This design comes from an exercise in tuning for small area on the open sky130 flow, not from production work.
Function was checked by simulation only, so behaviour that the tests miss may differ from the original.
Some runs may be left out. An edit can pass the tests and still lose a function that they never use.

Fig. 1: run 1, nets reached from selected ports
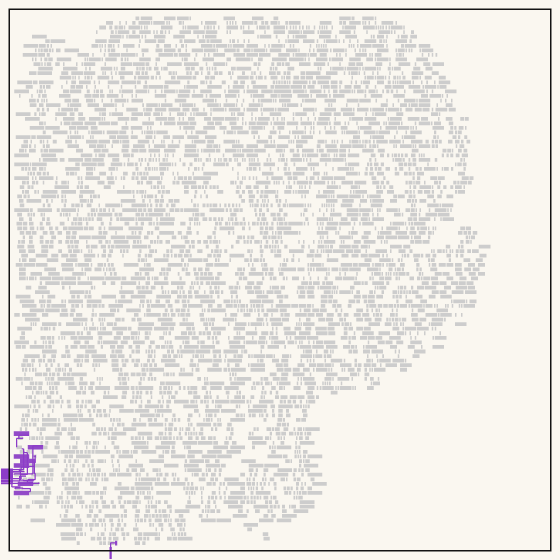
Fig. 2: run 1, placement by cell class
Fill, decap, tap and diode cells in grey.
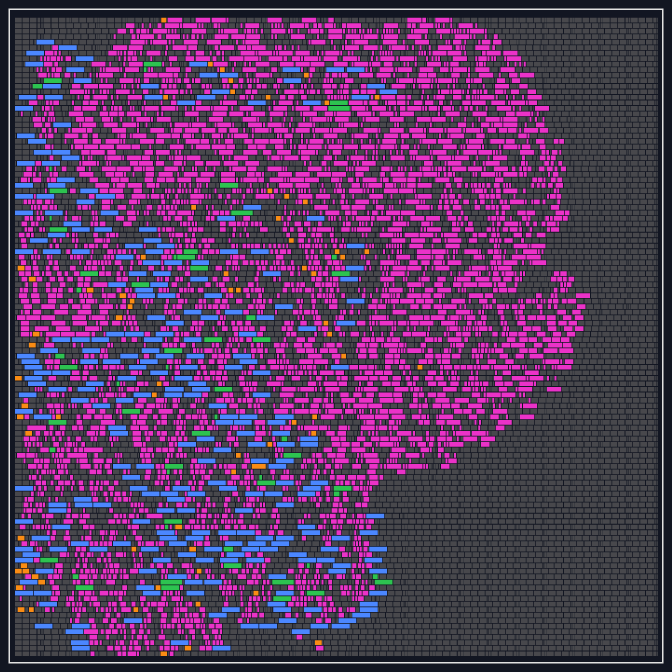
Fig. 3: run 1, pin map
Pins as bars across the die edge, other pins in grey.
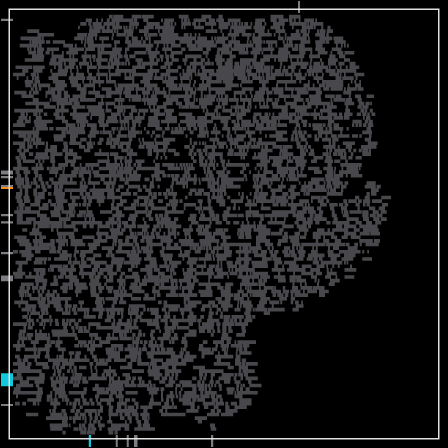
## design.v

```verilog
`timescale 1ns / 1ps
module uart_rx(clk, rst, rx, p1, p2, p3, d_n, s_h, s_l, led1, led2, led3);
input clk;				 
input rst;				 
input rx;				 
output [7:0]p1;			 
output [7:0]p2;			 
output [7:0]p3;			 
output [3:0]d_n;		 
output [7:0]s_h;		 
output [7:0]s_l;		 
localparam UART_CLK = 18432000;
localparam BAUD_RATE = 9600;
localparam NUM = 8;
localparam STOP = 1;
reg [10:0]cnt;			 
reg [11:0]cnt_stop;		 
reg rx_idle;				 
reg rx_done;				 
reg [3:0]rx_cnt;			 
reg [15:0]data;
reg [3:0]data_cnt;		 
reg [3:0]data_num;		 
reg [7:0]para;
reg [7:0]para1;			 
reg [7:0]para2;			 
reg [7:0]para3;			 
reg [7:0]n_para1, n_para2, n_para3;
reg [3:0]n_num;
reg [7:0]segment_h;		 
reg [7:0]segment_l;		 
output led1, led2, led3;
reg t1, t2, t3;
assign led1 = t1;		 
assign led2 = t2;		 
assign led3 = t3;		 
always @(posedge clk or posedge rst) begin
	if(rst) begin
		segment_h = 0;
		segment_l = 0;
		cnt = 0;
		cnt_stop = 0;
		rx_idle = 1;
		rx_done = 0;
		rx_cnt = 0;
		data = 0;
		data_cnt = 0;
		data_num <= 1;
		para = 0;
		para1 <= 0;
		para2 <= 0;
		para3 <= 0;
		t1 = 0;
		t2 = 0;
		t3 = 0;
	end
	else begin
		n_para1 = para1;
		n_para2 = para2;
		n_para3 = para3;
		n_num = data_num;
		if(rx_idle && !rx) begin
			cnt = cnt + 1;
			if(cnt == UART_CLK / (2 * BAUD_RATE)) begin	 
				cnt = 0;
				rx_idle = 0;
				data = 0;
				end
		end
		if(!rx_idle && rx_cnt < NUM) begin
			cnt = cnt + 1;
			if(cnt == UART_CLK / BAUD_RATE) begin
				cnt = 0;
				data[data_cnt + rx_cnt] = rx;
				rx_cnt = rx_cnt + 1;
			end
		end
		else if(!rx_idle && rx_cnt == NUM) begin
			cnt_stop = cnt_stop + 1;
			if(cnt_stop == UART_CLK * (STOP + 1) / BAUD_RATE) begin
				cnt_stop = 0;
				rx_cnt = 0;
				if(!rx) begin	 
					data_cnt = data_cnt + 8;
				end
				else begin
					rx_idle = 1;
					rx_done = 1;
					data_cnt = 0;
				end
			end
		end
		if(rx_done) begin
			rx_done = 0;
			case(data & 8'hff)						 
				8'h30: begin						 
					segment_h = 8'b00111111;
					para = 0;
				end
				8'h31: begin						 
					segment_h = 8'b00000110;
					para = 1;
				end
				8'h32: begin						 
					segment_h = 8'b01011011;
					para = 2;
				end
				8'h33: begin						 
					segment_h = 8'b01001111;
					para = 3;
				end
				8'h34: begin						 
					segment_h = 8'b01100110;
					para = 4;
				end
				8'h35: begin						 
					segment_h = 8'b01101101;
					para = 5;
				end
				8'h36: begin						 
					segment_h = 8'b01111101;
					para = 6;
				end
				8'h37: begin						 
					segment_h = 8'b00000111;
					para = 7;
				end
				8'h38: begin						 
					segment_h = 8'b01111111;
					para = 8;
				end
				8'h39: begin						 
					segment_h = 8'b01101111;
					para = 9;
				end
				8'h00: segment_h = 8'b00000000;		 
				default: segment_h = 8'b01111001;	 
			endcase
			case((data >> 8) & 8'hff)				 
				8'h30: begin
					segment_l = 8'b00111111;
					para = para * 10;
				end
				8'h31: begin
					segment_l = 8'b00000110;
					para = para * 10 + 1;
				end
				8'h32: begin
					segment_l = 8'b01011011;
					para = para * 10 + 2;
				end
				8'h33: begin
					segment_l = 8'b01001111;
					para = para * 10 + 3;
				end
				8'h34: begin
					segment_l = 8'b01100110;
					para = para * 10 + 4;
				end
				8'h35: begin
					segment_l = 8'b01101101;
					para = para * 10 + 5;
				end
				8'h36: begin
					segment_l = 8'b01111101;
					para = para * 10 + 6;
				end
				8'h37: begin
					segment_l = 8'b00000111;
					para = para * 10 + 7;
				end
				8'h38: begin
					segment_l = 8'b01111111;
					para = para * 10 + 8;
				end
				8'h39: begin
					segment_l = 8'b01101111;
					para = para * 10 + 9;
				end
				8'h00: segment_l = 8'b00000000;
				default: segment_l = 8'b01111001;
			endcase
			case(n_num)
				1: n_para1 = para;
				2: n_para2 = para << 1;
				3: n_para3 = para << 1;
				default: n_num = 4;
			endcase
			n_num = n_num + 1;
		end
		t1 = (n_para1 == 3) ? 1 : 0;
		t2 = (n_para2 == 12) ? 1 : 0;
		t3 = (n_para3 == 20) ? 1 : 0;
		para1 <= n_para1;
		para2 <= n_para2;
		para3 <= n_para3;
		data_num <= n_num;
	end
end
assign p1 = para1;
assign p2 = para2;
assign p3 = para3;
assign d_n = data_num;
assign s_h = segment_h;
assign s_l = segment_l;
endmodule
`timescale 1ns / 1ps
module line(clk, rst, para1, para2, para3, data_num, pul1, pul2, dir1, dir2, stop);
input clk;
input rst;
input [7:0]para1;
input [7:0]para2;
input [7:0]para3;
input [3:0]data_num;
output pul1, pul2;
output dir1, dir2;
output stop;
localparam RATIO = 62;
localparam SCALE = 20;
reg [31:0]cnt_x, cnt_y;
reg [15:0]num_x, num_y;
reg line_stop;
reg px, py;
wire dx, dy;		 
assign dx = 1'b0;
assign dy = 1'b0;
always @(posedge clk or posedge rst) begin
	if(rst) begin
		cnt_x = 0;
		px = 1;
		num_x = 0;
		line_stop <= 0;
	end
	else if(!line_stop && para1 == 1 && data_num == 5) begin
		cnt_x = cnt_x + 1;
		if(cnt_x == SCALE * para3) begin
			cnt_x = 0;
			px = ~px;
			num_x = (px == 0) ? (num_x + 1) : num_x;
			if(num_x == para2 * RATIO)
				line_stop <= 1;	 
		end
	end
end
always @(posedge clk or posedge rst) begin
	if(rst) begin
		cnt_y = 0;
		py = 1;
		num_y = 0;
	end
	else if(!line_stop && para1 == 1 && data_num == 5) begin
		cnt_y = cnt_y + 1;
		if(cnt_y == SCALE * para2) begin
			cnt_y = 0;
			py = ~py;
			num_y = (py == 0) ? (num_y + 1) : num_y;
		end
	end
end
assign pul1 = px;
assign pul2 = py;
assign dir1 = dx;
assign dir2 = dy;
assign stop = line_stop;
endmodule
`timescale 1ns / 1ps
module rectangle(clk, rst, para1, para2, para3, data_num, pul1, pul2, dir1, dir2, stop);
input clk;
input rst;
input [7:0]para1;
input [7:0]para2;
input [7:0]para3;
input [3:0]data_num;
output pul1, pul2;
output dir1, dir2;
output stop;
localparam DIVISION = 40;
localparam RATIO = 62;
reg [5:0]cnt;				 
reg clk1;
reg tick;			 
reg [3:0]num;
reg [15:0]num_x;
reg [15:0]num_y;
reg px, py;
reg dx, dy;
reg rec_flag;		 
reg rec_stop;
always @(posedge clk or posedge rst) begin
	if(rst) begin
		cnt = 0;
		clk1 = 0;
		tick <= 0;
	end
	else begin
		tick <= 0;
		cnt = cnt + 1;
		if(cnt == DIVISION)
			cnt = 0;
		else if(cnt == (DIVISION >> 2)) begin
			clk1 = ~clk1;
			tick <= clk1;	 
		end
	end
end
always @(posedge clk or posedge rst) begin
	if(rst) begin
		num = 0;
		num_x = 0;
		num_y = 0;
		px = 1;
		py = 1;
		dx = 0;
		dy = 0;
		rec_flag = 0;
		rec_stop = 0;
	end
	else if(tick && !rec_stop && para1 == 2 && data_num == 5) begin
		if(!rec_flag) begin
			px = ~px;
			num_x = (px == 0) ? (num_x + 1) : num_x;
			if(num_x == para2 * RATIO) begin
				num_x = 0;
				rec_flag = 1;
				dx = ~dx;
			end
		end
		else begin
			py = ~py;
			num_y = (py == 0) ? (num_y + 1) : num_y;
			if(num_y == para3 * RATIO) begin
				num_y = 0;
				rec_flag = 0;
				dy = ~dy;
				num = num + 1;
				rec_stop = (num == 2) ? 1 : 0;
			end
		end
	end
end
assign pul1 = px;
assign pul2 = py;
assign dir1 = dx;
assign dir2 = dy;
assign stop = rec_stop;
endmodule
`timescale 1ns / 1ps
module circle(clk, rst, data_num, para1, para2, pul1, pul2, dir1, dir2, stop);
input clk;
input rst;
input [7:0]para1;
input [7:0]para2;
input [3:0]data_num;
output pul1, pul2;
output dir1, dir2;
output stop;
localparam DIVISION = 30;
localparam RATIO = 62;
reg [5:0]cnt;				 
reg clk1;
reg tick;			 
reg signed[15:0]site_x, site_y;		 
reg px, py;
reg dx, dy;
reg cir_start, cir_stop;
always @(posedge clk or posedge rst) begin
	if(rst) begin
		cnt = 0;
		clk1 = 0;
		tick <= 0;
	end
	else begin
		tick <= 0;
		cnt = cnt + 1;
		if(cnt == DIVISION)
			cnt = 0;
		else if(cnt == (DIVISION >> 2)) begin
			clk1 = ~clk1;
			tick <= clk1;	 
		end
	end
end
always @(posedge clk or posedge rst) begin
	if(rst) begin
		site_x = 0;
		site_y = 0;
		px = 1;
		py = 1;
		dx = 0;
		dy = 0;
		cir_start = 0;
		cir_stop = 0;
	end
	else if(tick && para1 == 3 && data_num == 5) begin
		if(!cir_start && para2) begin
			site_x = para2 * RATIO;	 
			cir_start = 1;
		end
		if(site_x >= 0 && site_y >= 0 && !cir_stop) begin
			dx = 0;
			dy = 1;
			if((site_x*site_x + site_y*site_y) >= para2*para2*RATIO**2) begin
				px = ~px;
				site_x = (px == 0) ? (site_x - 1) : site_x;
			end
			else begin
				py = ~py;
				site_y = (py == 0) ? (site_y + 1) : site_y;
			end
		end
		else if(site_x < 0 && site_y >= 0) begin
			dx = 0;
			dy = 0;
			if((site_x*site_x + site_y*site_y) >= para2*para2*RATIO**2) begin
				py = ~py;
				site_y = (py == 0) ? (site_y - 1) : site_y;
			end
			else begin
				px = ~px;
				site_x = (px == 0) ? (site_x - 1) : site_x;
			end
		end
		else if(site_x < 0 && site_y < 0) begin
			dx = 1;
			dy = 0;
			if((site_x*site_x + site_y*site_y) >= para2*para2*RATIO**2) begin
				px = ~px;
				site_x = (px == 0) ? (site_x + 1) : site_x;
			end
			else begin
				py = ~py;
				site_y = (py == 0) ? (site_y - 1) : site_y;
			end
		end
		else if(site_x >= 0 && site_y < 0) begin
			dx = 1;
			dy = 1;
			if((site_x*site_x + site_y*site_y) >= para2*para2*RATIO**2) begin
				py = ~py;
				site_y = (py == 0) ? (site_y + 1) : site_y;
                if(site_y == 0)
                    cir_stop = 1;
			end
			else begin
				px = ~px;
				site_x = (px == 0) ? (site_x + 1) : site_x;
			end
		end
	end
end
assign pul1 = px;
assign pul2 = py;
assign dir1 = dx;
assign dir2 = dy;
assign stop = cir_stop;
endmodule
`timescale 1ns / 1ps
module top(
	input clk, 
	input rst, 
	output stop, 
	input rx, 
	output [7:0]segment_h, 
	output [7:0]segment_l, 
	output pul1, 
	output pul2, 
	output dir1, 
	output dir2, 
	output led1, 
	output led2, 
	output led3
);
wire [7:0]para1;		 
wire [7:0]para2;		 
wire [7:0]para3;		 
wire [3:0]data_num;		 
wire lin_p1, lin_p2, rec_p1, rec_p2, cir_p1, cir_p2;
wire lin_d1, lin_d2, rec_d1, rec_d2, cir_d1, cir_d2;
wire lin_stop, rec_stop, cir_stop;
uart_rx uart_rx(
	clk, 
	rst, 
	rx, 
	para1, 
	para2, 
	para3, 
	data_num, 
	segment_h, 
	segment_l, 
	led1, 
	led2, 
	led3
);
line line(
	clk, 
	rst, 
	para1, 
	para2, 
	para3, 
	data_num, 
	lin_p1, 
	lin_p2, 
	lin_d1, 
	lin_d2, 
	lin_stop
);
rectangle rectangle(
	clk, 
	rst, 
	para1, 
	para2, 
	para3, 
	data_num, 
	rec_p1, 
	rec_p2, 
	rec_d1, 
	rec_d2, 
	rec_stop
);
circle circle(
	clk, 
	rst, 
	data_num, 
	para1, 
	para2, 
	cir_p1, 
	cir_p2, 
	cir_d1, 
	cir_d2, 
	cir_stop
);
assign stop = (rec_stop || lin_stop || cir_stop) ? 1 : 0;
assign pul1 = (para1 == 1) ? lin_p1 : ((para1 == 2) ? rec_p1 : cir_p1);
assign pul2 = (para1 == 1) ? lin_p2 : ((para1 == 2) ? rec_p2 : cir_p2);
assign dir1 = (para1 == 1) ? lin_d1 : ((para1 == 2) ? rec_d1 : cir_d1);
assign dir2 = (para1 == 1) ? lin_d2 : ((para1 == 2) ? rec_d2 : cir_d2);
endmodule
```

## run.sh

```bash
#!/bin/bash
# synth_recipe.tcl (not shown) runs the flow's synth.tcl, then flattens the netlist and writes it again
# the make line also repeats each setting of config.mk as NAME=value (left out here)
make -C /OpenROAD-flow-scripts/flow DESIGN_CONFIG=/design/flow/config.mk WORK_HOME=/design/flow/orfs CLKGATE_MAP_FILE= SYNTH_SCRIPT=/design/flow/synth_recipe.tcl finish
```

## config.mk

```make
export PLATFORM = sky130hd
export DESIGN_NAME = top
export DESIGN_NICKNAME = top
export VERILOG_FILES = /design/flow/design.v
export SDC_FILE = /design/flow/constraint.sdc
export NUM_CORES = 4
export LEC_CHECK = 0
export CAP_MARGIN = 20
export CORE_MARGIN = 2
export CORE_UTILIZATION = 40
export SLEW_MARGIN = 20
```

## constraint.sdc

```tcl
create_clock -name core_clock -period 16.0 [get_ports {clk}]
set_input_delay 3.2000 -clock core_clock [delete_from_list [all_inputs] [get_ports {clk}]]
set_output_delay 3.2000 -clock core_clock [all_outputs]
set_load 0.01 [all_outputs]
```

==> report_table.html, run 1 <==
<table>
<tr><th>Metric</th><th>Value</th></tr>
<tr><th colspan="2">Layout</th></tr>
<tr><td>Share of the final layout cell area in multi-input gates</td><td>69.5%</td></tr>
<tr><td>Final Util</td><td>43.0%</td></tr>
<tr><td>Clk cell area share</td><td>2.51%</td></tr>
<tr><td>Number of nets in the final layout</td><td>5,440</td></tr>
<tr><td>Non-filler instance count after layout</td><td>5,846</td></tr>
<tr><td>Share of layout cells above drive strength 1</td><td>4.31%</td></tr>
<tr><td>Clock buffer cells</td><td>38</td></tr>
<tr><td>Most frequent cells in the layout</td><td>749 x inv_1, 480 x fa_1, 437 x ha_1</td></tr>
<tr><td>Area taken by flip-flops and latches</td><td>6940 um2</td></tr>
<tr><td>Non-clock buffer share</td><td>1.42%</td></tr>
<tr><th colspan="2">Worst setup path</th></tr>
<tr><td>Count of cells along the worst register-to-register path</td><td>48</td></tr>
<tr><td>Reg2Reg Capture Point</td><td>circle.site_x[14]$_DFFE_PP0P_</td></tr>
<tr><td>Reg-to-reg startpoint</td><td>uart_rx.para2[1]$_DFF_PP0_</td></tr>
<tr><td>Levels on crit path</td><td>48</td></tr>
<tr><td>Worst setup path end</td><td>circle.site_x[14]$_DFFE_PP0P_</td></tr>
<tr><td>Endpoint arrival time on the critical path</td><td>15,410 ps</td></tr>
<tr><td>Worst reg2reg setup slack</td><td>1090 ps</td></tr>
<tr><td>Type of the worst setup path</td><td>flip-flop to flip-flop</td></tr>
<tr><th colspan="2">Worst hold path</th></tr>
<tr><td>Min-Delay Path Class</td><td>flip-flop to flip-flop</td></tr>
<tr><th colspan="2">Routing</th></tr>
<tr><td>Met1 wire length</td><td>49,300 um</td></tr>
<tr><td>Met2 Routed Length</td><td>47,500 um</td></tr>
<tr><td>DRC violation total after the first TritonRoute iteration</td><td>2,435</td></tr>
<tr><td>Total vias in the final route</td><td>31,439</td></tr>
<tr><td>Count of nets left with antenna violations after detail routing</td><td>0</td></tr>
<tr><td>Met3 Routed Length</td><td>6510 um</td></tr>
<tr><td>Post-route DRC violation count</td><td>0</td></tr>
<tr><td>Post-detailed-route via-to-cell ratio</td><td>5.38</td></tr>
<tr><th colspan="2">Clocking</th></tr>
<tr><td>Setup repair bufs after CTS</td><td>0</td></tr>
<tr><td>Depth of the CTS H-tree</td><td>1</td></tr>
<tr><td>Clock-pin slew on the worst setup and hold paths</td><td>70 ps</td></tr>
<tr><td>Clock network latency to the later pin of the worst-skew pair</td><td>610 ps</td></tr>
<tr><th colspan="2">Die</th></tr>
<tr><td>Tap cell instance count</td><td>1,298</td></tr>
<tr><td>Initial core utilization</td><td>40.4%</td></tr>
<tr><td>Ports placed on the boundary</td><td>27</td></tr>
<tr><td>FP Rows</td><td>116</td></tr>
<tr><th colspan="2">Timing</th></tr>
<tr><td>Fin worst setup slack</td><td>1090 ps</td></tr>
<tr><td>Number of pins with negative max-slew slack in the final report</td><td>0</td></tr>
<tr><td>Setup TNS</td><td>0 ps</td></tr>
<tr><td>Number of failing hold endpoints at the final stage</td><td>0</td></tr>
<tr><td>Worst-margin pin slew</td><td>1300 ps</td></tr>
<tr><td>Final min period</td><td>14,910 ps</td></tr>
<tr><th colspan="2">Synth</th></tr>
<tr><td>Xor and xnor fraction of the mapped netlist area</td><td>7.82%</td></tr>
<tr><td>Share of synthesized area occupied by flip-flops and latches</td><td>17.2%</td></tr>
<tr><td>Synth Area in Adders</td><td>37.3%</td></tr>
<tr><td>Simple-gate share of the synthesized area</td><td>16.0%</td></tr>
<tr><td>Synth Area per Inst</td><td>8.80 um2</td></tr>
<tr><td>Most frequent cells after synthesis</td><td>750 x inv_1, 480 x fa_1, 437 x ha_1</td></tr>
<tr><td>Number of enable flip-flop cells after synthesis</td><td>0</td></tr>
<tr><td>Combinational family with the most area after synthesis</td><td>adder cells</td></tr>
<tr><td>Post-synth ARST share</td><td>100%</td></tr>
<tr><th colspan="2">Global routing</th></tr>
<tr><td>Global routing met1 resource utilization</td><td>30.2%</td></tr>
<tr><td>Most Crowded Layer GR</td><td>met2</td></tr>
<tr><td>Antenna violations before repair</td><td>3</td></tr>
<tr><td>First-pass GRT wire length</td><td>174,000 um</td></tr>
<tr><td>Maximum number of pins on one net before global-route repair</td><td>151</td></tr>
<tr><td>Grt ovf</td><td>0</td></tr>
<tr><td>Overall global routing resource usage</td><td>20.9%</td></tr>
<tr><td>Via count of the first global-routing pass</td><td>31,779</td></tr>
<tr><th colspan="2">Run</th></tr>
<tr><td># Max-Cap Violations</td><td>0</td></tr>
<tr><th colspan="2">Placed design</th></tr>
<tr><td>Post-Place Cell Area</td><td>42,000 um2</td></tr>
<tr><td>Estimated wirelength of the detail-placed design</td><td>83,700 um</td></tr>
<tr><th colspan="2">Status</th></tr>
<tr><td>Result of the run</td><td>complete, no violations</td></tr>
</table>
Back to the opening pictures, Fig. 1:
Key: purple = segment_l [bits 8, direction output, end cells 8, buffers 7, wire 228 um]

Back to the opening pictures, Fig. 2:
Key: orange = remaining buffers and delay cells [cells 72, share of their area 1.5%]; magenta = remaining logic cells [cells 4,138, share of their area 79%]; green = clock drivers and dummy loads [cells 58, share of their area 2.6%]; blue = registers [cells 277, share of their area 17%]

Back to the opening pictures, Fig. 3:
Key: cyan = segment_l [pins 8, direction output, edge 7 west, 1 south]; orange = dir2 [pins 1, direction output, edge west]
All pins by edge: 20 west, 6 south, 1 north.
Die Height: 322 um
port buffer count: 24
die boundary width: 322 um

==> run 2: a larger rewrite; changed files in full <==
==> design.v <==
module uart_rx(
	input clk,
	input rst,
	input rx,
	output reg [1:0] sel,		 
	output reg [6:0] q2,		 
	output reg [6:0] q3,		 
	output run,					 
	output go,					 
	output [7:0] s_h,
	output [7:0] s_l,
	output led1,
	output led2,
	output led3
);
reg [10:0] cnt;
reg idle;
reg [3:0] rx_cnt;		 
reg dc;					 
reg [15:0] data;
reg [2:0] dn;			 
reg [7:0] para;
reg [6:0] seg_h, seg_l;
wire [10:0] cnt_inc = cnt + 11'd1;
wire bit_end = (cnt_inc == 11'd1920);
wire start = idle && !rx && (cnt_inc == 11'd960);
wire done = !idle && rx_cnt[3] && rx_cnt[0] && bit_end && rx;
wire [7:0] bh = data[7:0];
wire [7:0] bl = data[15:8];
wire h_dig = (bh[7:4] == 4'h3) && (bh[3:0] <= 4'd9);
wire l_dig = (bl[7:4] == 4'h3) && (bl[3:0] <= 4'd9);
function [6:0] pat;
	input [3:0] d;
	case (d)
		4'd0: pat = 7'b0111111;
		4'd1: pat = 7'b0000110;
		4'd2: pat = 7'b1011011;
		4'd3: pat = 7'b1001111;
		4'd4: pat = 7'b1100110;
		4'd5: pat = 7'b1101101;
		4'd6: pat = 7'b1111101;
		4'd7: pat = 7'b0000111;
		4'd8: pat = 7'b1111111;
		default: pat = 7'b1101111;
	endcase
endfunction
wire [6:0] n_seg_h = h_dig ? pat(bh[3:0]) : ((bh == 8'h00) ? 7'b0000000 : 7'b1111001);
wire [6:0] n_seg_l = l_dig ? pat(bl[3:0]) : ((bl == 8'h00) ? 7'b0000000 : 7'b1111001);
wire [7:0] para_a = h_dig ? {4'd0, bh[3:0]} : para;
wire [7:0] para_b = l_dig ? (para_a * 8'd10 + {4'd0, bl[3:0]}) : para_a;
assign go = done && (dn == 3'd3);
assign run = (dn == 3'd4);
always @(posedge clk or posedge rst) begin
	if (rst) begin
		cnt <= 0;
		idle <= 1'b1;
		rx_cnt <= 0;
		dc <= 1'b0;
		data <= 0;
		dn <= 0;
		para <= 0;
		sel <= 0;
		q2 <= 0;
		q3 <= 0;
		seg_h <= 0;
		seg_l <= 0;
	end else begin
		if (idle) begin
			if (!rx) begin
				if (start) begin
					cnt <= 11'd1;
					idle <= 1'b0;
					data <= 0;
				end else
					cnt <= cnt_inc;
			end
		end else begin
			cnt <= bit_end ? 11'd0 : cnt_inc;
			if (bit_end) begin
				if (!rx_cnt[3]) begin
					data[{dc, rx_cnt[2:0]}] <= rx;
					rx_cnt <= rx_cnt + 4'd1;
				end else if (!rx_cnt[0]) begin
					rx_cnt <= 4'd9;
				end else begin
					rx_cnt <= 0;
					if (!rx)
						dc <= ~dc;
					else begin
						idle <= 1'b1;
						dc <= 1'b0;
					end
				end
			end
		end
		if (done) begin
			seg_h <= n_seg_h;
			seg_l <= n_seg_l;
			para <= para_b;
			case (dn)
				3'd0: sel <= (para_b == 8'd1) ? 2'd1 : (para_b == 8'd2) ? 2'd2 :
				             (para_b == 8'd3) ? 2'd3 : 2'd0;
				3'd1: q2 <= para_b[6:0];
				3'd2: q3 <= para_b[6:0];
				default: ;
			endcase
			if (dn != 3'd4)
				dn <= dn + 3'd1;
		end
	end
end
assign s_h = {1'b0, seg_h};
assign s_l = {1'b0, seg_l};
assign led1 = (sel == 2'd3);
assign led2 = (q2 == 7'd6);
assign led3 = (q3 == 7'd10);
endmodule
module motion(
	input clk,
	input rst,
	input [1:0] sel,
	input [6:0] q2,
	input [6:0] q3,
	input run,
	input go,
	output pul1,
	output pul2,
	output dir1,
	output dir2,
	output stop
);
reg [7:0] t;
reg px, py, dx, dy, stp;
reg [15:0] A;
reg [15:0] B;
reg [15:0] D;
reg [28:0] V;
reg rf;
reg [1:0] rn;
wire m_line = run && (sel == 2'd1) && !stp;
wire m_rect = run && (sel == 2'd2) && !stp;
wire m_circ = run && (sel == 2'd3);
wire tick_r = (t == 8'd10) || (t == 8'd90) || (t == 8'd170);
wire tick_c = (t == 8'd7) || (t == 8'd67) || (t == 8'd127) || (t == 8'd187);
wire ev = (t == 8'd39);
wire load_q3 = m_rect && tick_r && !rf;
wire [6:0] qs = load_q3 ? q3 : q2;
wire [15:0] T = {qs, 7'd0} - {7'd0, qs, 2'd0};
wire [6:0] kx = B[6:0];
wire [6:0] ky = B[13:7];
wire hit_x = (q3 != 0) && (kx == q3 - 7'd1);
wire hit_y = (q2 != 0) && (ky == q2 - 7'd1);
wire rt = rf ? py : px;			 
wire lp = m_line ? px : rt;
wire [15:0] A_dec = A - {15'd0, lp};	 
wire A_zero = (A_dec == 16'd0);
wire x_neg = A[15];
wire y_neg = B[15];
wire q1 = !x_neg && !y_neg && !stp;
wire q2_ = x_neg && !y_neg;
wire q3_ = x_neg && y_neg;
wire q4 = !x_neg && y_neg;
wire ge = q1 ? !D[15] : q2_ ? V[28] : 1'b1;
wire [15:0] x_dn = A - 16'd1;
wire [15:0] x_up = A + 16'd1;
wire [15:0] y_up = B + 16'd1;
wire [15:0] y_dn = B - 16'd1;
wire [16:0] y2p1 = {B, 1'b1};				 
wire [16:0] mx = ~{x_dn, 1'b1} + 17'd1;		 
wire x_pos = !x_neg && (A != 16'd0);
always @(posedge clk or posedge rst) begin
	if (rst) begin
		t <= 0;
		px <= 1'b1;
		py <= 1'b1;
		dx <= 1'b0;
		dy <= 1'b0;
		stp <= 1'b0;
		A <= 0;
		B <= 0;
		D <= 0;
		V <= 0;
		rf <= 1'b0;
		rn <= 0;
	end else begin
		if (go && sel == 2'd1)
			t <= 0;
		else if (run && sel == 2'd1)
			t <= ev ? 8'd0 : t + 8'd1;
		else
			t <= (t == 8'd239) ? 8'd0 : t + 8'd1;
		if (go)
			A <= T;
		if (m_line && ev) begin
			if (hit_x) begin
				B[6:0] <= 0;
				px <= ~px;
				A <= A_dec;
				if (A_zero)
					stp <= 1'b1;
			end else
				B[6:0] <= kx + 7'd1;
			if (hit_y) begin
				B[13:7] <= 0;
				py <= ~py;
			end else
				B[13:7] <= ky + 7'd1;
		end
		if (m_rect && tick_r) begin
			if (!rf) begin
				px <= ~px;
				if (A_zero) begin
					A <= T;
					rf <= 1'b1;
					dx <= ~dx;
				end else
					A <= A_dec;
			end else begin
				py <= ~py;
				if (A_zero) begin
					A <= T;
					rf <= 1'b0;
					dy <= ~dy;
					rn <= rn + 2'd1;
					if (rn == 2'd1)
						stp <= 1'b1;
				end else
					A <= A_dec;
			end
		end
		if (m_circ && tick_c) begin
			if (q1) begin
				dx <= 1'b0;
				dy <= 1'b1;
				if (ge) begin
					px <= ~px;
					if (px) begin
						A <= x_dn;
						if (x_pos)
							D <= D + mx[15:0];
						else
							V <= V + {{12{mx[16]}}, mx} - 29'h20000;
					end
				end else begin
					py <= ~py;
					if (py) begin
						B <= y_up;
						D <= D + y2p1[15:0];
						V <= V + {12'd0, y2p1};
					end
				end
			end else if (q2_) begin
				dx <= 1'b0;
				dy <= 1'b0;
				if (ge) begin
					py <= ~py;
					if (py)
						B <= y_dn;
				end else begin
					px <= ~px;
					if (px) begin
						A <= x_dn;
						V <= V + {{12{mx[16]}}, mx} - 29'h20000;
					end
				end
			end else if (q3_) begin
				dx <= 1'b1;
				dy <= 1'b0;
				px <= ~px;
				if (px)
					A <= x_up;
			end else if (q4) begin
				dx <= 1'b1;
				dy <= 1'b1;
				py <= ~py;
				if (py) begin
					B <= y_up;
					stp <= 1'b1;
				end
			end
		end
	end
end
assign pul1 = px;
assign pul2 = py;
assign dir1 = dx;
assign dir2 = dy;
assign stop = stp;
endmodule
module top(
	input clk,
	input rst,
	output stop,
	input rx,
	output [7:0]segment_h,
	output [7:0]segment_l,
	output pul1,
	output pul2,
	output dir1,
	output dir2,
	output led1,
	output led2,
	output led3
);
wire [1:0] sel;
wire [6:0] q2, q3;
wire run, go;
uart_rx uart_rx(
	.clk(clk), .rst(rst), .rx(rx),
	.sel(sel), .q2(q2), .q3(q3), .run(run), .go(go),
	.s_h(segment_h), .s_l(segment_l),
	.led1(led1), .led2(led2), .led3(led3)
);
motion motion(
	.clk(clk), .rst(rst),
	.sel(sel), .q2(q2), .q3(q3), .run(run), .go(go),
	.pul1(pul1), .pul2(pul2), .dir1(dir1), .dir2(dir2), .stop(stop)
);
endmodule
Fig. 4: run 2, pin map
Pins as bars across the die edge, other pins in grey.
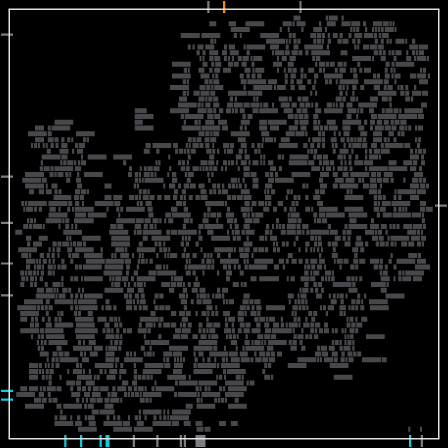
Key: cyan = segment_l [pins 8, direction output, edge 6 south, 2 west]; orange = dir2 [pins 1, direction output, edge north]
Die Height: 201 um
die boundary width: 201 um

Fig. 5: run 2, nets reached from selected ports
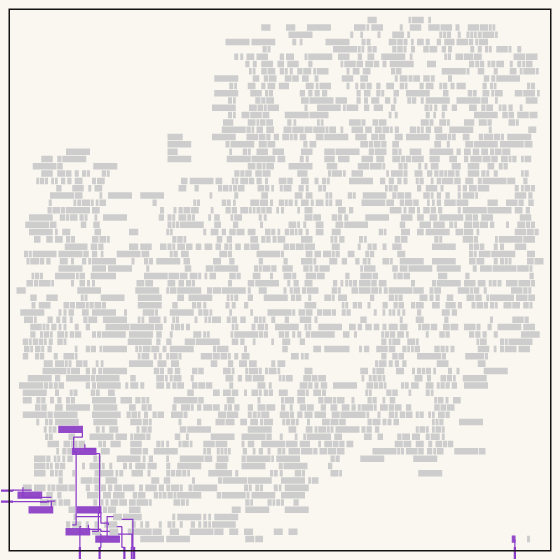
Key: purple = segment_l [bits 8, direction output, end cells 8, buffers 7, wire 221 um]
ports placed on the boundary: 27

==> report_table.html, run 2 <==
<table>
<tr><th>Metric</th><th>Value</th></tr>
<tr><th colspan="2">Synth</th></tr>
<tr><td>Fraction of the mapped netlist area in compound gates</td><td>23.4% (was 11.5%)</td></tr>
<tr><td>Number of enable flip-flop cells after synthesis</td><td>0 (unchanged)</td></tr>
<tr><td>Combinational family with the most area after synthesis</td><td>compound AO/OA/AOI/OAI gates (was adder cells)</td></tr>
<tr><td>Synth Area in Adders</td><td>11.9% (was 37.3%)</td></tr>
<tr><td>Post-Syn Area</td><td>15,500 um2 (was 40,400 um2)</td></tr>
<tr><td>Synthesis warning total</td><td>2 (was 4)</td></tr>
<tr><td>Share of synthesized area occupied by flip-flops and latches</td><td>27.0% (was 17.2%)</td></tr>
<tr><td>Synth Area per Inst</td><td>7.79 um2 (was 8.80 um2)</td></tr>
<tr><td>Main flop type after synthesis</td><td>dfrtp_1 (unchanged)</td></tr>
<tr><td>Simple-gate share of the synthesized area</td><td>21.8% (was 16.0%)</td></tr>
<tr><td>Number of unique standard cell types used by synthesis</td><td>92 (was 104)</td></tr>
<tr><td>Cell with the most instances after synthesis</td><td>nand2_1 (was inv_1)</td></tr>
<tr><td>Synthesized flop and latch total</td><td>167 (was 277)</td></tr>
<tr><td>Gate count after technology mapping</td><td>1,992 (was 4,592)</td></tr>
<tr><td>Share of synthesized area spent on multiplexers</td><td>1.90% (was 1.34%)</td></tr>
<tr><td>Top post-synthesis cells by area</td><td>dfrtp_1 26%, ha_1 11%, nand2_1 6.1% (was fa_1 24%, dfrtp_1 17%, ha_1 14%)</td></tr>
<tr><td>Xor and xnor fraction of the mapped netlist area</td><td>9.09% (was 7.82%)</td></tr>
<tr><td>Post-synth ARST share</td><td>100% (unchanged)</td></tr>
<tr><td>Most frequent cells after synthesis</td><td>253 x nand2_1, 179 x o21ai_0, 164 x dfrtp_1 (was 750 x inv_1, 480 x fa_1, 437 x ha_1)</td></tr>
<tr><td>Post-synth top area cell</td><td>dfrtp_1 (was fa_1)</td></tr>
<tr><td>Share of the synthesized area in the top cell type</td><td>26.4% (was 23.8%)</td></tr>
<tr><th colspan="2">Global routing</th></tr>
<tr><td>Maximum number of pins on one net before global-route repair</td><td>93 (was 151)</td></tr>
<tr><td>Antenna violations before repair</td><td>1 (was 3)</td></tr>
<tr><td>Met2 GRT Util</td><td>38.0% (was 33.1%)</td></tr>
<tr><td>Via count of the first global-routing pass</td><td>13,984 (was 31,779)</td></tr>
<tr><td>First-pass GRT wire length</td><td>76,300 um (was 174,000 um)</td></tr>
<tr><td>Most Crowded Layer GR</td><td>met2 (unchanged)</td></tr>
<tr><td>Overall global routing resource usage</td><td>23.3% (was 20.9%)</td></tr>
<tr><td>GR met3 Demand/Resource</td><td>3.23% (was 2.80%)</td></tr>
<tr><td>Global routing met1 resource utilization</td><td>31.7% (was 30.2%)</td></tr>
<tr><td>Grt ovf</td><td>0 (unchanged)</td></tr>
<tr><th colspan="2">Layout</th></tr>
<tr><td>Share of the final layout cell area in multi-input gates</td><td>63.2% (was 69.5%)</td></tr>
<tr><td>Multi-input logic area</td><td>10,600 um2 (was 30,000 um2)</td></tr>
<tr><td>Layout buffer count excluding clock buffers</td><td>41 (was 72)</td></tr>
<tr><td>Number of nets in the final layout</td><td>2,100 (was 5,440)</td></tr>
<tr><td>Top register by number of flip-flops</td><td>motion.V</td></tr>
<tr><td>Area taken by flip-flops and latches</td><td>4180 um2 (was 6940 um2)</td></tr>
<tr><td>Number of flip-flops and latches</td><td>167 (was 277)</td></tr>
<tr><td>Clk cell area share</td><td>3.52% (was 2.51%)</td></tr>
<tr><td>Max FFs per register</td><td>29</td></tr>
<tr><td>Non-clock buffer share</td><td>2.22% (was 1.42%)</td></tr>
<tr><td>Final Util</td><td>43.6% (was 43.0%)</td></tr>
<tr><td>Most common library cell in the layout ignoring fill and taps</td><td>nand2_1 (was inv_1)</td></tr>
<tr><td>Share of cell area taken by flip-flops and latches</td><td>24.9% (was 16.1%)</td></tr>
<tr><td>Non-clock inverters</td><td>99 (was 765)</td></tr>
<tr><td>Area overhead of the layout relative to synthesis</td><td>8.09% (was 6.65%)</td></tr>
<tr><td>Non-filler instance count after layout</td><td>2,483 (was 5,846)</td></tr>
<tr><td>Most frequent cells in the layout</td><td>253 x nand2_1, 179 x o21ai_0, 164 x dfrtp_1 (was 749 x inv_1, 480 x fa_1, 437 x ha_1)</td></tr>
<tr><td>Share of layout cells above drive strength 1</td><td>4.73% (was 4.31%)</td></tr>
<tr><td>Clock buffer cells</td><td>18 (was 38)</td></tr>
<tr><td>Number of fill cells</td><td>3,879 (was 9,924)</td></tr>
<tr><td>Largest cell class</td><td>multi-input combinational cells (unchanged)</td></tr>
<tr><td>Post-route cell area</td><td>16,800 um2 (was 43,100 um2)</td></tr>
<tr><td>Count of multi-input gates</td><td>1,626 (was 3,373)</td></tr>
<tr><td>Number of antenna diodes</td><td>0 (was 3)</td></tr>
<tr><th colspan="2">Worst setup path</th></tr>
<tr><td>Reg2Reg Capture Point</td><td>motion.D[15]$_DFFE_PP0P_ (was circle.site_x[14]$_DFFE_PP0P_)</td></tr>
<tr><td>Data required, critical path</td><td>16,340 ps (was 16,500 ps)</td></tr>
<tr><td>Top delay family on crit path</td><td>compound AO/OA/AOI/OAI gates (was adder cells)</td></tr>
<tr><td>Max FO, Critical Path</td><td>16 (was 14)</td></tr>
<tr><td>Levels on crit path</td><td>17 (was 48)</td></tr>
<tr><td>Critical-path cell list</td><td>inv_1 -&gt; ha_1 -&gt; nand2b_1 -&gt; nand2_1 -&gt; o21ai_1 -&gt; o21ai_0 -&gt; ha_1 -&gt; a21o_1 -&gt; a21oi_1 -&gt; o21bai_1 -&gt; a41oi_1 -&gt; a21oi_1 -&gt; a2111oi_0 -&gt; nor3b_1 -&gt; nor4_1 -&gt; a221oi_1 -&gt; xnor2_1</td></tr>
<tr><td>Crit path buffers/inverters</td><td>1 (was 7)</td></tr>
<tr><td>Count of cells along the worst register-to-register path</td><td>17 (was 48)</td></tr>
<tr><td>Crit-path max cell delay</td><td>840 ps (was 1010 ps)</td></tr>
<tr><td>Endpoint kind of the worst setup timing path</td><td>flip-flop (unchanged)</td></tr>
<tr><td>Worst reg2reg setup slack</td><td>10,420 ps (was 1090 ps)</td></tr>
<tr><td>Reg-to-reg startpoint</td><td>motion.A[15]$_DFF_PP0_ (was uart_rx.para2[1]$_DFF_PP0_)</td></tr>
<tr><td>Endpoint arrival time on the critical path</td><td>5930 ps (was 15,410 ps)</td></tr>
<tr><td>Type of the worst setup path</td><td>flip-flop to flip-flop (unchanged)</td></tr>
<tr><td>Worst setup path end</td><td>motion.D[15]$_DFFE_PP0P_ (was circle.site_x[14]$_DFFE_PP0P_)</td></tr>
<tr><td>Crit path max-delay cell type</td><td>o21ai_1 (was o21ai_0)</td></tr>
<tr><td>Startpoint types</td><td>flip-flop (unchanged)</td></tr>
<tr><td>Origin of the worst setup path</td><td>motion.A[15]$_DFF_PP0_ (was uart_rx.para2[1]$_DFF_PP0_)</td></tr>
<tr><th colspan="2">Run</th></tr>
<tr><td># Max-Cap Violations</td><td>0 (unchanged)</td></tr>
<tr><th colspan="2">Routing</th></tr>
<tr><td>Post-route DRC violation count</td><td>0 (unchanged)</td></tr>
<tr><td>Post-detailed-route via-to-cell ratio</td><td>5.89 (was 5.38)</td></tr>
<tr><td>Pre-antenna DRT Iters</td><td>7 (unchanged)</td></tr>
<tr><td>Aggregate routed wire length</td><td>46,800 um (was 106,000 um)</td></tr>
<tr><td>Met1 wire length</td><td>21,400 um (was 49,300 um)</td></tr>
<tr><td>Met2 Routed Length</td><td>21,300 um (was 47,500 um)</td></tr>
<tr><td>Met3 Routed Length</td><td>2720 um (was 6510 um)</td></tr>
<tr><td>Post-detailed-route wirelength per cell</td><td>18.9 um (was 18.1 um)</td></tr>
<tr><td>Total vias in the final route</td><td>14,614 (was 31,439)</td></tr>
<tr><td>Top layer reached by signal wires</td><td>met4 (was met5)</td></tr>
<tr><td>Count of nets left with antenna violations after detail routing</td><td>0 (unchanged)</td></tr>
<tr><td>DRC violation total after the first TritonRoute iteration</td><td>1,406 (was 2,435)</td></tr>
<tr><th colspan="2">Die</th></tr>
<tr><td>Floorplan core area</td><td>38,500 um2 (was 100,000 um2)</td></tr>
<tr><td>Initial core utilization</td><td>40.3% (was 40.4%)</td></tr>
<tr><td>Tap cell instance count</td><td>518 (was 1,298)</td></tr>
<tr><td>Die Footprint</td><td>40,400 um2 (was 104,000 um2)</td></tr>
<tr><td>FP Rows</td><td>72 (was 116)</td></tr>
<tr><th colspan="2">Worst hold path</th></tr>
<tr><td>Min-Delay Path Class</td><td>flip-flop to flip-flop (unchanged)</td></tr>
<tr><td>Cell depth of the worst hold path</td><td>2 (was 1)</td></tr>
<tr><td>End of the worst hold path</td><td>uart_rx.para[2]$_DFFE_PP0P_ (was rectangle.tick$_DFF_PP0_)</td></tr>
<tr><td>Worst hold start</td><td>uart_rx.para[2]$_DFFE_PP0P_ (was rectangle.clk1$_DFFE_PP0P_)</td></tr>
<tr><th colspan="2">Timing</th></tr>
<tr><td>Number of pins with negative max-slew slack in the final report</td><td>0 (unchanged)</td></tr>
<tr><td>Setup repair after global routing missed its margin</td><td>no (unchanged)</td></tr>
<tr><td>Number of failing hold endpoints at the final stage</td><td>0 (unchanged)</td></tr>
<tr><td>Period utilization</td><td>34.9% (was 93.2%)</td></tr>
<tr><td>Total setup violations reported at the end of the flow</td><td>0 (unchanged)</td></tr>
<tr><td>Worst slew margin relative to its limit</td><td>33.2% (was 12.4%)</td></tr>
<tr><td>Final min period</td><td>5580 ps (was 14,910 ps)</td></tr>
<tr><td>Worst-margin pin slew</td><td>995 ps (was 1300 ps)</td></tr>
<tr><td>Fin worst setup slack</td><td>10,420 ps (was 1090 ps)</td></tr>
<tr><td>Setup TNS</td><td>0 ps (unchanged)</td></tr>
<tr><td>Highest achievable clock rate</td><td>179 MHz (was 67.1 MHz)</td></tr>
<tr><td>Post-Route Skew</td><td>15.8 ps (was 21.2 ps)</td></tr>
<tr><td>Hold Worst Slack</td><td>481 ps (was 442 ps)</td></tr>
<tr><th colspan="2">Clocking</th></tr>
<tr><td>CTS Root Cell</td><td>clkbuf_16 (unchanged)</td></tr>
<tr><td>Hold-fix buffers, CTS</td><td>0 (unchanged)</td></tr>
<tr><td>Number of buffers created by CTS</td><td>17 (was 31)</td></tr>
<tr><td># resized after CTS</td><td>0 (unchanged)</td></tr>
<tr><td>Total clock sinks</td><td>167 (was 277)</td></tr>
<tr><td>Setup repair bufs after CTS</td><td>0 (unchanged)</td></tr>
<tr><td>Clock-pin slew on the worst setup and hold paths</td><td>80 ps (was 70 ps)</td></tr>
<tr><td>CTS Buffer Depth</td><td>2 (was 3)</td></tr>
<tr><td>Clock network latency to the later pin of the worst-skew pair</td><td>460 ps (was 610 ps)</td></tr>
<tr><td>Depth of the CTS H-tree</td><td>4 (was 1)</td></tr>
<tr><td>Clock tree from TritonCTS</td><td>yes (unchanged)</td></tr>
<tr><th colspan="2">Status</th></tr>
<tr><td>Result of the run</td><td>complete, no violations (unchanged)</td></tr>
<tr><th colspan="2">Placed design</th></tr>
<tr><td>Cells after DPL</td><td>2,451 (was 5,785)</td></tr>
<tr><td>Worst setup slack after placement</td><td>10,260 ps (was 961 ps)</td></tr>
<tr><td>Port buffer count</td><td>24 (unchanged)</td></tr>
<tr><td>Post-Place Cell Area</td><td>16,200 um2 (was 42,000 um2)</td></tr>
<tr><td>Final weighted congestion in routability-driven placement</td><td>0.974 (was 0.937)</td></tr>
<tr><td>Estimated wirelength of the detail-placed design</td><td>34,700 um (was 83,700 um)</td></tr>
</table>
Fig. 6: run 2, placement by cell class
Fill, decap, tap and diode cells in grey.
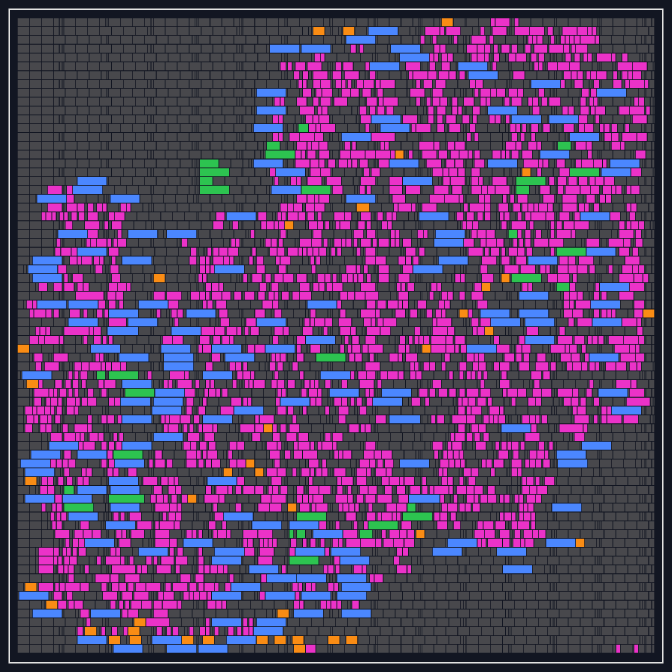
Key: blue = registers [cells 167, share of their area 26%]; magenta = remaining logic cells [cells 1,725, share of their area 68%]; green = clock drivers and dummy loads [cells 32, share of their area 3.7%]; orange = remaining buffers and delay cells [cells 41, share of their area 2.3%]

Fig. 7: run 2, sequential cells coloured by netlist name
Other sequential cells in the stronger grey, the rest of the logic in the fainter grey.
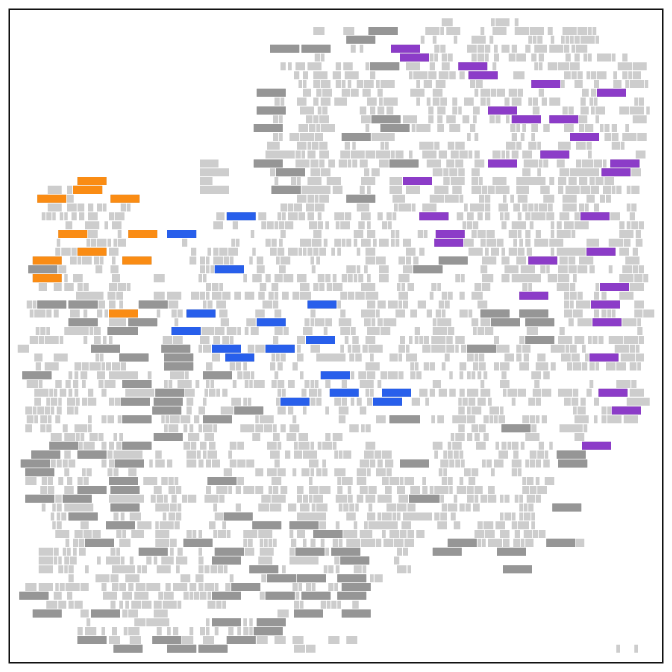
Key: blue = motion.A [flops 16, where centre]; purple = motion.V [flops 29]; orange = uart_rx.cnt [flops 11]
Another 111 sequential cells are not coloured.

--- run 3 (changed files replaced; the others as in run 2) ---
==> design.v <==
module uart_rx(
	input clk,
	input rst,
	input rx,
	output reg [1:0] sel,		 
	output reg [6:0] q2,		 
	output reg [6:0] q3,		 
	output run,					 
	output go,					 
	output [7:0] s_h,
	output [7:0] s_l,
	output led1,
	output led2,
	output led3
);
reg [10:0] cnt;
reg idle;
reg [3:0] rx_cnt;		 
reg dc;					 
reg [15:0] data;
reg [2:0] dn;			 
reg [7:0] para;
reg [6:0] seg_h, seg_l;
wire [10:0] cnt_inc = cnt + 11'd1;
wire bit_end = (cnt_inc == 11'd1920);
wire start = idle && !rx && (cnt_inc == 11'd960);
wire done = !idle && rx_cnt[3] && rx_cnt[0] && bit_end && rx;
wire [7:0] bh = data[7:0];
wire [7:0] bl = data[15:8];
wire h_dig = (bh[7:4] == 4'h3) && (bh[3:0] <= 4'd9);
wire l_dig = (bl[7:4] == 4'h3) && (bl[3:0] <= 4'd9);
function [6:0] pat;
	input [3:0] d;
	case (d)
		4'd0: pat = 7'b0111111;
		4'd1: pat = 7'b0000110;
		4'd2: pat = 7'b1011011;
		4'd3: pat = 7'b1001111;
		4'd4: pat = 7'b1100110;
		4'd5: pat = 7'b1101101;
		4'd6: pat = 7'b1111101;
		4'd7: pat = 7'b0000111;
		4'd8: pat = 7'b1111111;
		default: pat = 7'b1101111;
	endcase
endfunction
wire [6:0] n_seg_h = h_dig ? pat(bh[3:0]) : ((bh == 8'h00) ? 7'b0000000 : 7'b1111001);
wire [6:0] n_seg_l = l_dig ? pat(bl[3:0]) : ((bl == 8'h00) ? 7'b0000000 : 7'b1111001);
wire [7:0] para_a = h_dig ? {4'd0, bh[3:0]} : para;
wire [7:0] para_b = l_dig ? (para_a * 8'd10 + {4'd0, bl[3:0]}) : para_a;
assign go = done && (dn == 3'd3);
assign run = (dn == 3'd4);
always @(posedge clk or posedge rst) begin
	if (rst) begin
		cnt <= 0;
		idle <= 1'b1;
		rx_cnt <= 0;
		dc <= 1'b0;
		data <= 0;
		dn <= 0;
		para <= 0;
		sel <= 0;
		q2 <= 0;
		q3 <= 0;
		seg_h <= 0;
		seg_l <= 0;
	end else begin
		if (idle) begin
			if (!rx) begin
				if (start) begin
					cnt <= 11'd1;
					idle <= 1'b0;
					data <= 0;
				end else
					cnt <= cnt_inc;
			end
		end else begin
			cnt <= bit_end ? 11'd0 : cnt_inc;
			if (bit_end) begin
				if (!rx_cnt[3]) begin
					data[{dc, rx_cnt[2:0]}] <= rx;
					rx_cnt <= rx_cnt + 4'd1;
				end else if (!rx_cnt[0]) begin
					rx_cnt <= 4'd9;
				end else begin
					rx_cnt <= 0;
					if (!rx)
						dc <= ~dc;
					else begin
						idle <= 1'b1;
						dc <= 1'b0;
					end
				end
			end
		end
		if (done) begin
			seg_h <= n_seg_h;
			seg_l <= n_seg_l;
			para <= para_b;
			case (dn)
				3'd0: sel <= (para_b == 8'd1) ? 2'd1 : (para_b == 8'd2) ? 2'd2 :
				             (para_b == 8'd3) ? 2'd3 : 2'd0;
				3'd1: q2 <= para_b[6:0];
				3'd2: q3 <= para_b[6:0];
				default: ;
			endcase
			if (dn != 3'd4)
				dn <= dn + 3'd1;
		end
	end
end
assign s_h = {1'b0, seg_h};
assign s_l = {1'b0, seg_l};
assign led1 = (sel == 2'd3);
assign led2 = (q2 == 7'd6);
assign led3 = (q3 == 7'd10);
endmodule
module motion(
	input clk,
	input rst,
	input [1:0] sel,
	input [6:0] q2,
	input [6:0] q3,
	input run,
	input go,
	output pul1,
	output pul2,
	output dir1,
	output dir2,
	output stop
);
reg [7:0] t;
reg px, py, dx, dy, stp;
reg [15:0] A;
reg [15:0] B;
reg [15:0] D;
reg [28:0] V;
reg rf;
reg [1:0] rn;
wire s_line = (sel == 2'd1);
wire tick_r = (t == 8'd10) || (t == 8'd90) || (t == 8'd170);
wire tick_c = (t == 8'd7) || (t == 8'd67) || (t == 8'd127) || (t == 8'd187);
wire ev = (t == 8'd39);
wire act_l = run && s_line && !stp && ev;
wire act_r = run && (sel == 2'd2) && !stp && tick_r;
wire act_c = run && (sel == 2'd3) && tick_c;
wire [6:0] kx = B[6:0];
wire [6:0] ky = B[13:7];
wire hit_x = (q3 != 0) && (kx == q3 - 7'd1);
wire hit_y = (q2 != 0) && (ky == q2 - 7'd1);
wire x_neg = A[15];
wire y_neg = B[15];
wire c1 = !x_neg && !y_neg && !stp;
wire c2 = x_neg && !y_neg;
wire c3 = x_neg && y_neg;
wire c4 = !x_neg && y_neg;
wire cq = c1 || c2 || c3 || c4;
wire ge = c1 ? !D[15] : c2 ? V[28] : 1'b1;
wire c_tx = (c1 && ge) || (c2 && !ge) || c3;	 
wire c_ty = cq && !c_tx;						 
wire tog_x = (act_l && hit_x) || (act_r && !rf) || (act_c && c_tx);
wire tog_y = (act_l && hit_y) || (act_r && rf) || (act_c && c_ty);
wire a_up = c3;
wire [15:0] A_sum = A + (a_up ? 16'd1 : 16'hffff);
wire lp = rf ? py : px;							 
wire cnt_dec = act_l ? px : lp;					 
wire A_hit = (A[15:1] == 15'd0) && (A[0] == cnt_dec);	 
wire load_q3 = act_r && !rf;
wire [6:0] qs = load_q3 ? q3 : q2;
wire [15:0] T = {qs, 7'd0} - {7'd0, qs, 2'd0};
wire inc_x = act_l && !hit_x && (q3 != 0);
wire inc_y = act_l && !hit_y && (q2 != 0);
wire [15:0] B_add = act_c ? (c2 ? 16'hffff : 16'd1) : {8'd0, inc_y, 6'd0, inc_x};
wire [15:0] B_sum = B + B_add;
wire x_pos = !x_neg && (A != 16'd0);
wire step_x = act_c && c_tx && px;
wire step_y = act_c && c_ty && py;
wire d_x = step_x && c1 && x_pos;
wire d_y = step_y && c1;
wire v_x = step_x && !c3 && !x_pos;
wire [15:0] D_sum = D + (d_x ? {~A_sum[14:0], 1'b1} : {B[14:0], 1'b1});
wire [28:0] V_sum = V + (v_x ? {12'hfff, 4'd0, ~A_sum[11:0], 1'b1} : {13'd0, B[14:0], 1'b1});
always @(posedge clk or posedge rst) begin
	if (rst) begin
		t <= 0;
		px <= 1'b1;
		py <= 1'b1;
		dx <= 1'b0;
		dy <= 1'b0;
		stp <= 1'b0;
		A <= 0;
		B <= 0;
		D <= 0;
		V <= 0;
		rf <= 1'b0;
		rn <= 0;
	end else begin
		if (go && s_line)
			t <= 0;
		else if (run && s_line)
			t <= ev ? 8'd0 : t + 8'd1;
		else
			t <= (t == 8'd239) ? 8'd0 : t + 8'd1;
		if (tog_x)
			px <= ~px;
		if (tog_y)
			py <= ~py;
		if (go || (act_r && A_hit))
			A <= T;
		else if ((act_l && hit_x && px) || (act_r && cnt_dec) || step_x)
			A <= A_sum;
		if (act_l) begin
			B[6:0] <= hit_x ? 7'd0 : B_sum[6:0];
			B[13:7] <= hit_y ? 7'd0 : B_sum[13:7];
		end else if (step_y)
			B <= B_sum;
		if (d_x || d_y)
			D <= D_sum;
		if (v_x || d_y)
			V <= V_sum;
		if ((act_l && hit_x && A_hit) || (act_r && rf && A_hit && rn == 2'd1) || (step_y && c4))
			stp <= 1'b1;
		if (act_r && A_hit) begin
			rf <= ~rf;
			if (rf)
				rn <= rn + 2'd1;
		end
		if (act_r && A_hit) begin
			if (rf)
				dy <= ~dy;
			else
				dx <= ~dx;
		end
		if (act_c && cq) begin
			dx <= y_neg;
			dy <= !x_neg;
		end
	end
end
assign pul1 = px;
assign pul2 = py;
assign dir1 = dx;
assign dir2 = dy;
assign stop = stp;
endmodule
module top(
	input clk,
	input rst,
	output stop,
	input rx,
	output [7:0]segment_h,
	output [7:0]segment_l,
	output pul1,
	output pul2,
	output dir1,
	output dir2,
	output led1,
	output led2,
	output led3
);
wire [1:0] sel;
wire [6:0] q2, q3;
wire run, go;
uart_rx uart_rx(
	.clk(clk), .rst(rst), .rx(rx),
	.sel(sel), .q2(q2), .q3(q3), .run(run), .go(go),
	.s_h(segment_h), .s_l(segment_l),
	.led1(led1), .led2(led2), .led3(led3)
);
motion motion(
	.clk(clk), .rst(rst),
	.sel(sel), .q2(q2), .q3(q3), .run(run), .go(go),
	.pul1(pul1), .pul2(pul2), .dir1(dir1), .dir2(dir2), .stop(stop)
);
endmodule
Fig. 8: run 3, sequential cells coloured by netlist name
Other sequential cells in the stronger grey, the rest of the logic in the fainter grey.
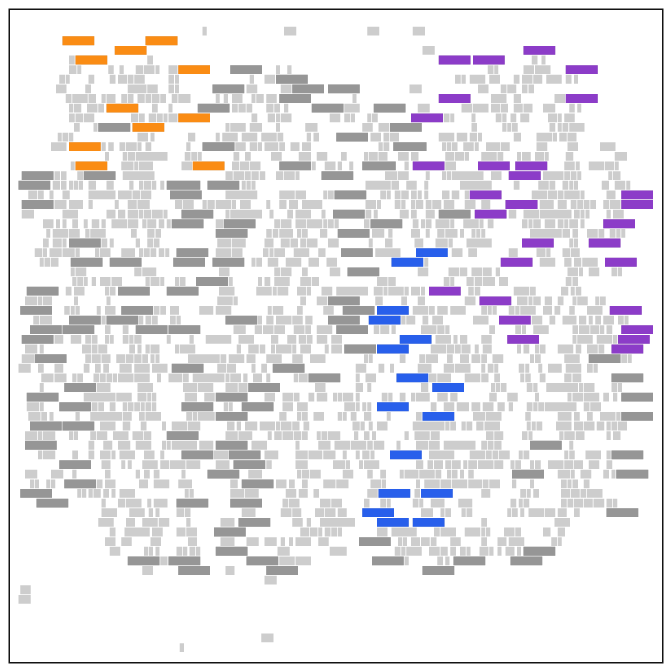
Key: orange = uart_rx.cnt [flops 11, where north-west]; blue = motion.A [flops 16]; purple = motion.V [flops 29]

Fig. 9: run 3, placement by cell class
Fill, decap, tap and diode cells in grey.
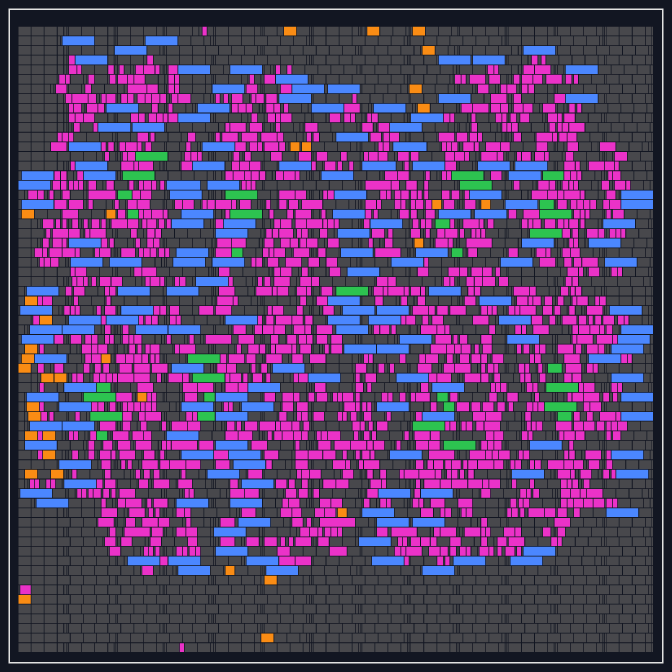
Key: orange = remaining buffers and delay cells [cells 34, share of their area 2.3%]; green = clock drivers and dummy loads [cells 32, share of their area 4.3%]; magenta = remaining logic cells [cells 1,284, share of their area 63%]; blue = registers [cells 167, share of their area 31%]
post-route cell area: 14,100 um2
floorplan core area: 31,700 um2
Final Util: 44.4%
share of cell area taken by flip-flops and latches: 29.7%
FP Rows: 65

Fig. 10: run 3, nets reached from selected ports
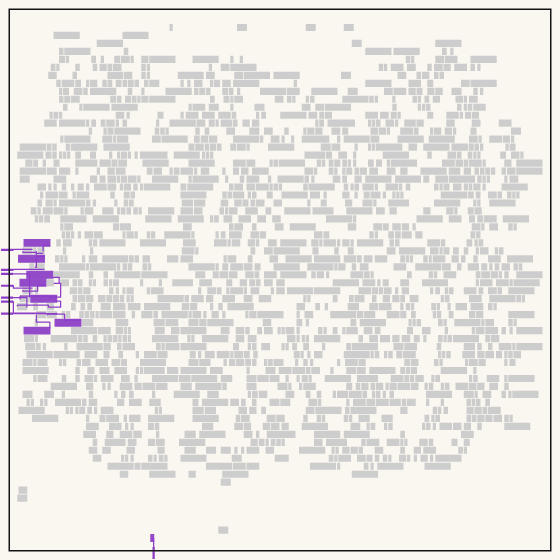
Key: purple = segment_l [bits 8, direction output, end cells 8, buffers 7, wire 184 um]

Fig. 11: run 3, pin map
Pins as bars across the die edge, other pins in grey.
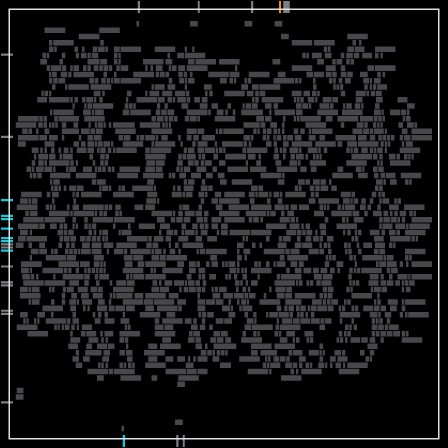
Key: orange = dir2 [pins 1, direction output, edge north]; cyan = segment_l [pins 8, direction output, edge 7 west, 1 south]
Die Height: 184 um
die boundary width: 184 um

==> report_table.html, run 3 <==
<table>
<tr><th>Metric</th><th>Value</th></tr>
<tr><th colspan="2">Status</th></tr>
<tr><td>Result of the run</td><td>complete, no violations (unchanged)</td></tr>
<tr><th colspan="2">Layout</th></tr>
<tr><td>Number of nets in the final layout</td><td>1,626 (was 2,100)</td></tr>
<tr><td>Non-filler instance count after layout</td><td>1,919 (was 2,483)</td></tr>
<tr><td>Number of flip-flops and latches</td><td>167 (unchanged)</td></tr>
<tr><td>Layout buffer count excluding clock buffers</td><td>34 (was 41)</td></tr>
<tr><td>Multi-input logic area</td><td>8270 um2 (was 10,600 um2)</td></tr>
<tr><td>Top register by number of flip-flops</td><td>motion.V (unchanged)</td></tr>
<tr><td>Most common library cell in the layout ignoring fill and taps</td><td>nand2_1 (unchanged)</td></tr>
<tr><td>Largest cell class</td><td>multi-input combinational cells (unchanged)</td></tr>
<tr><td>Count of multi-input gates</td><td>1,224 (was 1,626)</td></tr>
<tr><td>Area overhead of the layout relative to synthesis</td><td>8.53% (was 8.09%)</td></tr>
<tr><td>Clk cell area share</td><td>4.15% (was 3.52%)</td></tr>
<tr><td>Most frequent cells in the layout</td><td>213 x nand2_1, 164 x dfrtp_1, 148 x o21ai_0 (was 253 x nand2_1, 179 x o21ai_0, 164 x dfrtp_1)</td></tr>
<tr><td>Share of layout cells above drive strength 1</td><td>6.13% (was 4.73%)</td></tr>
<tr><td>Number of fill cells</td><td>3,128 (was 3,879)</td></tr>
<tr><td>Clock buffer cells</td><td>18 (unchanged)</td></tr>
<tr><td>Area taken by flip-flops and latches</td><td>4180 um2 (unchanged)</td></tr>
<tr><td>Number of antenna diodes</td><td>0 (unchanged)</td></tr>
<tr><td>Share of the final layout cell area in multi-input gates</td><td>58.7% (was 63.2%)</td></tr>
<tr><td>Non-clock buffer share</td><td>2.24% (was 2.22%)</td></tr>
<tr><td>Non-clock inverters</td><td>60 (was 99)</td></tr>
<tr><td>Max FFs per register</td><td>29 (unchanged)</td></tr>
<tr><th colspan="2">Synth</th></tr>
<tr><td>Post-synth top area cell</td><td>dfrtp_1 (unchanged)</td></tr>
<tr><td>Synth Area in Adders</td><td>11.8% (was 11.9%)</td></tr>
<tr><td>Post-synth ARST share</td><td>100% (unchanged)</td></tr>
<tr><td>Number of unique standard cell types used by synthesis</td><td>89 (was 92)</td></tr>
<tr><td>Synthesized flop and latch total</td><td>167 (unchanged)</td></tr>
<tr><td>Share of synthesized area spent on multiplexers</td><td>4.66% (was 1.90%)</td></tr>
<tr><td>Number of enable flip-flop cells after synthesis</td><td>0 (unchanged)</td></tr>
<tr><td>Simple-gate share of the synthesized area</td><td>19.2% (was 21.8%)</td></tr>
<tr><td>Share of the synthesized area in the top cell type</td><td>31.6% (was 26.4%)</td></tr>
<tr><td>Most frequent cells after synthesis</td><td>213 x nand2_1, 164 x dfrtp_1, 148 x o21ai_0 (was 253 x nand2_1, 179 x o21ai_0, 164 x dfrtp_1)</td></tr>
<tr><td>Post-Syn Area</td><td>13,000 um2 (was 15,500 um2)</td></tr>
<tr><td>Synthesis warning total</td><td>2 (unchanged)</td></tr>
<tr><td>Share of synthesized area occupied by flip-flops and latches</td><td>32.2% (was 27.0%)</td></tr>
<tr><td>Main flop type after synthesis</td><td>dfrtp_1 (unchanged)</td></tr>
<tr><td>Top post-synthesis cells by area</td><td>dfrtp_1 32%, ha_1 11%, nand2_1 6.2% (was dfrtp_1 26%, ha_1 11%, nand2_1 6.1%)</td></tr>
<tr><td>Synth Area per Inst</td><td>8.56 um2 (was 7.79 um2)</td></tr>
<tr><td>Combinational family with the most area after synthesis</td><td>compound AO/OA/AOI/OAI gates (unchanged)</td></tr>
<tr><td>Gate count after technology mapping</td><td>1,516 (was 1,992)</td></tr>
<tr><td>Cell with the most instances after synthesis</td><td>nand2_1 (unchanged)</td></tr>
<tr><td>Xor and xnor fraction of the mapped netlist area</td><td>7.83% (was 9.09%)</td></tr>
<tr><td>Fraction of the mapped netlist area in compound gates</td><td>20.1% (was 23.4%)</td></tr>
<tr><th colspan="2">Timing</th></tr>
<tr><td>Total setup violations reported at the end of the flow</td><td>0 (unchanged)</td></tr>
<tr><td>Hold Worst Slack</td><td>462 ps (was 481 ps)</td></tr>
<tr><td>Period utilization</td><td>34.6% (was 34.9%)</td></tr>
<tr><td>Highest achievable clock rate</td><td>181 MHz (was 179 MHz)</td></tr>
<tr><td>Setup repair after global routing missed its margin</td><td>no (unchanged)</td></tr>
<tr><td>Setup TNS</td><td>0 ps (unchanged)</td></tr>
<tr><td>Number of failing hold endpoints at the final stage</td><td>0 (unchanged)</td></tr>
<tr><td>Final min period</td><td>5530 ps (was 5580 ps)</td></tr>
<tr><td>Worst-margin pin slew</td><td>956 ps (was 995 ps)</td></tr>
<tr><td>Number of pins with negative max-slew slack in the final report</td><td>0 (unchanged)</td></tr>
<tr><td>Worst slew margin relative to its limit</td><td>36.3% (was 33.2%)</td></tr>
<tr><td>Post-Route Skew</td><td>12.8 ps (was 15.8 ps)</td></tr>
<tr><td>Fin worst setup slack</td><td>10,470 ps (was 10,420 ps)</td></tr>
<tr><th colspan="2">Global routing</th></tr>
<tr><td>Most Crowded Layer GR</td><td>met2 (unchanged)</td></tr>
<tr><td>First-pass GRT wire length</td><td>53,300 um (was 76,300 um)</td></tr>
<tr><td>Overall global routing resource usage</td><td>19.3% (was 23.3%)</td></tr>
<tr><td>Global routing met1 resource utilization</td><td>25.3% (was 31.7%)</td></tr>
<tr><td>Via count of the first global-routing pass</td><td>10,444 (was 13,984)</td></tr>
<tr><td>Grt ovf</td><td>0 (unchanged)</td></tr>
<tr><td>Met2 GRT Util</td><td>33.9% (was 38.0%)</td></tr>
<tr><td>Antenna violations before repair</td><td>0 (was 1)</td></tr>
<tr><td>Maximum number of pins on one net before global-route repair</td><td>100 (was 93)</td></tr>
<tr><td>GR met3 Demand/Resource</td><td>3.02% (was 3.23%)</td></tr>
<tr><th colspan="2">Routing</th></tr>
<tr><td>Post-detailed-route via-to-cell ratio</td><td>5.53 (was 5.89)</td></tr>
<tr><td>Count of nets left with antenna violations after detail routing</td><td>0 (unchanged)</td></tr>
<tr><td>Met2 Routed Length</td><td>15,500 um (was 21,300 um)</td></tr>
<tr><td>Post-route DRC violation count</td><td>0 (unchanged)</td></tr>
<tr><td>Top layer reached by signal wires</td><td>met4 (unchanged)</td></tr>
<tr><td>Total vias in the final route</td><td>10,616 (was 14,614)</td></tr>
<tr><td>Post-detailed-route wirelength per cell</td><td>16.4 um (was 18.9 um)</td></tr>
<tr><td>DRC violation total after the first TritonRoute iteration</td><td>555 (was 1,406)</td></tr>
<tr><td>Met1 wire length</td><td>14,900 um (was 21,400 um)</td></tr>
<tr><td>Aggregate routed wire length</td><td>31,400 um (was 46,800 um)</td></tr>
<tr><td>Met3 Routed Length</td><td>826 um (was 2720 um)</td></tr>
<tr><td>Pre-antenna DRT Iters</td><td>5 (was 7)</td></tr>
<tr><th colspan="2">Die</th></tr>
<tr><td>Initial core utilization</td><td>40.9% (was 40.3%)</td></tr>
<tr><td>Die Footprint</td><td>33,900 um2 (was 40,400 um2)</td></tr>
<tr><td>Ports placed on the boundary</td><td>27 (unchanged)</td></tr>
<tr><td>Tap cell instance count</td><td>402 (was 518)</td></tr>
<tr><th colspan="2">Worst setup path</th></tr>
<tr><td>Levels on crit path</td><td>19 (was 17)</td></tr>
<tr><td>Type of the worst setup path</td><td>flip-flop to flip-flop (unchanged)</td></tr>
<tr><td>Startpoint types</td><td>flip-flop (unchanged)</td></tr>
<tr><td>Worst reg2reg setup slack</td><td>10,470 ps (was 10,420 ps)</td></tr>
<tr><td>Max FO, Critical Path</td><td>16 (unchanged)</td></tr>
<tr><td>Reg2Reg Capture Point</td><td>motion.V[18]$_DFFE_PP0P_ (was motion.D[15]$_DFFE_PP0P_)</td></tr>
<tr><td>Worst setup path end</td><td>motion.V[18]$_DFFE_PP0P_ (was motion.D[15]$_DFFE_PP0P_)</td></tr>
<tr><td>Crit path buffers/inverters</td><td>0 (was 1)</td></tr>
<tr><td>Endpoint arrival time on the critical path</td><td>5850 ps (was 5930 ps)</td></tr>
<tr><td>Top delay family on crit path</td><td>compound AO/OA/AOI/OAI gates (unchanged)</td></tr>
<tr><td>Origin of the worst setup path</td><td>motion.A[15]$_DFFE_PP0P_ (was motion.A[15]$_DFF_PP0_)</td></tr>
<tr><td>Data required, critical path</td><td>16,320 ps (was 16,340 ps)</td></tr>
<tr><td>Critical-path cell list</td><td>nand2_1 -&gt; fa_1 -&gt; a211oi_1 -&gt; o21ai_0 -&gt; o211ai_1 -&gt; nor2b_1 -&gt; nor2_1 -&gt; xnor2_1 -&gt; o21ai_0 -&gt; ha_1 -&gt; nand2_1 -&gt; nor4_1 -&gt; o21ai_0 -&gt; a21oi_1 -&gt; o21ai_0 -&gt; a21oi_1 -&gt; o211ai_1 -&gt; mux2i_1 -&gt; o311ai_1 (was inv_1 -&gt; ha_1 -&gt; nand2b_1 -&gt; nand2_1 -&gt; o21ai_1 -&gt; o21ai_0 -&gt; ha_1 -&gt; a21o_1 -&gt; a21oi_1 -&gt; o21bai_1 -&gt; a41oi_1 -&gt; a21oi_1 -&gt; a2111oi_0 -&gt; nor3b_1 -&gt; nor4_1 -&gt; a221oi_1 -&gt; xnor2_1)</td></tr>
<tr><td>Endpoint kind of the worst setup timing path</td><td>flip-flop (unchanged)</td></tr>
<tr><td>Count of cells along the worst register-to-register path</td><td>19 (was 17)</td></tr>
<tr><td>Library cell appearing most often on the critical path</td><td>o21ai_0</td></tr>
<tr><td>Crit-path max cell delay</td><td>620 ps (was 840 ps)</td></tr>
<tr><td>Crit path max-delay cell type</td><td>dfrtp_1 (was o21ai_1)</td></tr>
<tr><td>Reg-to-reg startpoint</td><td>motion.A[15]$_DFFE_PP0P_ (was motion.A[15]$_DFF_PP0_)</td></tr>
<tr><th colspan="2">Clocking</th></tr>
<tr><td>Hold-fix buffers, CTS</td><td>0 (unchanged)</td></tr>
<tr><td># resized after CTS</td><td>0 (unchanged)</td></tr>
<tr><td>Clock tree from TritonCTS</td><td>yes (unchanged)</td></tr>
<tr><td>CTS Buffer Depth</td><td>2 (unchanged)</td></tr>
<tr><td>Number of buffers created by CTS</td><td>17 (unchanged)</td></tr>
<tr><td>Clock-pin slew on the worst setup and hold paths</td><td>70 ps (was 80 ps)</td></tr>
<tr><td>Depth of the CTS H-tree</td><td>4 (unchanged)</td></tr>
<tr><td>Clock network latency to the later pin of the worst-skew pair</td><td>450 ps (was 460 ps)</td></tr>
<tr><td>CTS Root Cell</td><td>clkbuf_16 (unchanged)</td></tr>
<tr><td>Total clock sinks</td><td>167 (unchanged)</td></tr>
<tr><td>Setup repair bufs after CTS</td><td>0 (unchanged)</td></tr>
<tr><th colspan="2">Placed design</th></tr>
<tr><td>Estimated wirelength of the detail-placed design</td><td>23,000 um (was 34,700 um)</td></tr>
<tr><td>Cells after DPL</td><td>1,887 (was 2,451)</td></tr>
<tr><td>Port buffer count</td><td>24 (unchanged)</td></tr>
<tr><td>Post-Place Cell Area</td><td>13,500 um2 (was 16,200 um2)</td></tr>
<tr><td>Final weighted congestion in routability-driven placement</td><td>0.865 (was 0.974)</td></tr>
<tr><td>Worst setup slack after placement</td><td>10,170 ps (was 10,260 ps)</td></tr>
<tr><th colspan="2">Worst hold path</th></tr>
<tr><td>Worst hold start</td><td>uart_rx.para[5]$_DFFE_PP0P_ (was uart_rx.para[2]$_DFFE_PP0P_)</td></tr>
<tr><td>End of the worst hold path</td><td>uart_rx.para[5]$_DFFE_PP0P_ (was uart_rx.para[2]$_DFFE_PP0P_)</td></tr>
<tr><td>Min-Delay Path Class</td><td>flip-flop to flip-flop (unchanged)</td></tr>
<tr><td>Cell depth of the worst hold path</td><td>2 (unchanged)</td></tr>
<tr><th colspan="2">Run</th></tr>
<tr><td># Max-Cap Violations</td><td>0 (unchanged)</td></tr>
</table>
--- run 4 (changed files replaced; the others as in run 3) ---
==> design.v <==
module uart_rx(
	input clk,
	input rst,
	input rx,
	output reg [1:0] sel,		 
	output reg [6:0] q2,		 
	output reg [6:0] q3,		 
	output run,					 
	output go,					 
	output [7:0] s_h,
	output [7:0] s_l,
	output led1,
	output led2,
	output led3
);
localparam [3:0] C_BLANK = 4'd10;
localparam [3:0] C_ERR = 4'd11;
reg [10:0] cnt;
reg idle;
reg [3:0] rx_cnt;		 
reg dc;					 
reg [3:0] ch, cl;		 
reg [2:0] dn;			 
reg [7:0] para;
reg [3:0] seg_h, seg_l;	 
wire [10:0] cnt_inc = cnt + 11'd1;
wire bit_end = (cnt_inc == 11'd1920);
wire start = idle && !rx && (cnt_inc == 11'd960);
wire done = !idle && rx_cnt[3] && rx_cnt[0] && bit_end && rx;
wire sample = !idle && !rx_cnt[3] && bit_end;
function [3:0] cls_next;
	input [3:0] c;
	input [2:0] i;
	input b;
	case (i)
		3'd0: cls_next = {3'b000, b};
		3'd1: cls_next = {2'b00, b, c[0]};
		3'd2: cls_next = {1'b0, b, c[1:0]};
		3'd3: cls_next = !b ? c : (c[2:1] == 2'b00) ? {3'b100, c[0]} : C_ERR;
		3'd4: cls_next = (c == C_ERR) ? C_ERR : b ? c : (c == 4'd0) ? C_BLANK : C_ERR;
		3'd5: cls_next = (c == C_ERR) ? C_ERR : (b == (c != C_BLANK)) ? c : C_ERR;
		default: cls_next = b ? C_ERR : c;
	endcase
endfunction
wire [3:0] c_new = cls_next(dc ? cl : ch, rx_cnt[2:0], rx);
wire h_dig = (ch <= 4'd9);
wire l_dig = (cl <= 4'd9);
wire [7:0] para_a = h_dig ? {4'd0, ch} : para;
wire [7:0] para_b = l_dig ? (para_a * 8'd10 + {4'd0, cl}) : para_a;
assign go = done && (dn == 3'd3);
assign run = (dn == 3'd4);
always @(posedge clk) begin
	if (start) begin
		ch <= C_BLANK;
		cl <= C_BLANK;
	end else if (sample) begin
		if (dc)
			cl <= c_new;
		else
			ch <= c_new;
	end
end
always @(posedge clk or posedge rst) begin
	if (rst) begin
		cnt <= 0;
		idle <= 1'b1;
		rx_cnt <= 0;
		dc <= 1'b0;
		dn <= 0;
		para <= 0;
		sel <= 0;
		q2 <= 0;
		q3 <= 0;
		seg_h <= C_BLANK;
		seg_l <= C_BLANK;
	end else begin
		if (idle) begin
			if (!rx) begin
				if (start) begin
					cnt <= 11'd1;
					idle <= 1'b0;
				end else
					cnt <= cnt_inc;
			end
		end else begin
			cnt <= bit_end ? 11'd0 : cnt_inc;
			if (bit_end) begin
				if (!rx_cnt[3]) begin
					rx_cnt <= rx_cnt + 4'd1;
				end else if (!rx_cnt[0]) begin
					rx_cnt <= 4'd9;
				end else begin
					rx_cnt <= 0;
					if (!rx)
						dc <= ~dc;
					else begin
						idle <= 1'b1;
						dc <= 1'b0;
					end
				end
			end
		end
		if (done) begin
			seg_h <= ch;
			seg_l <= cl;
			para <= para_b;
			case (dn)
				3'd0: sel <= (para_b == 8'd1) ? 2'd1 : (para_b == 8'd2) ? 2'd2 :
				             (para_b == 8'd3) ? 2'd3 : 2'd0;
				3'd1: q2 <= para_b[6:0];
				3'd2: q3 <= para_b[6:0];
				default: ;
			endcase
			if (dn != 3'd4)
				dn <= dn + 3'd1;
		end
	end
end
function [6:0] pat;
	input [3:0] c;
	case (c)
		4'd0: pat = 7'b0111111;
		4'd1: pat = 7'b0000110;
		4'd2: pat = 7'b1011011;
		4'd3: pat = 7'b1001111;
		4'd4: pat = 7'b1100110;
		4'd5: pat = 7'b1101101;
		4'd6: pat = 7'b1111101;
		4'd7: pat = 7'b0000111;
		4'd8: pat = 7'b1111111;
		4'd9: pat = 7'b1101111;
		4'd10: pat = 7'b0000000;
		default: pat = 7'b1111001;
	endcase
endfunction
assign s_h = {1'b0, pat(seg_h)};
assign s_l = {1'b0, pat(seg_l)};
assign led1 = (sel == 2'd3);
assign led2 = (q2 == 7'd6);
assign led3 = (q3 == 7'd10);
endmodule
module motion(
	input clk,
	input rst,
	input [1:0] sel,
	input [6:0] q2,
	input [6:0] q3,
	input run,
	input go,
	output pul1,
	output pul2,
	output dir1,
	output dir2,
	output stop
);
reg [7:0] t;
reg px, py, dx, dy, stp;
reg [15:0] A;
reg [15:0] B;
reg [15:0] D;
reg rf;
reg [1:0] rn;
wire s_line = (sel == 2'd1);
wire tick_r = (t == 8'd10) || (t == 8'd90) || (t == 8'd170);
wire tick_c = (t == 8'd7) || (t == 8'd67) || (t == 8'd127) || (t == 8'd187);
wire ev = (t == 8'd39);
wire act_l = run && s_line && !stp && ev;
wire act_r = run && (sel == 2'd2) && !stp && tick_r;
wire act_c = run && (sel == 2'd3) && tick_c;
wire [6:0] kx = B[6:0];
wire [6:0] ky = B[13:7];
wire hit_x = (q3 != 0) && (kx == q3 - 7'd1);
wire hit_y = (q2 != 0) && (ky == q2 - 7'd1);
reg [10:0] astar_m1;		 
always @* begin
	case (q2)
		7'd0: astar_m1 = 11'd0;
		7'd1: astar_m1 = 11'd0;
		7'd2: astar_m1 = 11'd0;
		7'd3: astar_m1 = 11'd1;
		7'd4: astar_m1 = 11'd1;
		7'd5: astar_m1 = 11'd2;
		7'd6: astar_m1 = 11'd4;
		7'd7: astar_m1 = 11'd5;
		7'd8: astar_m1 = 11'd7;
		7'd9: astar_m1 = 11'd9;
		7'd10: astar_m1 = 11'd11;
		7'd11: astar_m1 = 11'd14;
		7'd12: astar_m1 = 11'd16;
		7'd13: astar_m1 = 11'd19;
		7'd14: astar_m1 = 11'd22;
		7'd15: astar_m1 = 11'd26;
		7'd16: astar_m1 = 11'd30;
		7'd17: astar_m1 = 11'd33;
		7'd18: astar_m1 = 11'd38;
		7'd19: astar_m1 = 11'd42;
		7'd20: astar_m1 = 11'd46;
		7'd21: astar_m1 = 11'd51;
		7'd22: astar_m1 = 11'd56;
		7'd23: astar_m1 = 11'd62;
		7'd24: astar_m1 = 11'd67;
		7'd25: astar_m1 = 11'd73;
		7'd26: astar_m1 = 11'd79;
		7'd27: astar_m1 = 11'd85;
		7'd28: astar_m1 = 11'd92;
		7'd29: astar_m1 = 11'd98;
		7'd30: astar_m1 = 11'd105;
		7'd31: astar_m1 = 11'd112;
		7'd32: astar_m1 = 11'd120;
		7'd33: astar_m1 = 11'd127;
		7'd34: astar_m1 = 11'd135;
		7'd35: astar_m1 = 11'd143;
		7'd36: astar_m1 = 11'd152;
		7'd37: astar_m1 = 11'd160;
		7'd38: astar_m1 = 11'd169;
		7'd39: astar_m1 = 11'd178;
		7'd40: astar_m1 = 11'd187;
		7'd41: astar_m1 = 11'd197;
		7'd42: astar_m1 = 11'd207;
		7'd43: astar_m1 = 11'd217;
		7'd44: astar_m1 = 11'd227;
		7'd45: astar_m1 = 11'd237;
		7'd46: astar_m1 = 11'd248;
		7'd47: astar_m1 = 11'd259;
		7'd48: astar_m1 = 11'd270;
		7'd49: astar_m1 = 11'd282;
		7'd50: astar_m1 = 11'd293;
		7'd51: astar_m1 = 11'd305;
		7'd52: astar_m1 = 11'd317;
		7'd53: astar_m1 = 11'd330;
		7'd54: astar_m1 = 11'd342;
		7'd55: astar_m1 = 11'd355;
		7'd56: astar_m1 = 11'd368;
		7'd57: astar_m1 = 11'd382;
		7'd58: astar_m1 = 11'd395;
		7'd59: astar_m1 = 11'd409;
		7'd60: astar_m1 = 11'd423;
		7'd61: astar_m1 = 11'd437;
		7'd62: astar_m1 = 11'd452;
		7'd63: astar_m1 = 11'd467;
		7'd64: astar_m1 = 11'd482;
		7'd65: astar_m1 = 11'd497;
		7'd66: astar_m1 = 11'd513;
		7'd67: astar_m1 = 11'd528;
		7'd68: astar_m1 = 11'd544;
		7'd69: astar_m1 = 11'd560;
		7'd70: astar_m1 = 11'd577;
		7'd71: astar_m1 = 11'd594;
		7'd72: astar_m1 = 11'd610;
		7'd73: astar_m1 = 11'd628;
		7'd74: astar_m1 = 11'd645;
		7'd75: astar_m1 = 11'd663;
		7'd76: astar_m1 = 11'd681;
		7'd77: astar_m1 = 11'd699;
		7'd78: astar_m1 = 11'd717;
		7'd79: astar_m1 = 11'd736;
		7'd80: astar_m1 = 11'd755;
		7'd81: astar_m1 = 11'd774;
		7'd82: astar_m1 = 11'd793;
		7'd83: astar_m1 = 11'd813;
		7'd84: astar_m1 = 11'd833;
		7'd85: astar_m1 = 11'd853;
		7'd86: astar_m1 = 11'd873;
		7'd87: astar_m1 = 11'd894;
		7'd88: astar_m1 = 11'd914;
		7'd89: astar_m1 = 11'd935;
		7'd90: astar_m1 = 11'd957;
		7'd91: astar_m1 = 11'd978;
		7'd92: astar_m1 = 11'd1000;
		7'd93: astar_m1 = 11'd1022;
		7'd94: astar_m1 = 11'd1044;
		7'd95: astar_m1 = 11'd1067;
		7'd96: astar_m1 = 11'd1090;
		7'd97: astar_m1 = 11'd1113;
		7'd98: astar_m1 = 11'd1136;
		7'd99: astar_m1 = 11'd1160;
		7'd100: astar_m1 = 11'd1183;
		7'd101: astar_m1 = 11'd1207;
		7'd102: astar_m1 = 11'd1232;
		7'd103: astar_m1 = 11'd1256;
		7'd104: astar_m1 = 11'd1281;
		7'd105: astar_m1 = 11'd1306;
		7'd106: astar_m1 = 11'd1331;
		7'd107: astar_m1 = 11'd1357;
		7'd108: astar_m1 = 11'd1382;
		7'd109: astar_m1 = 11'd1408;
		7'd110: astar_m1 = 11'd1435;
		7'd111: astar_m1 = 11'd1461;
		7'd112: astar_m1 = 11'd1488;
		7'd113: astar_m1 = 11'd1515;
		7'd114: astar_m1 = 11'd1542;
		7'd115: astar_m1 = 11'd1570;
		7'd116: astar_m1 = 11'd1598;
		7'd117: astar_m1 = 11'd1626;
		7'd118: astar_m1 = 11'd1654;
		7'd119: astar_m1 = 11'd1682;
		7'd120: astar_m1 = 11'd1711;
		7'd121: astar_m1 = 11'd1740;
		7'd122: astar_m1 = 11'd1769;
		7'd123: astar_m1 = 11'd1799;
		7'd124: astar_m1 = 11'd1829;
		7'd125: astar_m1 = 11'd1859;
		7'd126: astar_m1 = 11'd1889;
		7'd127: astar_m1 = 11'd1920;
		default: astar_m1 = 11'd0;
	endcase
end
wire x_neg = A[15];
wire y_neg = B[15];
wire c1 = !x_neg && !y_neg && !stp;
wire c2 = x_neg && !y_neg;
wire c3 = x_neg && y_neg;
wire c4 = !x_neg && y_neg;
wire cq = c1 || c2 || c3 || c4;
wire ge = c1 ? !D[15] : c2 ? (~A[10:0] == astar_m1) : 1'b1;
wire c_tx = (c1 && ge) || (c2 && !ge) || c3;	 
wire c_ty = cq && !c_tx;						 
wire tog_x = (act_l && hit_x) || (act_r && !rf) || (act_c && c_tx);
wire tog_y = (act_l && hit_y) || (act_r && rf) || (act_c && c_ty);
wire a_up = c3;
wire [15:0] A_sum = A + (a_up ? 16'd1 : 16'hffff);
wire lp = rf ? py : px;							 
wire cnt_dec = act_l ? px : lp;					 
wire A_hit = (A[15:1] == 15'd0) && (A[0] == cnt_dec);	 
wire load_q3 = act_r && !rf;
wire [6:0] qs = load_q3 ? q3 : q2;
wire [15:0] T = {qs, 7'd0} - {7'd0, qs, 2'd0};
wire inc_x = act_l && !hit_x && (q3 != 0);
wire inc_y = act_l && !hit_y && (q2 != 0);
wire [15:0] B_add = act_c ? (c2 ? 16'hffff : 16'd1) : {8'd0, inc_y, 6'd0, inc_x};
wire [15:0] B_sum = B + B_add;
wire x_pos = !x_neg && (A != 16'd0);
wire step_x = act_c && c_tx && px;
wire step_y = act_c && c_ty && py;
wire d_x = step_x && c1 && x_pos;
wire d_y = step_y && c1;
wire [15:0] D_sum = D + (d_x ? {~A_sum[14:0], 1'b1} : {B[14:0], 1'b1});
always @(posedge clk) begin
	if (go || (act_r && A_hit))
		A <= T;
	else if ((act_l && hit_x && px) || (act_r && cnt_dec) || step_x)
		A <= A_sum;
end
always @(posedge clk or posedge rst) begin
	if (rst) begin
		t <= 0;
		px <= 1'b1;
		py <= 1'b1;
		dx <= 1'b0;
		dy <= 1'b0;
		stp <= 1'b0;
		B <= 0;
		D <= 0;
		rf <= 1'b0;
		rn <= 0;
	end else begin
		if (go && s_line)
			t <= 0;
		else if (run && s_line)
			t <= ev ? 8'd0 : t + 8'd1;
		else
			t <= (t == 8'd239) ? 8'd0 : t + 8'd1;
		if (tog_x)
			px <= ~px;
		if (tog_y)
			py <= ~py;
		if (act_l) begin
			B[6:0] <= hit_x ? 7'd0 : B_sum[6:0];
			B[13:7] <= hit_y ? 7'd0 : B_sum[13:7];
		end else if (step_y)
			B <= B_sum;
		if (d_x || d_y)
			D <= D_sum;
		if ((act_l && hit_x && A_hit) || (act_r && rf && A_hit && rn == 2'd1) || (step_y && c4))
			stp <= 1'b1;
		if (act_r && A_hit) begin
			rf <= ~rf;
			if (rf)
				rn <= rn + 2'd1;
		end
		if (act_r && A_hit) begin
			if (rf)
				dy <= ~dy;
			else
				dx <= ~dx;
		end
		if (act_c && cq) begin
			dx <= y_neg;
			dy <= !x_neg;
		end
	end
end
assign pul1 = px;
assign pul2 = py;
assign dir1 = dx;
assign dir2 = dy;
assign stop = stp;
endmodule
module top(
	input clk,
	input rst,
	output stop,
	input rx,
	output [7:0]segment_h,
	output [7:0]segment_l,
	output pul1,
	output pul2,
	output dir1,
	output dir2,
	output led1,
	output led2,
	output led3
);
wire [1:0] sel;
wire [6:0] q2, q3;
wire run, go;
uart_rx uart_rx(
	.clk(clk), .rst(rst), .rx(rx),
	.sel(sel), .q2(q2), .q3(q3), .run(run), .go(go),
	.s_h(segment_h), .s_l(segment_l),
	.led1(led1), .led2(led2), .led3(led3)
);
motion motion(
	.clk(clk), .rst(rst),
	.sel(sel), .q2(q2), .q3(q3), .run(run), .go(go),
	.pul1(pul1), .pul2(pul2), .dir1(dir1), .dir2(dir2), .stop(stop)
);
endmodule
==> config.mk <==
export PLATFORM = sky130hd
export DESIGN_NAME = top
export DESIGN_NICKNAME = top
export VERILOG_FILES = /design/flow/design.v
export SDC_FILE = /design/flow/constraint.sdc
export NUM_CORES = 4
export LEC_CHECK = 0
export ABC_AREA = 1
export CAP_MARGIN = 20
export CORE_MARGIN = 2
export CORE_UTILIZATION = 65
export CTS_BUF_LIST = sky130_fd_sc_hd__clkbuf_4 sky130_fd_sc_hd__clkbuf_8
export CTS_CLUSTER_DIAMETER = 100
export CTS_CLUSTER_SIZE = 40
export SLEW_MARGIN = 20
Fig. 12: run 4, nets reached from selected ports
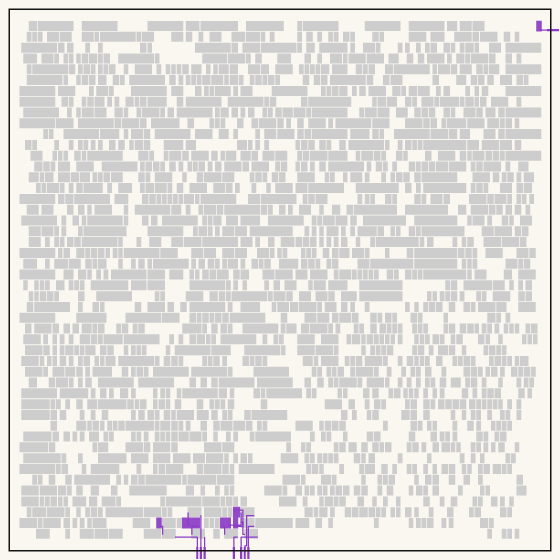
Key: purple = segment_l [bits 8, direction output, end cells 8, buffers 7, wire 81.9 um]

Fig. 13: run 4, placement by cell class
Fill, decap, tap and diode cells in grey.
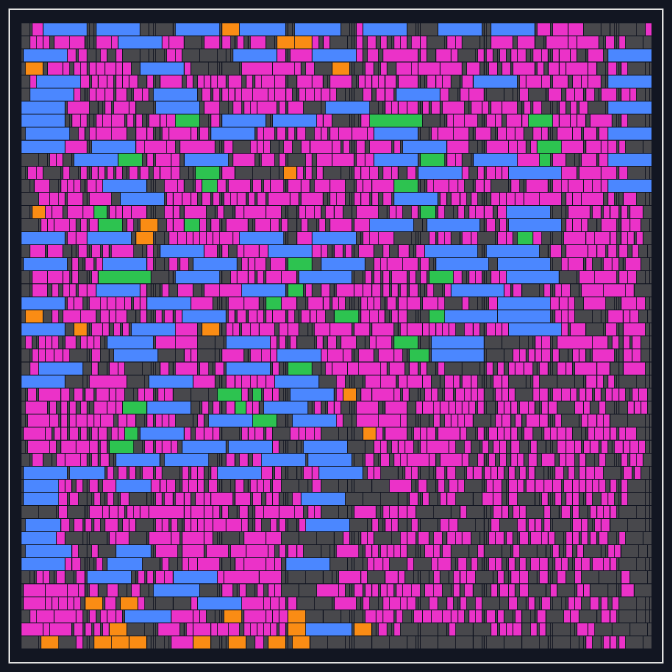
Key: orange = remaining buffers and delay cells [cells 29, share of their area 2.4%]; green = clock drivers and dummy loads [cells 32, share of their area 3.4%]; blue = registers [cells 124, share of their area 27%]; magenta = remaining logic cells [cells 1,474, share of their area 67%]

Fig. 14: run 4, sequential cells coloured by netlist name
Other sequential cells in the stronger grey, the rest of the logic in the fainter grey.
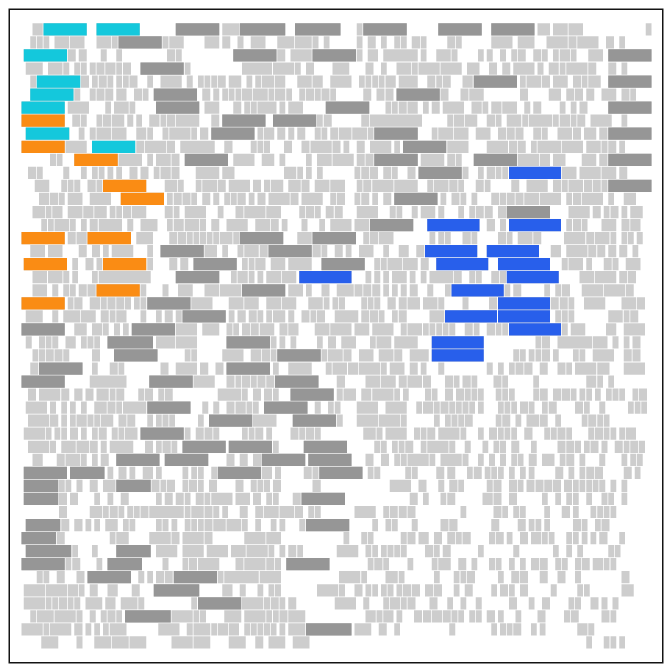
Key: orange = uart_rx.cnt [flops 11]; blue = motion.A [flops 16, where east]; cyan = motion.t [flops 8, where north-west]

Fig. 15: run 4, pin map
Pins as bars across the die edge, other pins in grey.
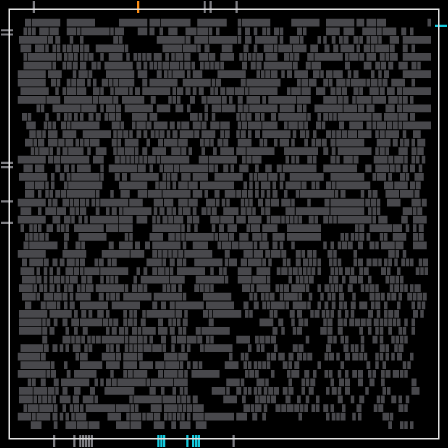
Key: cyan = segment_l [pins 8, direction output, edge 7 south, 1 east]; orange = dir2 [pins 1, direction output, edge north]
All pins by edge: 15 south, 6 west, 5 north, 1 east.

==> report_table.html, run 4 <==
<table>
<tr><th>Metric</th><th>Value</th></tr>
<tr><th colspan="2">Status</th></tr>
<tr><td>Result of the run</td><td>complete, no violations (unchanged)</td></tr>
<tr><th colspan="2">Die</th></tr>
<tr><td>Die Footprint</td><td>18,500 um2 (was 33,900 um2)</td></tr>
<tr><td>Tap cell instance count</td><td>225 (was 402)</td></tr>
<tr><td>Initial core utilization</td><td>65.9% (was 40.9%)</td></tr>
<tr><td>Die Height</td><td>136 um (was 184 um)</td></tr>
<tr><td>FP Rows</td><td>48 (was 65)</td></tr>
<tr><td>Floorplan core area</td><td>17,200 um2 (was 31,700 um2)</td></tr>
<tr><td>Die boundary width</td><td>136 um (was 184 um)</td></tr>
<tr><td>Ports placed on the boundary</td><td>27 (unchanged)</td></tr>
<tr><th colspan="2">Timing</th></tr>
<tr><td>Hold Worst Slack</td><td>490 ps (was 462 ps)</td></tr>
<tr><td>Period utilization</td><td>38.4% (was 34.6%)</td></tr>
<tr><td>Total setup violations reported at the end of the flow</td><td>0 (unchanged)</td></tr>
<tr><td>Worst slew margin relative to its limit</td><td>26.0% (was 36.3%)</td></tr>
<tr><td>Post-Route Skew</td><td>13.1 ps (was 12.8 ps)</td></tr>
<tr><td>Number of pins with negative max-slew slack in the final report</td><td>0 (unchanged)</td></tr>
<tr><td>Setup TNS</td><td>0 ps (unchanged)</td></tr>
<tr><td>Fin worst setup slack</td><td>9860 ps (was 10,470 ps)</td></tr>
<tr><td>Final min period</td><td>6140 ps (was 5530 ps)</td></tr>
<tr><td>Highest achievable clock rate</td><td>163 MHz (was 181 MHz)</td></tr>
<tr><td>Worst-margin pin slew</td><td>1110 ps (was 956 ps)</td></tr>
<tr><td>Number of failing hold endpoints at the final stage</td><td>0 (unchanged)</td></tr>
<tr><td>Setup repair after global routing missed its margin</td><td>no (unchanged)</td></tr>
<tr><th colspan="2">Clocking</th></tr>
<tr><td>Clock-pin slew on the worst setup and hold paths</td><td>80 ps (was 70 ps)</td></tr>
<tr><td>Depth of the CTS H-tree</td><td>4 (unchanged)</td></tr>
<tr><td>Clock tree from TritonCTS</td><td>yes (unchanged)</td></tr>
<tr><td>Clock network latency to the later pin of the worst-skew pair</td><td>450 ps (about the same)</td></tr>
<tr><td>Setup repair bufs after CTS</td><td>0 (unchanged)</td></tr>
<tr><td>Number of buffers created by CTS</td><td>17 (unchanged)</td></tr>
<tr><td>CTS Root Cell</td><td>clkbuf_8 (was clkbuf_16)</td></tr>
<tr><td>Hold-fix buffers, CTS</td><td>0 (unchanged)</td></tr>
<tr><td># resized after CTS</td><td>0 (unchanged)</td></tr>
<tr><td>CTS Buffer Depth</td><td>2 (unchanged)</td></tr>
<tr><td>Total clock sinks</td><td>124 (was 167)</td></tr>
<tr><th colspan="2">Synth</th></tr>
<tr><td>Most frequent cells after synthesis</td><td>451 x nand2_1, 166 x inv_1, 144 x nand3_1 (was 213 x nand2_1, 164 x dfrtp_1, 148 x o21ai_0)</td></tr>
<tr><td>Synth Area per Inst</td><td>6.90 um2 (was 8.56 um2)</td></tr>
<tr><td>Fraction of the mapped netlist area in compound gates</td><td>15.0% (was 20.1%)</td></tr>
<tr><td>Top post-synthesis cells by area</td><td>dfrtp_1 21%, nand2_1 15%, ha_1 11% (was dfrtp_1 32%, ha_1 11%, nand2_1 6.2%)</td></tr>
<tr><td>Simple-gate share of the synthesized area</td><td>30.1% (was 19.2%)</td></tr>
<tr><td>Share of synthesized area spent on multiplexers</td><td>0.188% (was 4.66%)</td></tr>
<tr><td>Post-Syn Area</td><td>11,300 um2 (was 13,000 um2)</td></tr>
<tr><td>Share of synthesized area occupied by flip-flops and latches</td><td>27.8% (was 32.2%)</td></tr>
<tr><td>Number of unique standard cell types used by synthesis</td><td>59 (was 89)</td></tr>
<tr><td>Combinational family with the most area after synthesis</td><td>simple AND/OR/NAND/NOR gates (was compound AO/OA/AOI/OAI gates)</td></tr>
<tr><td>Gate count after technology mapping</td><td>1,640 (was 1,516)</td></tr>
<tr><td>Number of enable flip-flop cells after synthesis</td><td>16 (was 0)</td></tr>
<tr><td>Synthesized flop and latch total</td><td>124 (was 167)</td></tr>
<tr><td>Synthesis warning total</td><td>2 (unchanged)</td></tr>
<tr><td>Post-synth top area cell</td><td>dfrtp_1 (unchanged)</td></tr>
<tr><td>Xor and xnor fraction of the mapped netlist area</td><td>6.58% (was 7.83%)</td></tr>
<tr><td>Share of the synthesized area in the top cell type</td><td>20.6% (was 31.6%)</td></tr>
<tr><td>Synth Area in Adders</td><td>12.0% (was 11.8%)</td></tr>
<tr><td>Main flop type after synthesis</td><td>dfrtp_1 (unchanged)</td></tr>
<tr><td>Post-synth ARST share</td><td>80.6% (was 100%)</td></tr>
<tr><td>Cell with the most instances after synthesis</td><td>nand2_1 (unchanged)</td></tr>
<tr><th colspan="2">Placed design</th></tr>
<tr><td>Estimated wirelength of the detail-placed design</td><td>22,700 um (was 23,000 um)</td></tr>
<tr><td>Worst setup slack after placement</td><td>9750 ps (was 10,170 ps)</td></tr>
<tr><td>Port buffer count</td><td>24 (unchanged)</td></tr>
<tr><td>Post-Place Cell Area</td><td>11,600 um2 (was 13,500 um2)</td></tr>
<tr><td>Final weighted congestion in routability-driven placement</td><td>0.992 (was 0.865)</td></tr>
<tr><td>Cells after DPL</td><td>1,852 (was 1,887)</td></tr>
<tr><th colspan="2">Layout</th></tr>
<tr><td>Non-filler instance count after layout</td><td>1,884 (was 1,919)</td></tr>
<tr><td>Share of layout cells above drive strength 1</td><td>5.30% (was 6.13%)</td></tr>
<tr><td>Final Util</td><td>70.1% (was 44.4%)</td></tr>
<tr><td>Number of nets in the final layout</td><td>1,755 (was 1,626)</td></tr>
<tr><td>Share of cell area taken by flip-flops and latches</td><td>26.2% (was 29.7%)</td></tr>
<tr><td>Clk cell area share</td><td>3.31% (was 4.15%)</td></tr>
<tr><td>Area taken by flip-flops and latches</td><td>3150 um2 (was 4180 um2)</td></tr>
<tr><td>Area overhead of the layout relative to synthesis</td><td>6.40% (was 8.53%)</td></tr>
<tr><td>Number of flip-flops and latches</td><td>124 (was 167)</td></tr>
<tr><td>Post-route cell area</td><td>12,000 um2 (was 14,100 um2)</td></tr>
<tr><td>Number of fill cells</td><td>1,545 (was 3,128)</td></tr>
<tr><td>Largest cell class</td><td>multi-input combinational cells (unchanged)</td></tr>
<tr><td>Non-clock buffer share</td><td>2.31% (was 2.24%)</td></tr>
<tr><td>Most frequent cells in the layout</td><td>451 x nand2_1, 165 x inv_1, 144 x nand3_1 (was 213 x nand2_1, 164 x dfrtp_1, 148 x o21ai_0)</td></tr>
<tr><td>Most common library cell in the layout ignoring fill and taps</td><td>nand2_1 (unchanged)</td></tr>
<tr><td>Share of the final layout cell area in multi-input gates</td><td>60.2% (was 58.7%)</td></tr>
<tr><td>Multi-input logic area</td><td>7250 um2 (was 8270 um2)</td></tr>
<tr><td>Clock buffer cells</td><td>18 (unchanged)</td></tr>
<tr><td>Layout buffer count excluding clock buffers</td><td>29 (was 34)</td></tr>
<tr><td>Count of multi-input gates</td><td>1,293 (was 1,224)</td></tr>
<tr><td>Non-clock inverters</td><td>181 (was 60)</td></tr>
<tr><td>Number of antenna diodes</td><td>0 (unchanged)</td></tr>
<tr><th colspan="2">Global routing</th></tr>
<tr><td>Maximum number of pins on one net before global-route repair</td><td>63 (was 100)</td></tr>
<tr><td>Overall global routing resource usage</td><td>33.5% (was 19.3%)</td></tr>
<tr><td>Antenna violations before repair</td><td>0 (unchanged)</td></tr>
<tr><td>Grt ovf</td><td>0 (unchanged)</td></tr>
<tr><td>Most Crowded Layer GR</td><td>met2 (unchanged)</td></tr>
<tr><td>Via count of the first global-routing pass</td><td>10,231 (was 10,444)</td></tr>
<tr><td>First-pass GRT wire length</td><td>49,500 um (was 53,300 um)</td></tr>
<tr><td>Met2 GRT Util</td><td>54.2% (was 33.9%)</td></tr>
<tr><td>GR met3 Demand/Resource</td><td>6.38% (was 3.02%)</td></tr>
<tr><td>Global routing met1 resource utilization</td><td>45.8% (was 25.3%)</td></tr>
<tr><th colspan="2">Worst setup path</th></tr>
<tr><td>Worst reg2reg setup slack</td><td>10,060 ps (was 10,470 ps)</td></tr>
<tr><td>Crit-path max cell delay</td><td>1080 ps (was 620 ps)</td></tr>
<tr><td>Startpoint types</td><td>flip-flop (unchanged)</td></tr>
<tr><td>Reg-to-reg startpoint</td><td>uart_rx.q2[0]$_DFFE_PP0P_ (was motion.A[15]$_DFFE_PP0P_)</td></tr>
<tr><td>Max FO, Critical Path</td><td>32 (was 16)</td></tr>
<tr><td>Data required, critical path</td><td>12,800 ps (was 16,320 ps)</td></tr>
<tr><td>Levels on crit path</td><td>3 (was 19)</td></tr>
<tr><td>Crit path buffers/inverters</td><td>2 (was 0)</td></tr>
<tr><td>Type of the worst setup path</td><td>flip-flop to output pin (was flip-flop to flip-flop)</td></tr>
<tr><td>Crit path max-delay cell type</td><td>dfrtp_1 (unchanged)</td></tr>
<tr><td>Reg2Reg Capture Point</td><td>motion.D[13]$_DFFE_PP0P_ (was motion.V[18]$_DFFE_PP0P_)</td></tr>
<tr><td>Count of cells along the worst register-to-register path</td><td>28 (was 19)</td></tr>
<tr><td>Endpoint arrival time on the critical path</td><td>2940 ps (was 5850 ps)</td></tr>
<tr><td>Endpoint kind of the worst setup timing path</td><td>output pin (was flip-flop)</td></tr>
<tr><td>Origin of the worst setup path</td><td>uart_rx.q2[2]$_DFFE_PP0P_ (was motion.A[15]$_DFFE_PP0P_)</td></tr>
<tr><td>Critical-path cell list</td><td>inv_2 -&gt; nor4_1 -&gt; clkdlybuf4s50_1 (was nand2_1 -&gt; fa_1 -&gt; a211oi_1 -&gt; o21ai_0 -&gt; o211ai_1 -&gt; nor2b_1 -&gt; nor2_1 -&gt; xnor2_1 -&gt; o21ai_0 -&gt; ha_1 -&gt; nand2_1 -&gt; nor4_1 -&gt; o21ai_0 -&gt; a21oi_1 -&gt; o21ai_0 -&gt; a21oi_1 -&gt; o211ai_1 -&gt; mux2i_1 -&gt; o311ai_1)</td></tr>
<tr><td>Worst setup path end</td><td>led2 (was motion.V[18]$_DFFE_PP0P_)</td></tr>
<tr><td>Top delay family on crit path</td><td>flip-flops (was compound AO/OA/AOI/OAI gates)</td></tr>
<tr><th colspan="2">Routing</th></tr>
<tr><td>Pre-antenna DRT Iters</td><td>5 (unchanged)</td></tr>
<tr><td>Post-route DRC violation count</td><td>0 (unchanged)</td></tr>
<tr><td>Post-detailed-route wirelength per cell</td><td>15.9 um (was 16.4 um)</td></tr>
<tr><td>DRC violation total after the first TritonRoute iteration</td><td>1,019 (was 555)</td></tr>
<tr><td>Met2 Routed Length</td><td>13,900 um (was 15,500 um)</td></tr>
<tr><td>Met3 Routed Length</td><td>2310 um (was 826 um)</td></tr>
<tr><td>Count of nets left with antenna violations after detail routing</td><td>0 (unchanged)</td></tr>
<tr><td>Met1 wire length</td><td>13,100 um (was 14,900 um)</td></tr>
<tr><td>Total vias in the final route</td><td>11,113 (was 10,616)</td></tr>
<tr><td>Aggregate routed wire length</td><td>30,000 um (was 31,400 um)</td></tr>
<tr><td>Top layer reached by signal wires</td><td>met4 (unchanged)</td></tr>
<tr><td>Post-detailed-route via-to-cell ratio</td><td>5.90 (was 5.53)</td></tr>
<tr><th colspan="2">Worst hold path</th></tr>
<tr><td>Worst hold start</td><td>motion.rn[1]$_DFFE_PP0P_ (was uart_rx.para[5]$_DFFE_PP0P_)</td></tr>
<tr><td>Cell depth of the worst hold path</td><td>2 (unchanged)</td></tr>
<tr><td>Min-Delay Path Class</td><td>flip-flop to flip-flop (unchanged)</td></tr>
<tr><td>End of the worst hold path</td><td>motion.rn[1]$_DFFE_PP0P_ (was uart_rx.para[5]$_DFFE_PP0P_)</td></tr>
<tr><th colspan="2">Run</th></tr>
<tr><td># Max-Cap Violations</td><td>0 (unchanged)</td></tr>
</table>
--- run 5 (diff from run 4) ---
==> config.mk (replaced) <==
export PLATFORM = sky130hd
export DESIGN_NAME = top
export DESIGN_NICKNAME = top
export VERILOG_FILES = /design/flow/design.v
export SDC_FILE = /design/flow/constraint.sdc
export NUM_CORES = 4
export LEC_CHECK = 0
export CAP_MARGIN = 20
export CORE_MARGIN = 2
export CORE_UTILIZATION = 40
export SLEW_MARGIN = 20
Fig. 16: run 5, nets reached from selected ports
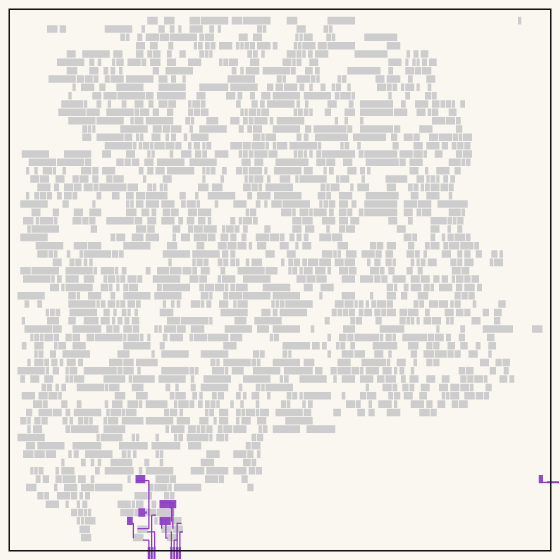
Key: purple = segment_l [bits 8, direction output, end cells 8, buffers 7, wire 112 um]

Fig. 17: run 5, pin map
Pins as bars across the die edge, other pins in grey.
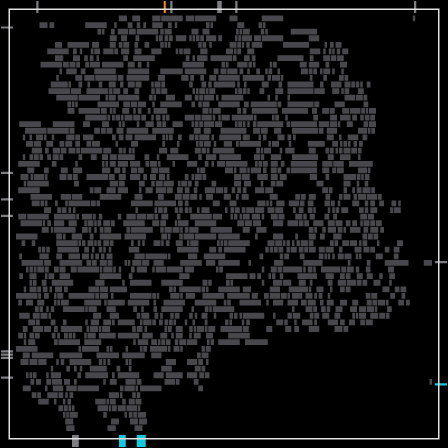
Key: orange = dir2 [pins 1, direction output, edge north]; cyan = segment_l [pins 8, direction output, edge 7 south, 1 east]

Fig. 18: run 5, placement by cell class
Fill, decap, tap and diode cells in grey.
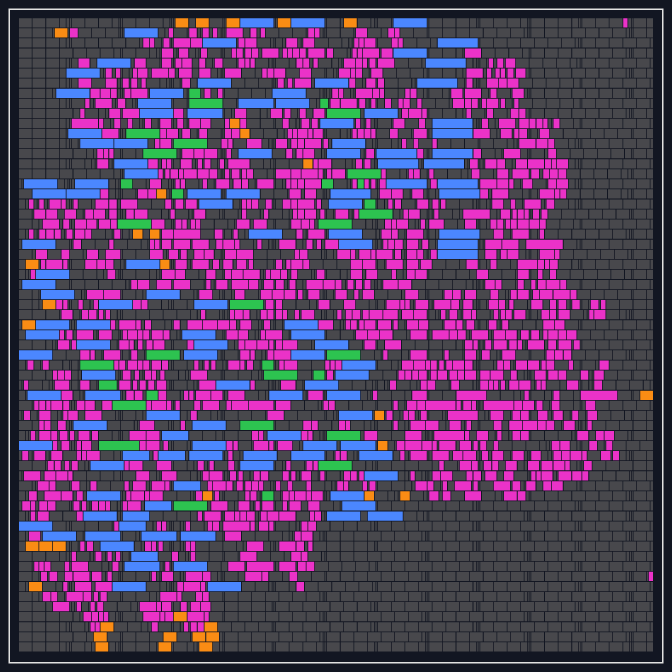
Key: magenta = remaining logic cells [cells 1,235, share of their area 67%]; green = clock drivers and dummy loads [cells 32, share of their area 4.9%]; blue = registers [cells 124, share of their area 25%]; orange = remaining buffers and delay cells [cells 36, share of their area 2.7%]

Fig. 19: run 5, sequential cells coloured by netlist name
Other sequential cells in the stronger grey, the rest of the logic in the fainter grey.
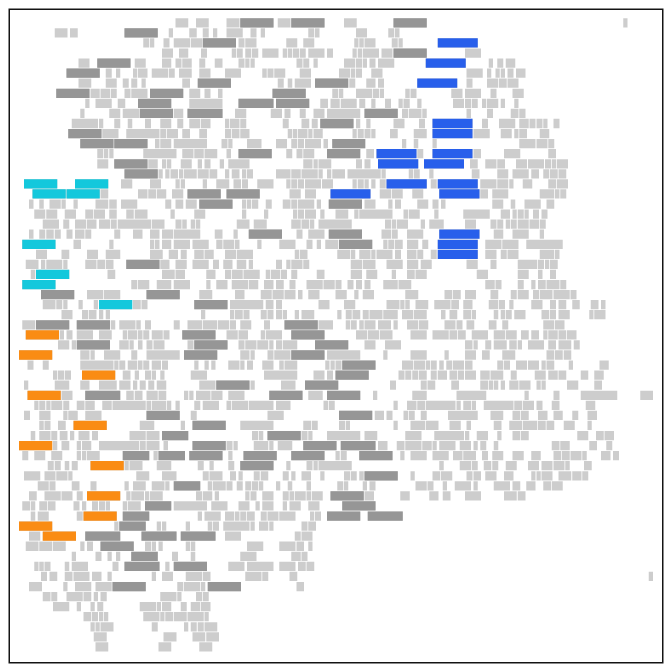
Key: blue = motion.A [flops 16]; cyan = motion.t [flops 8]; orange = uart_rx.cnt [flops 11]

==> report_table.html, run 5 <==
<table>
<tr><th>Metric</th><th>Value</th></tr>
<tr><th colspan="2">Worst hold path</th></tr>
<tr><td>Cell depth of the worst hold path</td><td>2 (unchanged)</td></tr>
<tr><td>Worst hold start</td><td>motion.rn[1]$_DFFE_PP0P_ (unchanged)</td></tr>
<tr><td>End of the worst hold path</td><td>motion.rn[1]$_DFFE_PP0P_ (unchanged)</td></tr>
<tr><td>Min-Delay Path Class</td><td>flip-flop to flip-flop (unchanged)</td></tr>
<tr><th colspan="2">Timing</th></tr>
<tr><td>Setup TNS</td><td>0 ps (unchanged)</td></tr>
<tr><td>Highest achievable clock rate</td><td>170 MHz (was 163 MHz)</td></tr>
<tr><td>Final min period</td><td>5890 ps (was 6140 ps)</td></tr>
<tr><td>Worst slew margin relative to its limit</td><td>34.3% (was 26.0%)</td></tr>
<tr><td>Hold Worst Slack</td><td>482 ps (was 490 ps)</td></tr>
<tr><td>Number of pins with negative max-slew slack in the final report</td><td>0 (unchanged)</td></tr>
<tr><td>Post-Route Skew</td><td>14.8 ps (was 13.1 ps)</td></tr>
<tr><td>Number of failing hold endpoints at the final stage</td><td>0 (unchanged)</td></tr>
<tr><td>Worst-margin pin slew</td><td>974 ps (was 1110 ps)</td></tr>
<tr><td>Fin worst setup slack</td><td>10,110 ps (was 9860 ps)</td></tr>
<tr><td>Total setup violations reported at the end of the flow</td><td>0 (unchanged)</td></tr>
<tr><td>Setup repair after global routing missed its margin</td><td>no (unchanged)</td></tr>
<tr><td>Period utilization</td><td>36.8% (was 38.4%)</td></tr>
<tr><th colspan="2">Synth</th></tr>
<tr><td>Most frequent cells after synthesis</td><td>134 x nand2_1, 127 x nor2_1, 104 x o21ai_0 (was 451 x nand2_1, 166 x inv_1, 144 x nand3_1)</td></tr>
<tr><td>Simple-gate share of the synthesized area</td><td>21.0% (was 30.1%)</td></tr>
<tr><td>Fraction of the mapped netlist area in compound gates</td><td>21.5% (was 15.0%)</td></tr>
<tr><td>Share of the synthesized area in the top cell type</td><td>19.6% (was 20.6%)</td></tr>
<tr><td>Main flop type after synthesis</td><td>dfrtp_1 (unchanged)</td></tr>
<tr><td>Gate count after technology mapping</td><td>1,433 (was 1,640)</td></tr>
<tr><td>Synth Area in Adders</td><td>11.5% (was 12.0%)</td></tr>
<tr><td>Share of synthesized area spent on multiplexers</td><td>6.32% (was 0.188%)</td></tr>
<tr><td>Combinational family with the most area after synthesis</td><td>compound AO/OA/AOI/OAI gates (was simple AND/OR/NAND/NOR gates)</td></tr>
<tr><td>Cell with the most instances after synthesis</td><td>nand2_1 (unchanged)</td></tr>
<tr><td>Number of unique standard cell types used by synthesis</td><td>97 (was 59)</td></tr>
<tr><td>Number of enable flip-flop cells after synthesis</td><td>16 (unchanged)</td></tr>
<tr><td>Top post-synthesis cells by area</td><td>dfrtp_1 20%, ha_1 11%, xnor2_1 4.5% (was dfrtp_1 21%, nand2_1 15%, ha_1 11%)</td></tr>
<tr><td>Xor and xnor fraction of the mapped netlist area</td><td>7.83% (was 6.58%)</td></tr>
<tr><td>Synthesized flop and latch total</td><td>124 (unchanged)</td></tr>
<tr><td>Share of synthesized area occupied by flip-flops and latches</td><td>26.6% (was 27.8%)</td></tr>
<tr><td>Post-synth ARST share</td><td>80.6% (unchanged)</td></tr>
<tr><td>Synthesis warning total</td><td>2 (unchanged)</td></tr>
<tr><td>Synth Area per Inst</td><td>8.28 um2 (was 6.90 um2)</td></tr>
<tr><td>Post-Syn Area</td><td>11,900 um2 (was 11,300 um2)</td></tr>
<tr><td>Post-synth top area cell</td><td>dfrtp_1 (unchanged)</td></tr>
<tr><th colspan="2">Worst setup path</th></tr>
<tr><td>Startpoint types</td><td>flip-flop (unchanged)</td></tr>
<tr><td>Data required, critical path</td><td>12,800 ps (about the same)</td></tr>
<tr><td>Count of cells along the worst register-to-register path</td><td>21 (was 28)</td></tr>
<tr><td>Endpoint arrival time on the critical path</td><td>2690 ps (was 2940 ps)</td></tr>
<tr><td>Reg-to-reg startpoint</td><td>uart_rx.q2[2]$_DFFE_PP0P_ (was uart_rx.q2[0]$_DFFE_PP0P_)</td></tr>
<tr><td>Worst reg2reg setup slack</td><td>10,410 ps (was 10,060 ps)</td></tr>
<tr><td>Origin of the worst setup path</td><td>uart_rx.q2[0]$_DFFE_PP0P_ (was uart_rx.q2[2]$_DFFE_PP0P_)</td></tr>
<tr><td>Crit-path max cell delay</td><td>810 ps (was 1080 ps)</td></tr>
<tr><td>Crit path max-delay cell type</td><td>dfrtp_1 (unchanged)</td></tr>
<tr><td>Critical-path cell list</td><td>inv_1 -&gt; ha_1 -&gt; and3_1 -&gt; clkdlybuf4s50_1 (was inv_2 -&gt; nor4_1 -&gt; clkdlybuf4s50_1)</td></tr>
<tr><td>Type of the worst setup path</td><td>flip-flop to output pin (unchanged)</td></tr>
<tr><td>Endpoint kind of the worst setup timing path</td><td>output pin (unchanged)</td></tr>
<tr><td>Worst setup path end</td><td>led2 (unchanged)</td></tr>
<tr><td>Levels on crit path</td><td>4 (was 3)</td></tr>
<tr><td>Crit path buffers/inverters</td><td>2 (unchanged)</td></tr>
<tr><td>Max FO, Critical Path</td><td>20 (was 32)</td></tr>
<tr><td>Reg2Reg Capture Point</td><td>motion.B[15]$_DFFE_PP0P_ (was motion.D[13]$_DFFE_PP0P_)</td></tr>
<tr><th colspan="2">Clocking</th></tr>
<tr><td>Total clock sinks</td><td>124 (unchanged)</td></tr>
<tr><td>Clock network latency to the later pin of the worst-skew pair</td><td>430 ps (was 450 ps)</td></tr>
<tr><td>CTS Buffer Depth</td><td>2 (unchanged)</td></tr>
<tr><td>Number of buffers created by CTS</td><td>17 (unchanged)</td></tr>
<tr><td>Depth of the CTS H-tree</td><td>4 (unchanged)</td></tr>
<tr><td>Setup repair bufs after CTS</td><td>0 (unchanged)</td></tr>
<tr><td>Clock tree from TritonCTS</td><td>yes (unchanged)</td></tr>
<tr><td># resized after CTS</td><td>0 (unchanged)</td></tr>
<tr><td>Clock-pin slew on the worst setup and hold paths</td><td>60 ps (was 80 ps)</td></tr>
<tr><td>Hold-fix buffers, CTS</td><td>0 (unchanged)</td></tr>
<tr><td>CTS Root Cell</td><td>clkbuf_16 (was clkbuf_8)</td></tr>
<tr><th colspan="2">Global routing</th></tr>
<tr><td>Most Crowded Layer GR</td><td>met2 (unchanged)</td></tr>
<tr><td>Grt ovf</td><td>0 (unchanged)</td></tr>
<tr><td>Met2 GRT Util</td><td>32.0% (was 54.2%)</td></tr>
<tr><td>Overall global routing resource usage</td><td>20.2% (was 33.5%)</td></tr>
<tr><td>GR met3 Demand/Resource</td><td>2.99% (was 6.38%)</td></tr>
<tr><td>First-pass GRT wire length</td><td>51,000 um (was 49,500 um)</td></tr>
<tr><td>Antenna violations before repair</td><td>0 (unchanged)</td></tr>
<tr><td>Maximum number of pins on one net before global-route repair</td><td>74 (was 63)</td></tr>
<tr><td>Global routing met1 resource utilization</td><td>28.4% (was 45.8%)</td></tr>
<tr><th colspan="2">Placed design</th></tr>
<tr><td>Post-Place Cell Area</td><td>12,300 um2 (was 11,600 um2)</td></tr>
<tr><td>Worst setup slack after placement</td><td>9800 ps (was 9750 ps)</td></tr>
<tr><td>Estimated wirelength of the detail-placed design</td><td>22,500 um (was 22,700 um)</td></tr>
<tr><td>Final weighted congestion in routability-driven placement</td><td>0.919 (was 0.992)</td></tr>
<tr><td>Port buffer count</td><td>24 (unchanged)</td></tr>
<tr><td>Cells after DPL</td><td>1,785 (was 1,852)</td></tr>
<tr><th colspan="2">Routing</th></tr>
<tr><td>Post-route DRC violation count</td><td>0 (unchanged)</td></tr>
<tr><td>Post-detailed-route wirelength per cell</td><td>17.0 um (was 15.9 um)</td></tr>
<tr><td>Met2 Routed Length</td><td>14,100 um (was 13,900 um)</td></tr>
<tr><td>Aggregate routed wire length</td><td>30,800 um (was 30,000 um)</td></tr>
<tr><td>Post-detailed-route via-to-cell ratio</td><td>5.72 (was 5.90)</td></tr>
<tr><td>Met3 Routed Length</td><td>1370 um (was 2310 um)</td></tr>
<tr><td>Top layer reached by signal wires</td><td>met4 (unchanged)</td></tr>
<tr><td>Count of nets left with antenna violations after detail routing</td><td>0 (unchanged)</td></tr>
<tr><td>Total vias in the final route</td><td>10,394 (was 11,113)</td></tr>
<tr><td>DRC violation total after the first TritonRoute iteration</td><td>983 (was 1,019)</td></tr>
<tr><td>Pre-antenna DRT Iters</td><td>8 (was 5)</td></tr>
<tr><td>Met1 wire length</td><td>14,700 um (was 13,100 um)</td></tr>
<tr><th colspan="2">Die</th></tr>
<tr><td>Die Height</td><td>176 um (was 136 um)</td></tr>
<tr><td>Tap cell instance count</td><td>390 (was 225)</td></tr>
<tr><td>Die Footprint</td><td>31,000 um2 (was 18,500 um2)</td></tr>
<tr><td>FP Rows</td><td>63 (was 48)</td></tr>
<tr><td>Initial core utilization</td><td>40.3% (was 65.9%)</td></tr>
<tr><td>Floorplan core area</td><td>29,400 um2 (was 17,200 um2)</td></tr>
<tr><td>Ports placed on the boundary</td><td>27 (unchanged)</td></tr>
<tr><td>Die boundary width</td><td>176 um (was 136 um)</td></tr>
<tr><th colspan="2">Layout</th></tr>
<tr><td>Non-clock buffer share</td><td>2.56% (was 2.31%)</td></tr>
<tr><td>Area taken by flip-flops and latches</td><td>3150 um2 (about the same)</td></tr>
<tr><td>Clk cell area share</td><td>4.71% (was 3.31%)</td></tr>
<tr><td>Number of nets in the final layout</td><td>1,523 (was 1,755)</td></tr>
<tr><td>Multi-input logic area</td><td>8090 um2 (was 7250 um2)</td></tr>
<tr><td>Layout buffer count excluding clock buffers</td><td>36 (was 29)</td></tr>
<tr><td>Share of the final layout cell area in multi-input gates</td><td>62.6% (was 60.2%)</td></tr>
<tr><td>Largest cell class</td><td>multi-input combinational cells (unchanged)</td></tr>
<tr><td>Non-filler instance count after layout</td><td>1,817 (was 1,884)</td></tr>
<tr><td>Number of antenna diodes</td><td>0 (unchanged)</td></tr>
<tr><td>Number of flip-flops and latches</td><td>124 (unchanged)</td></tr>
<tr><td>Count of multi-input gates</td><td>1,167 (was 1,293)</td></tr>
<tr><td>Post-route cell area</td><td>12,900 um2 (was 12,000 um2)</td></tr>
<tr><td>Non-clock inverters</td><td>68 (was 181)</td></tr>
<tr><td>Most frequent cells in the layout</td><td>134 x nand2_1, 127 x nor2_1, 103 x o21ai_0 (was 451 x nand2_1, 165 x inv_1, 144 x nand3_1)</td></tr>
<tr><td>Area overhead of the layout relative to synthesis</td><td>8.98% (was 6.40%)</td></tr>
<tr><td>Number of fill cells</td><td>2,910 (was 1,545)</td></tr>
<tr><td>Share of cell area taken by flip-flops and latches</td><td>24.4% (was 26.2%)</td></tr>
<tr><td>Clock buffer cells</td><td>20 (was 18)</td></tr>
<tr><td>Final Util</td><td>44.0% (was 70.1%)</td></tr>
<tr><td>Most common library cell in the layout ignoring fill and taps</td><td>nand2_1 (unchanged)</td></tr>
<tr><th colspan="2">Status</th></tr>
<tr><td>Result of the run</td><td>complete, no violations (unchanged)</td></tr>
<tr><th colspan="2">Run</th></tr>
<tr><td># Max-Cap Violations</td><td>0 (unchanged)</td></tr>
</table>

==> what the ideal ports hide <==
Ports are ideal in the flow. The routed layouts listed here were re-timed in OpenROAD.
Step 1 assumes that a clkbuf_16 drives the clock port and a buf_2 every other input.
Step 2 also shifts input and output timing later by t, the mid clock arrival at the registers, as if the neighbouring blocks saw the same clock.
Slacks: no drivers / after step 1 / after step 2; pairs: no drivers / after step 1.
run	t, ns	setup slack, ns	worst register clock-pin slew, ns
run 1	0.665	1.086 / 1.086 / 1.086	0.07 / 0.07
run 2	0.506	10.415 / 10.415 / 10.206	0.08 / 0.08
run 3	0.491	10.466 / 10.466 / 10.125	0.08 / 0.08
run 4	0.485	9.858 / 9.815 / 9.748	0.09 / 0.09
run 5	0.467	10.110 / 10.063 / 9.818	0.06 / 0.06
After both steps setup and hold are still met in every run listed. For run 3, which loses most, drivers alone change the setup slack by 0.000 ns; drivers and shift together by -0.341 ns.
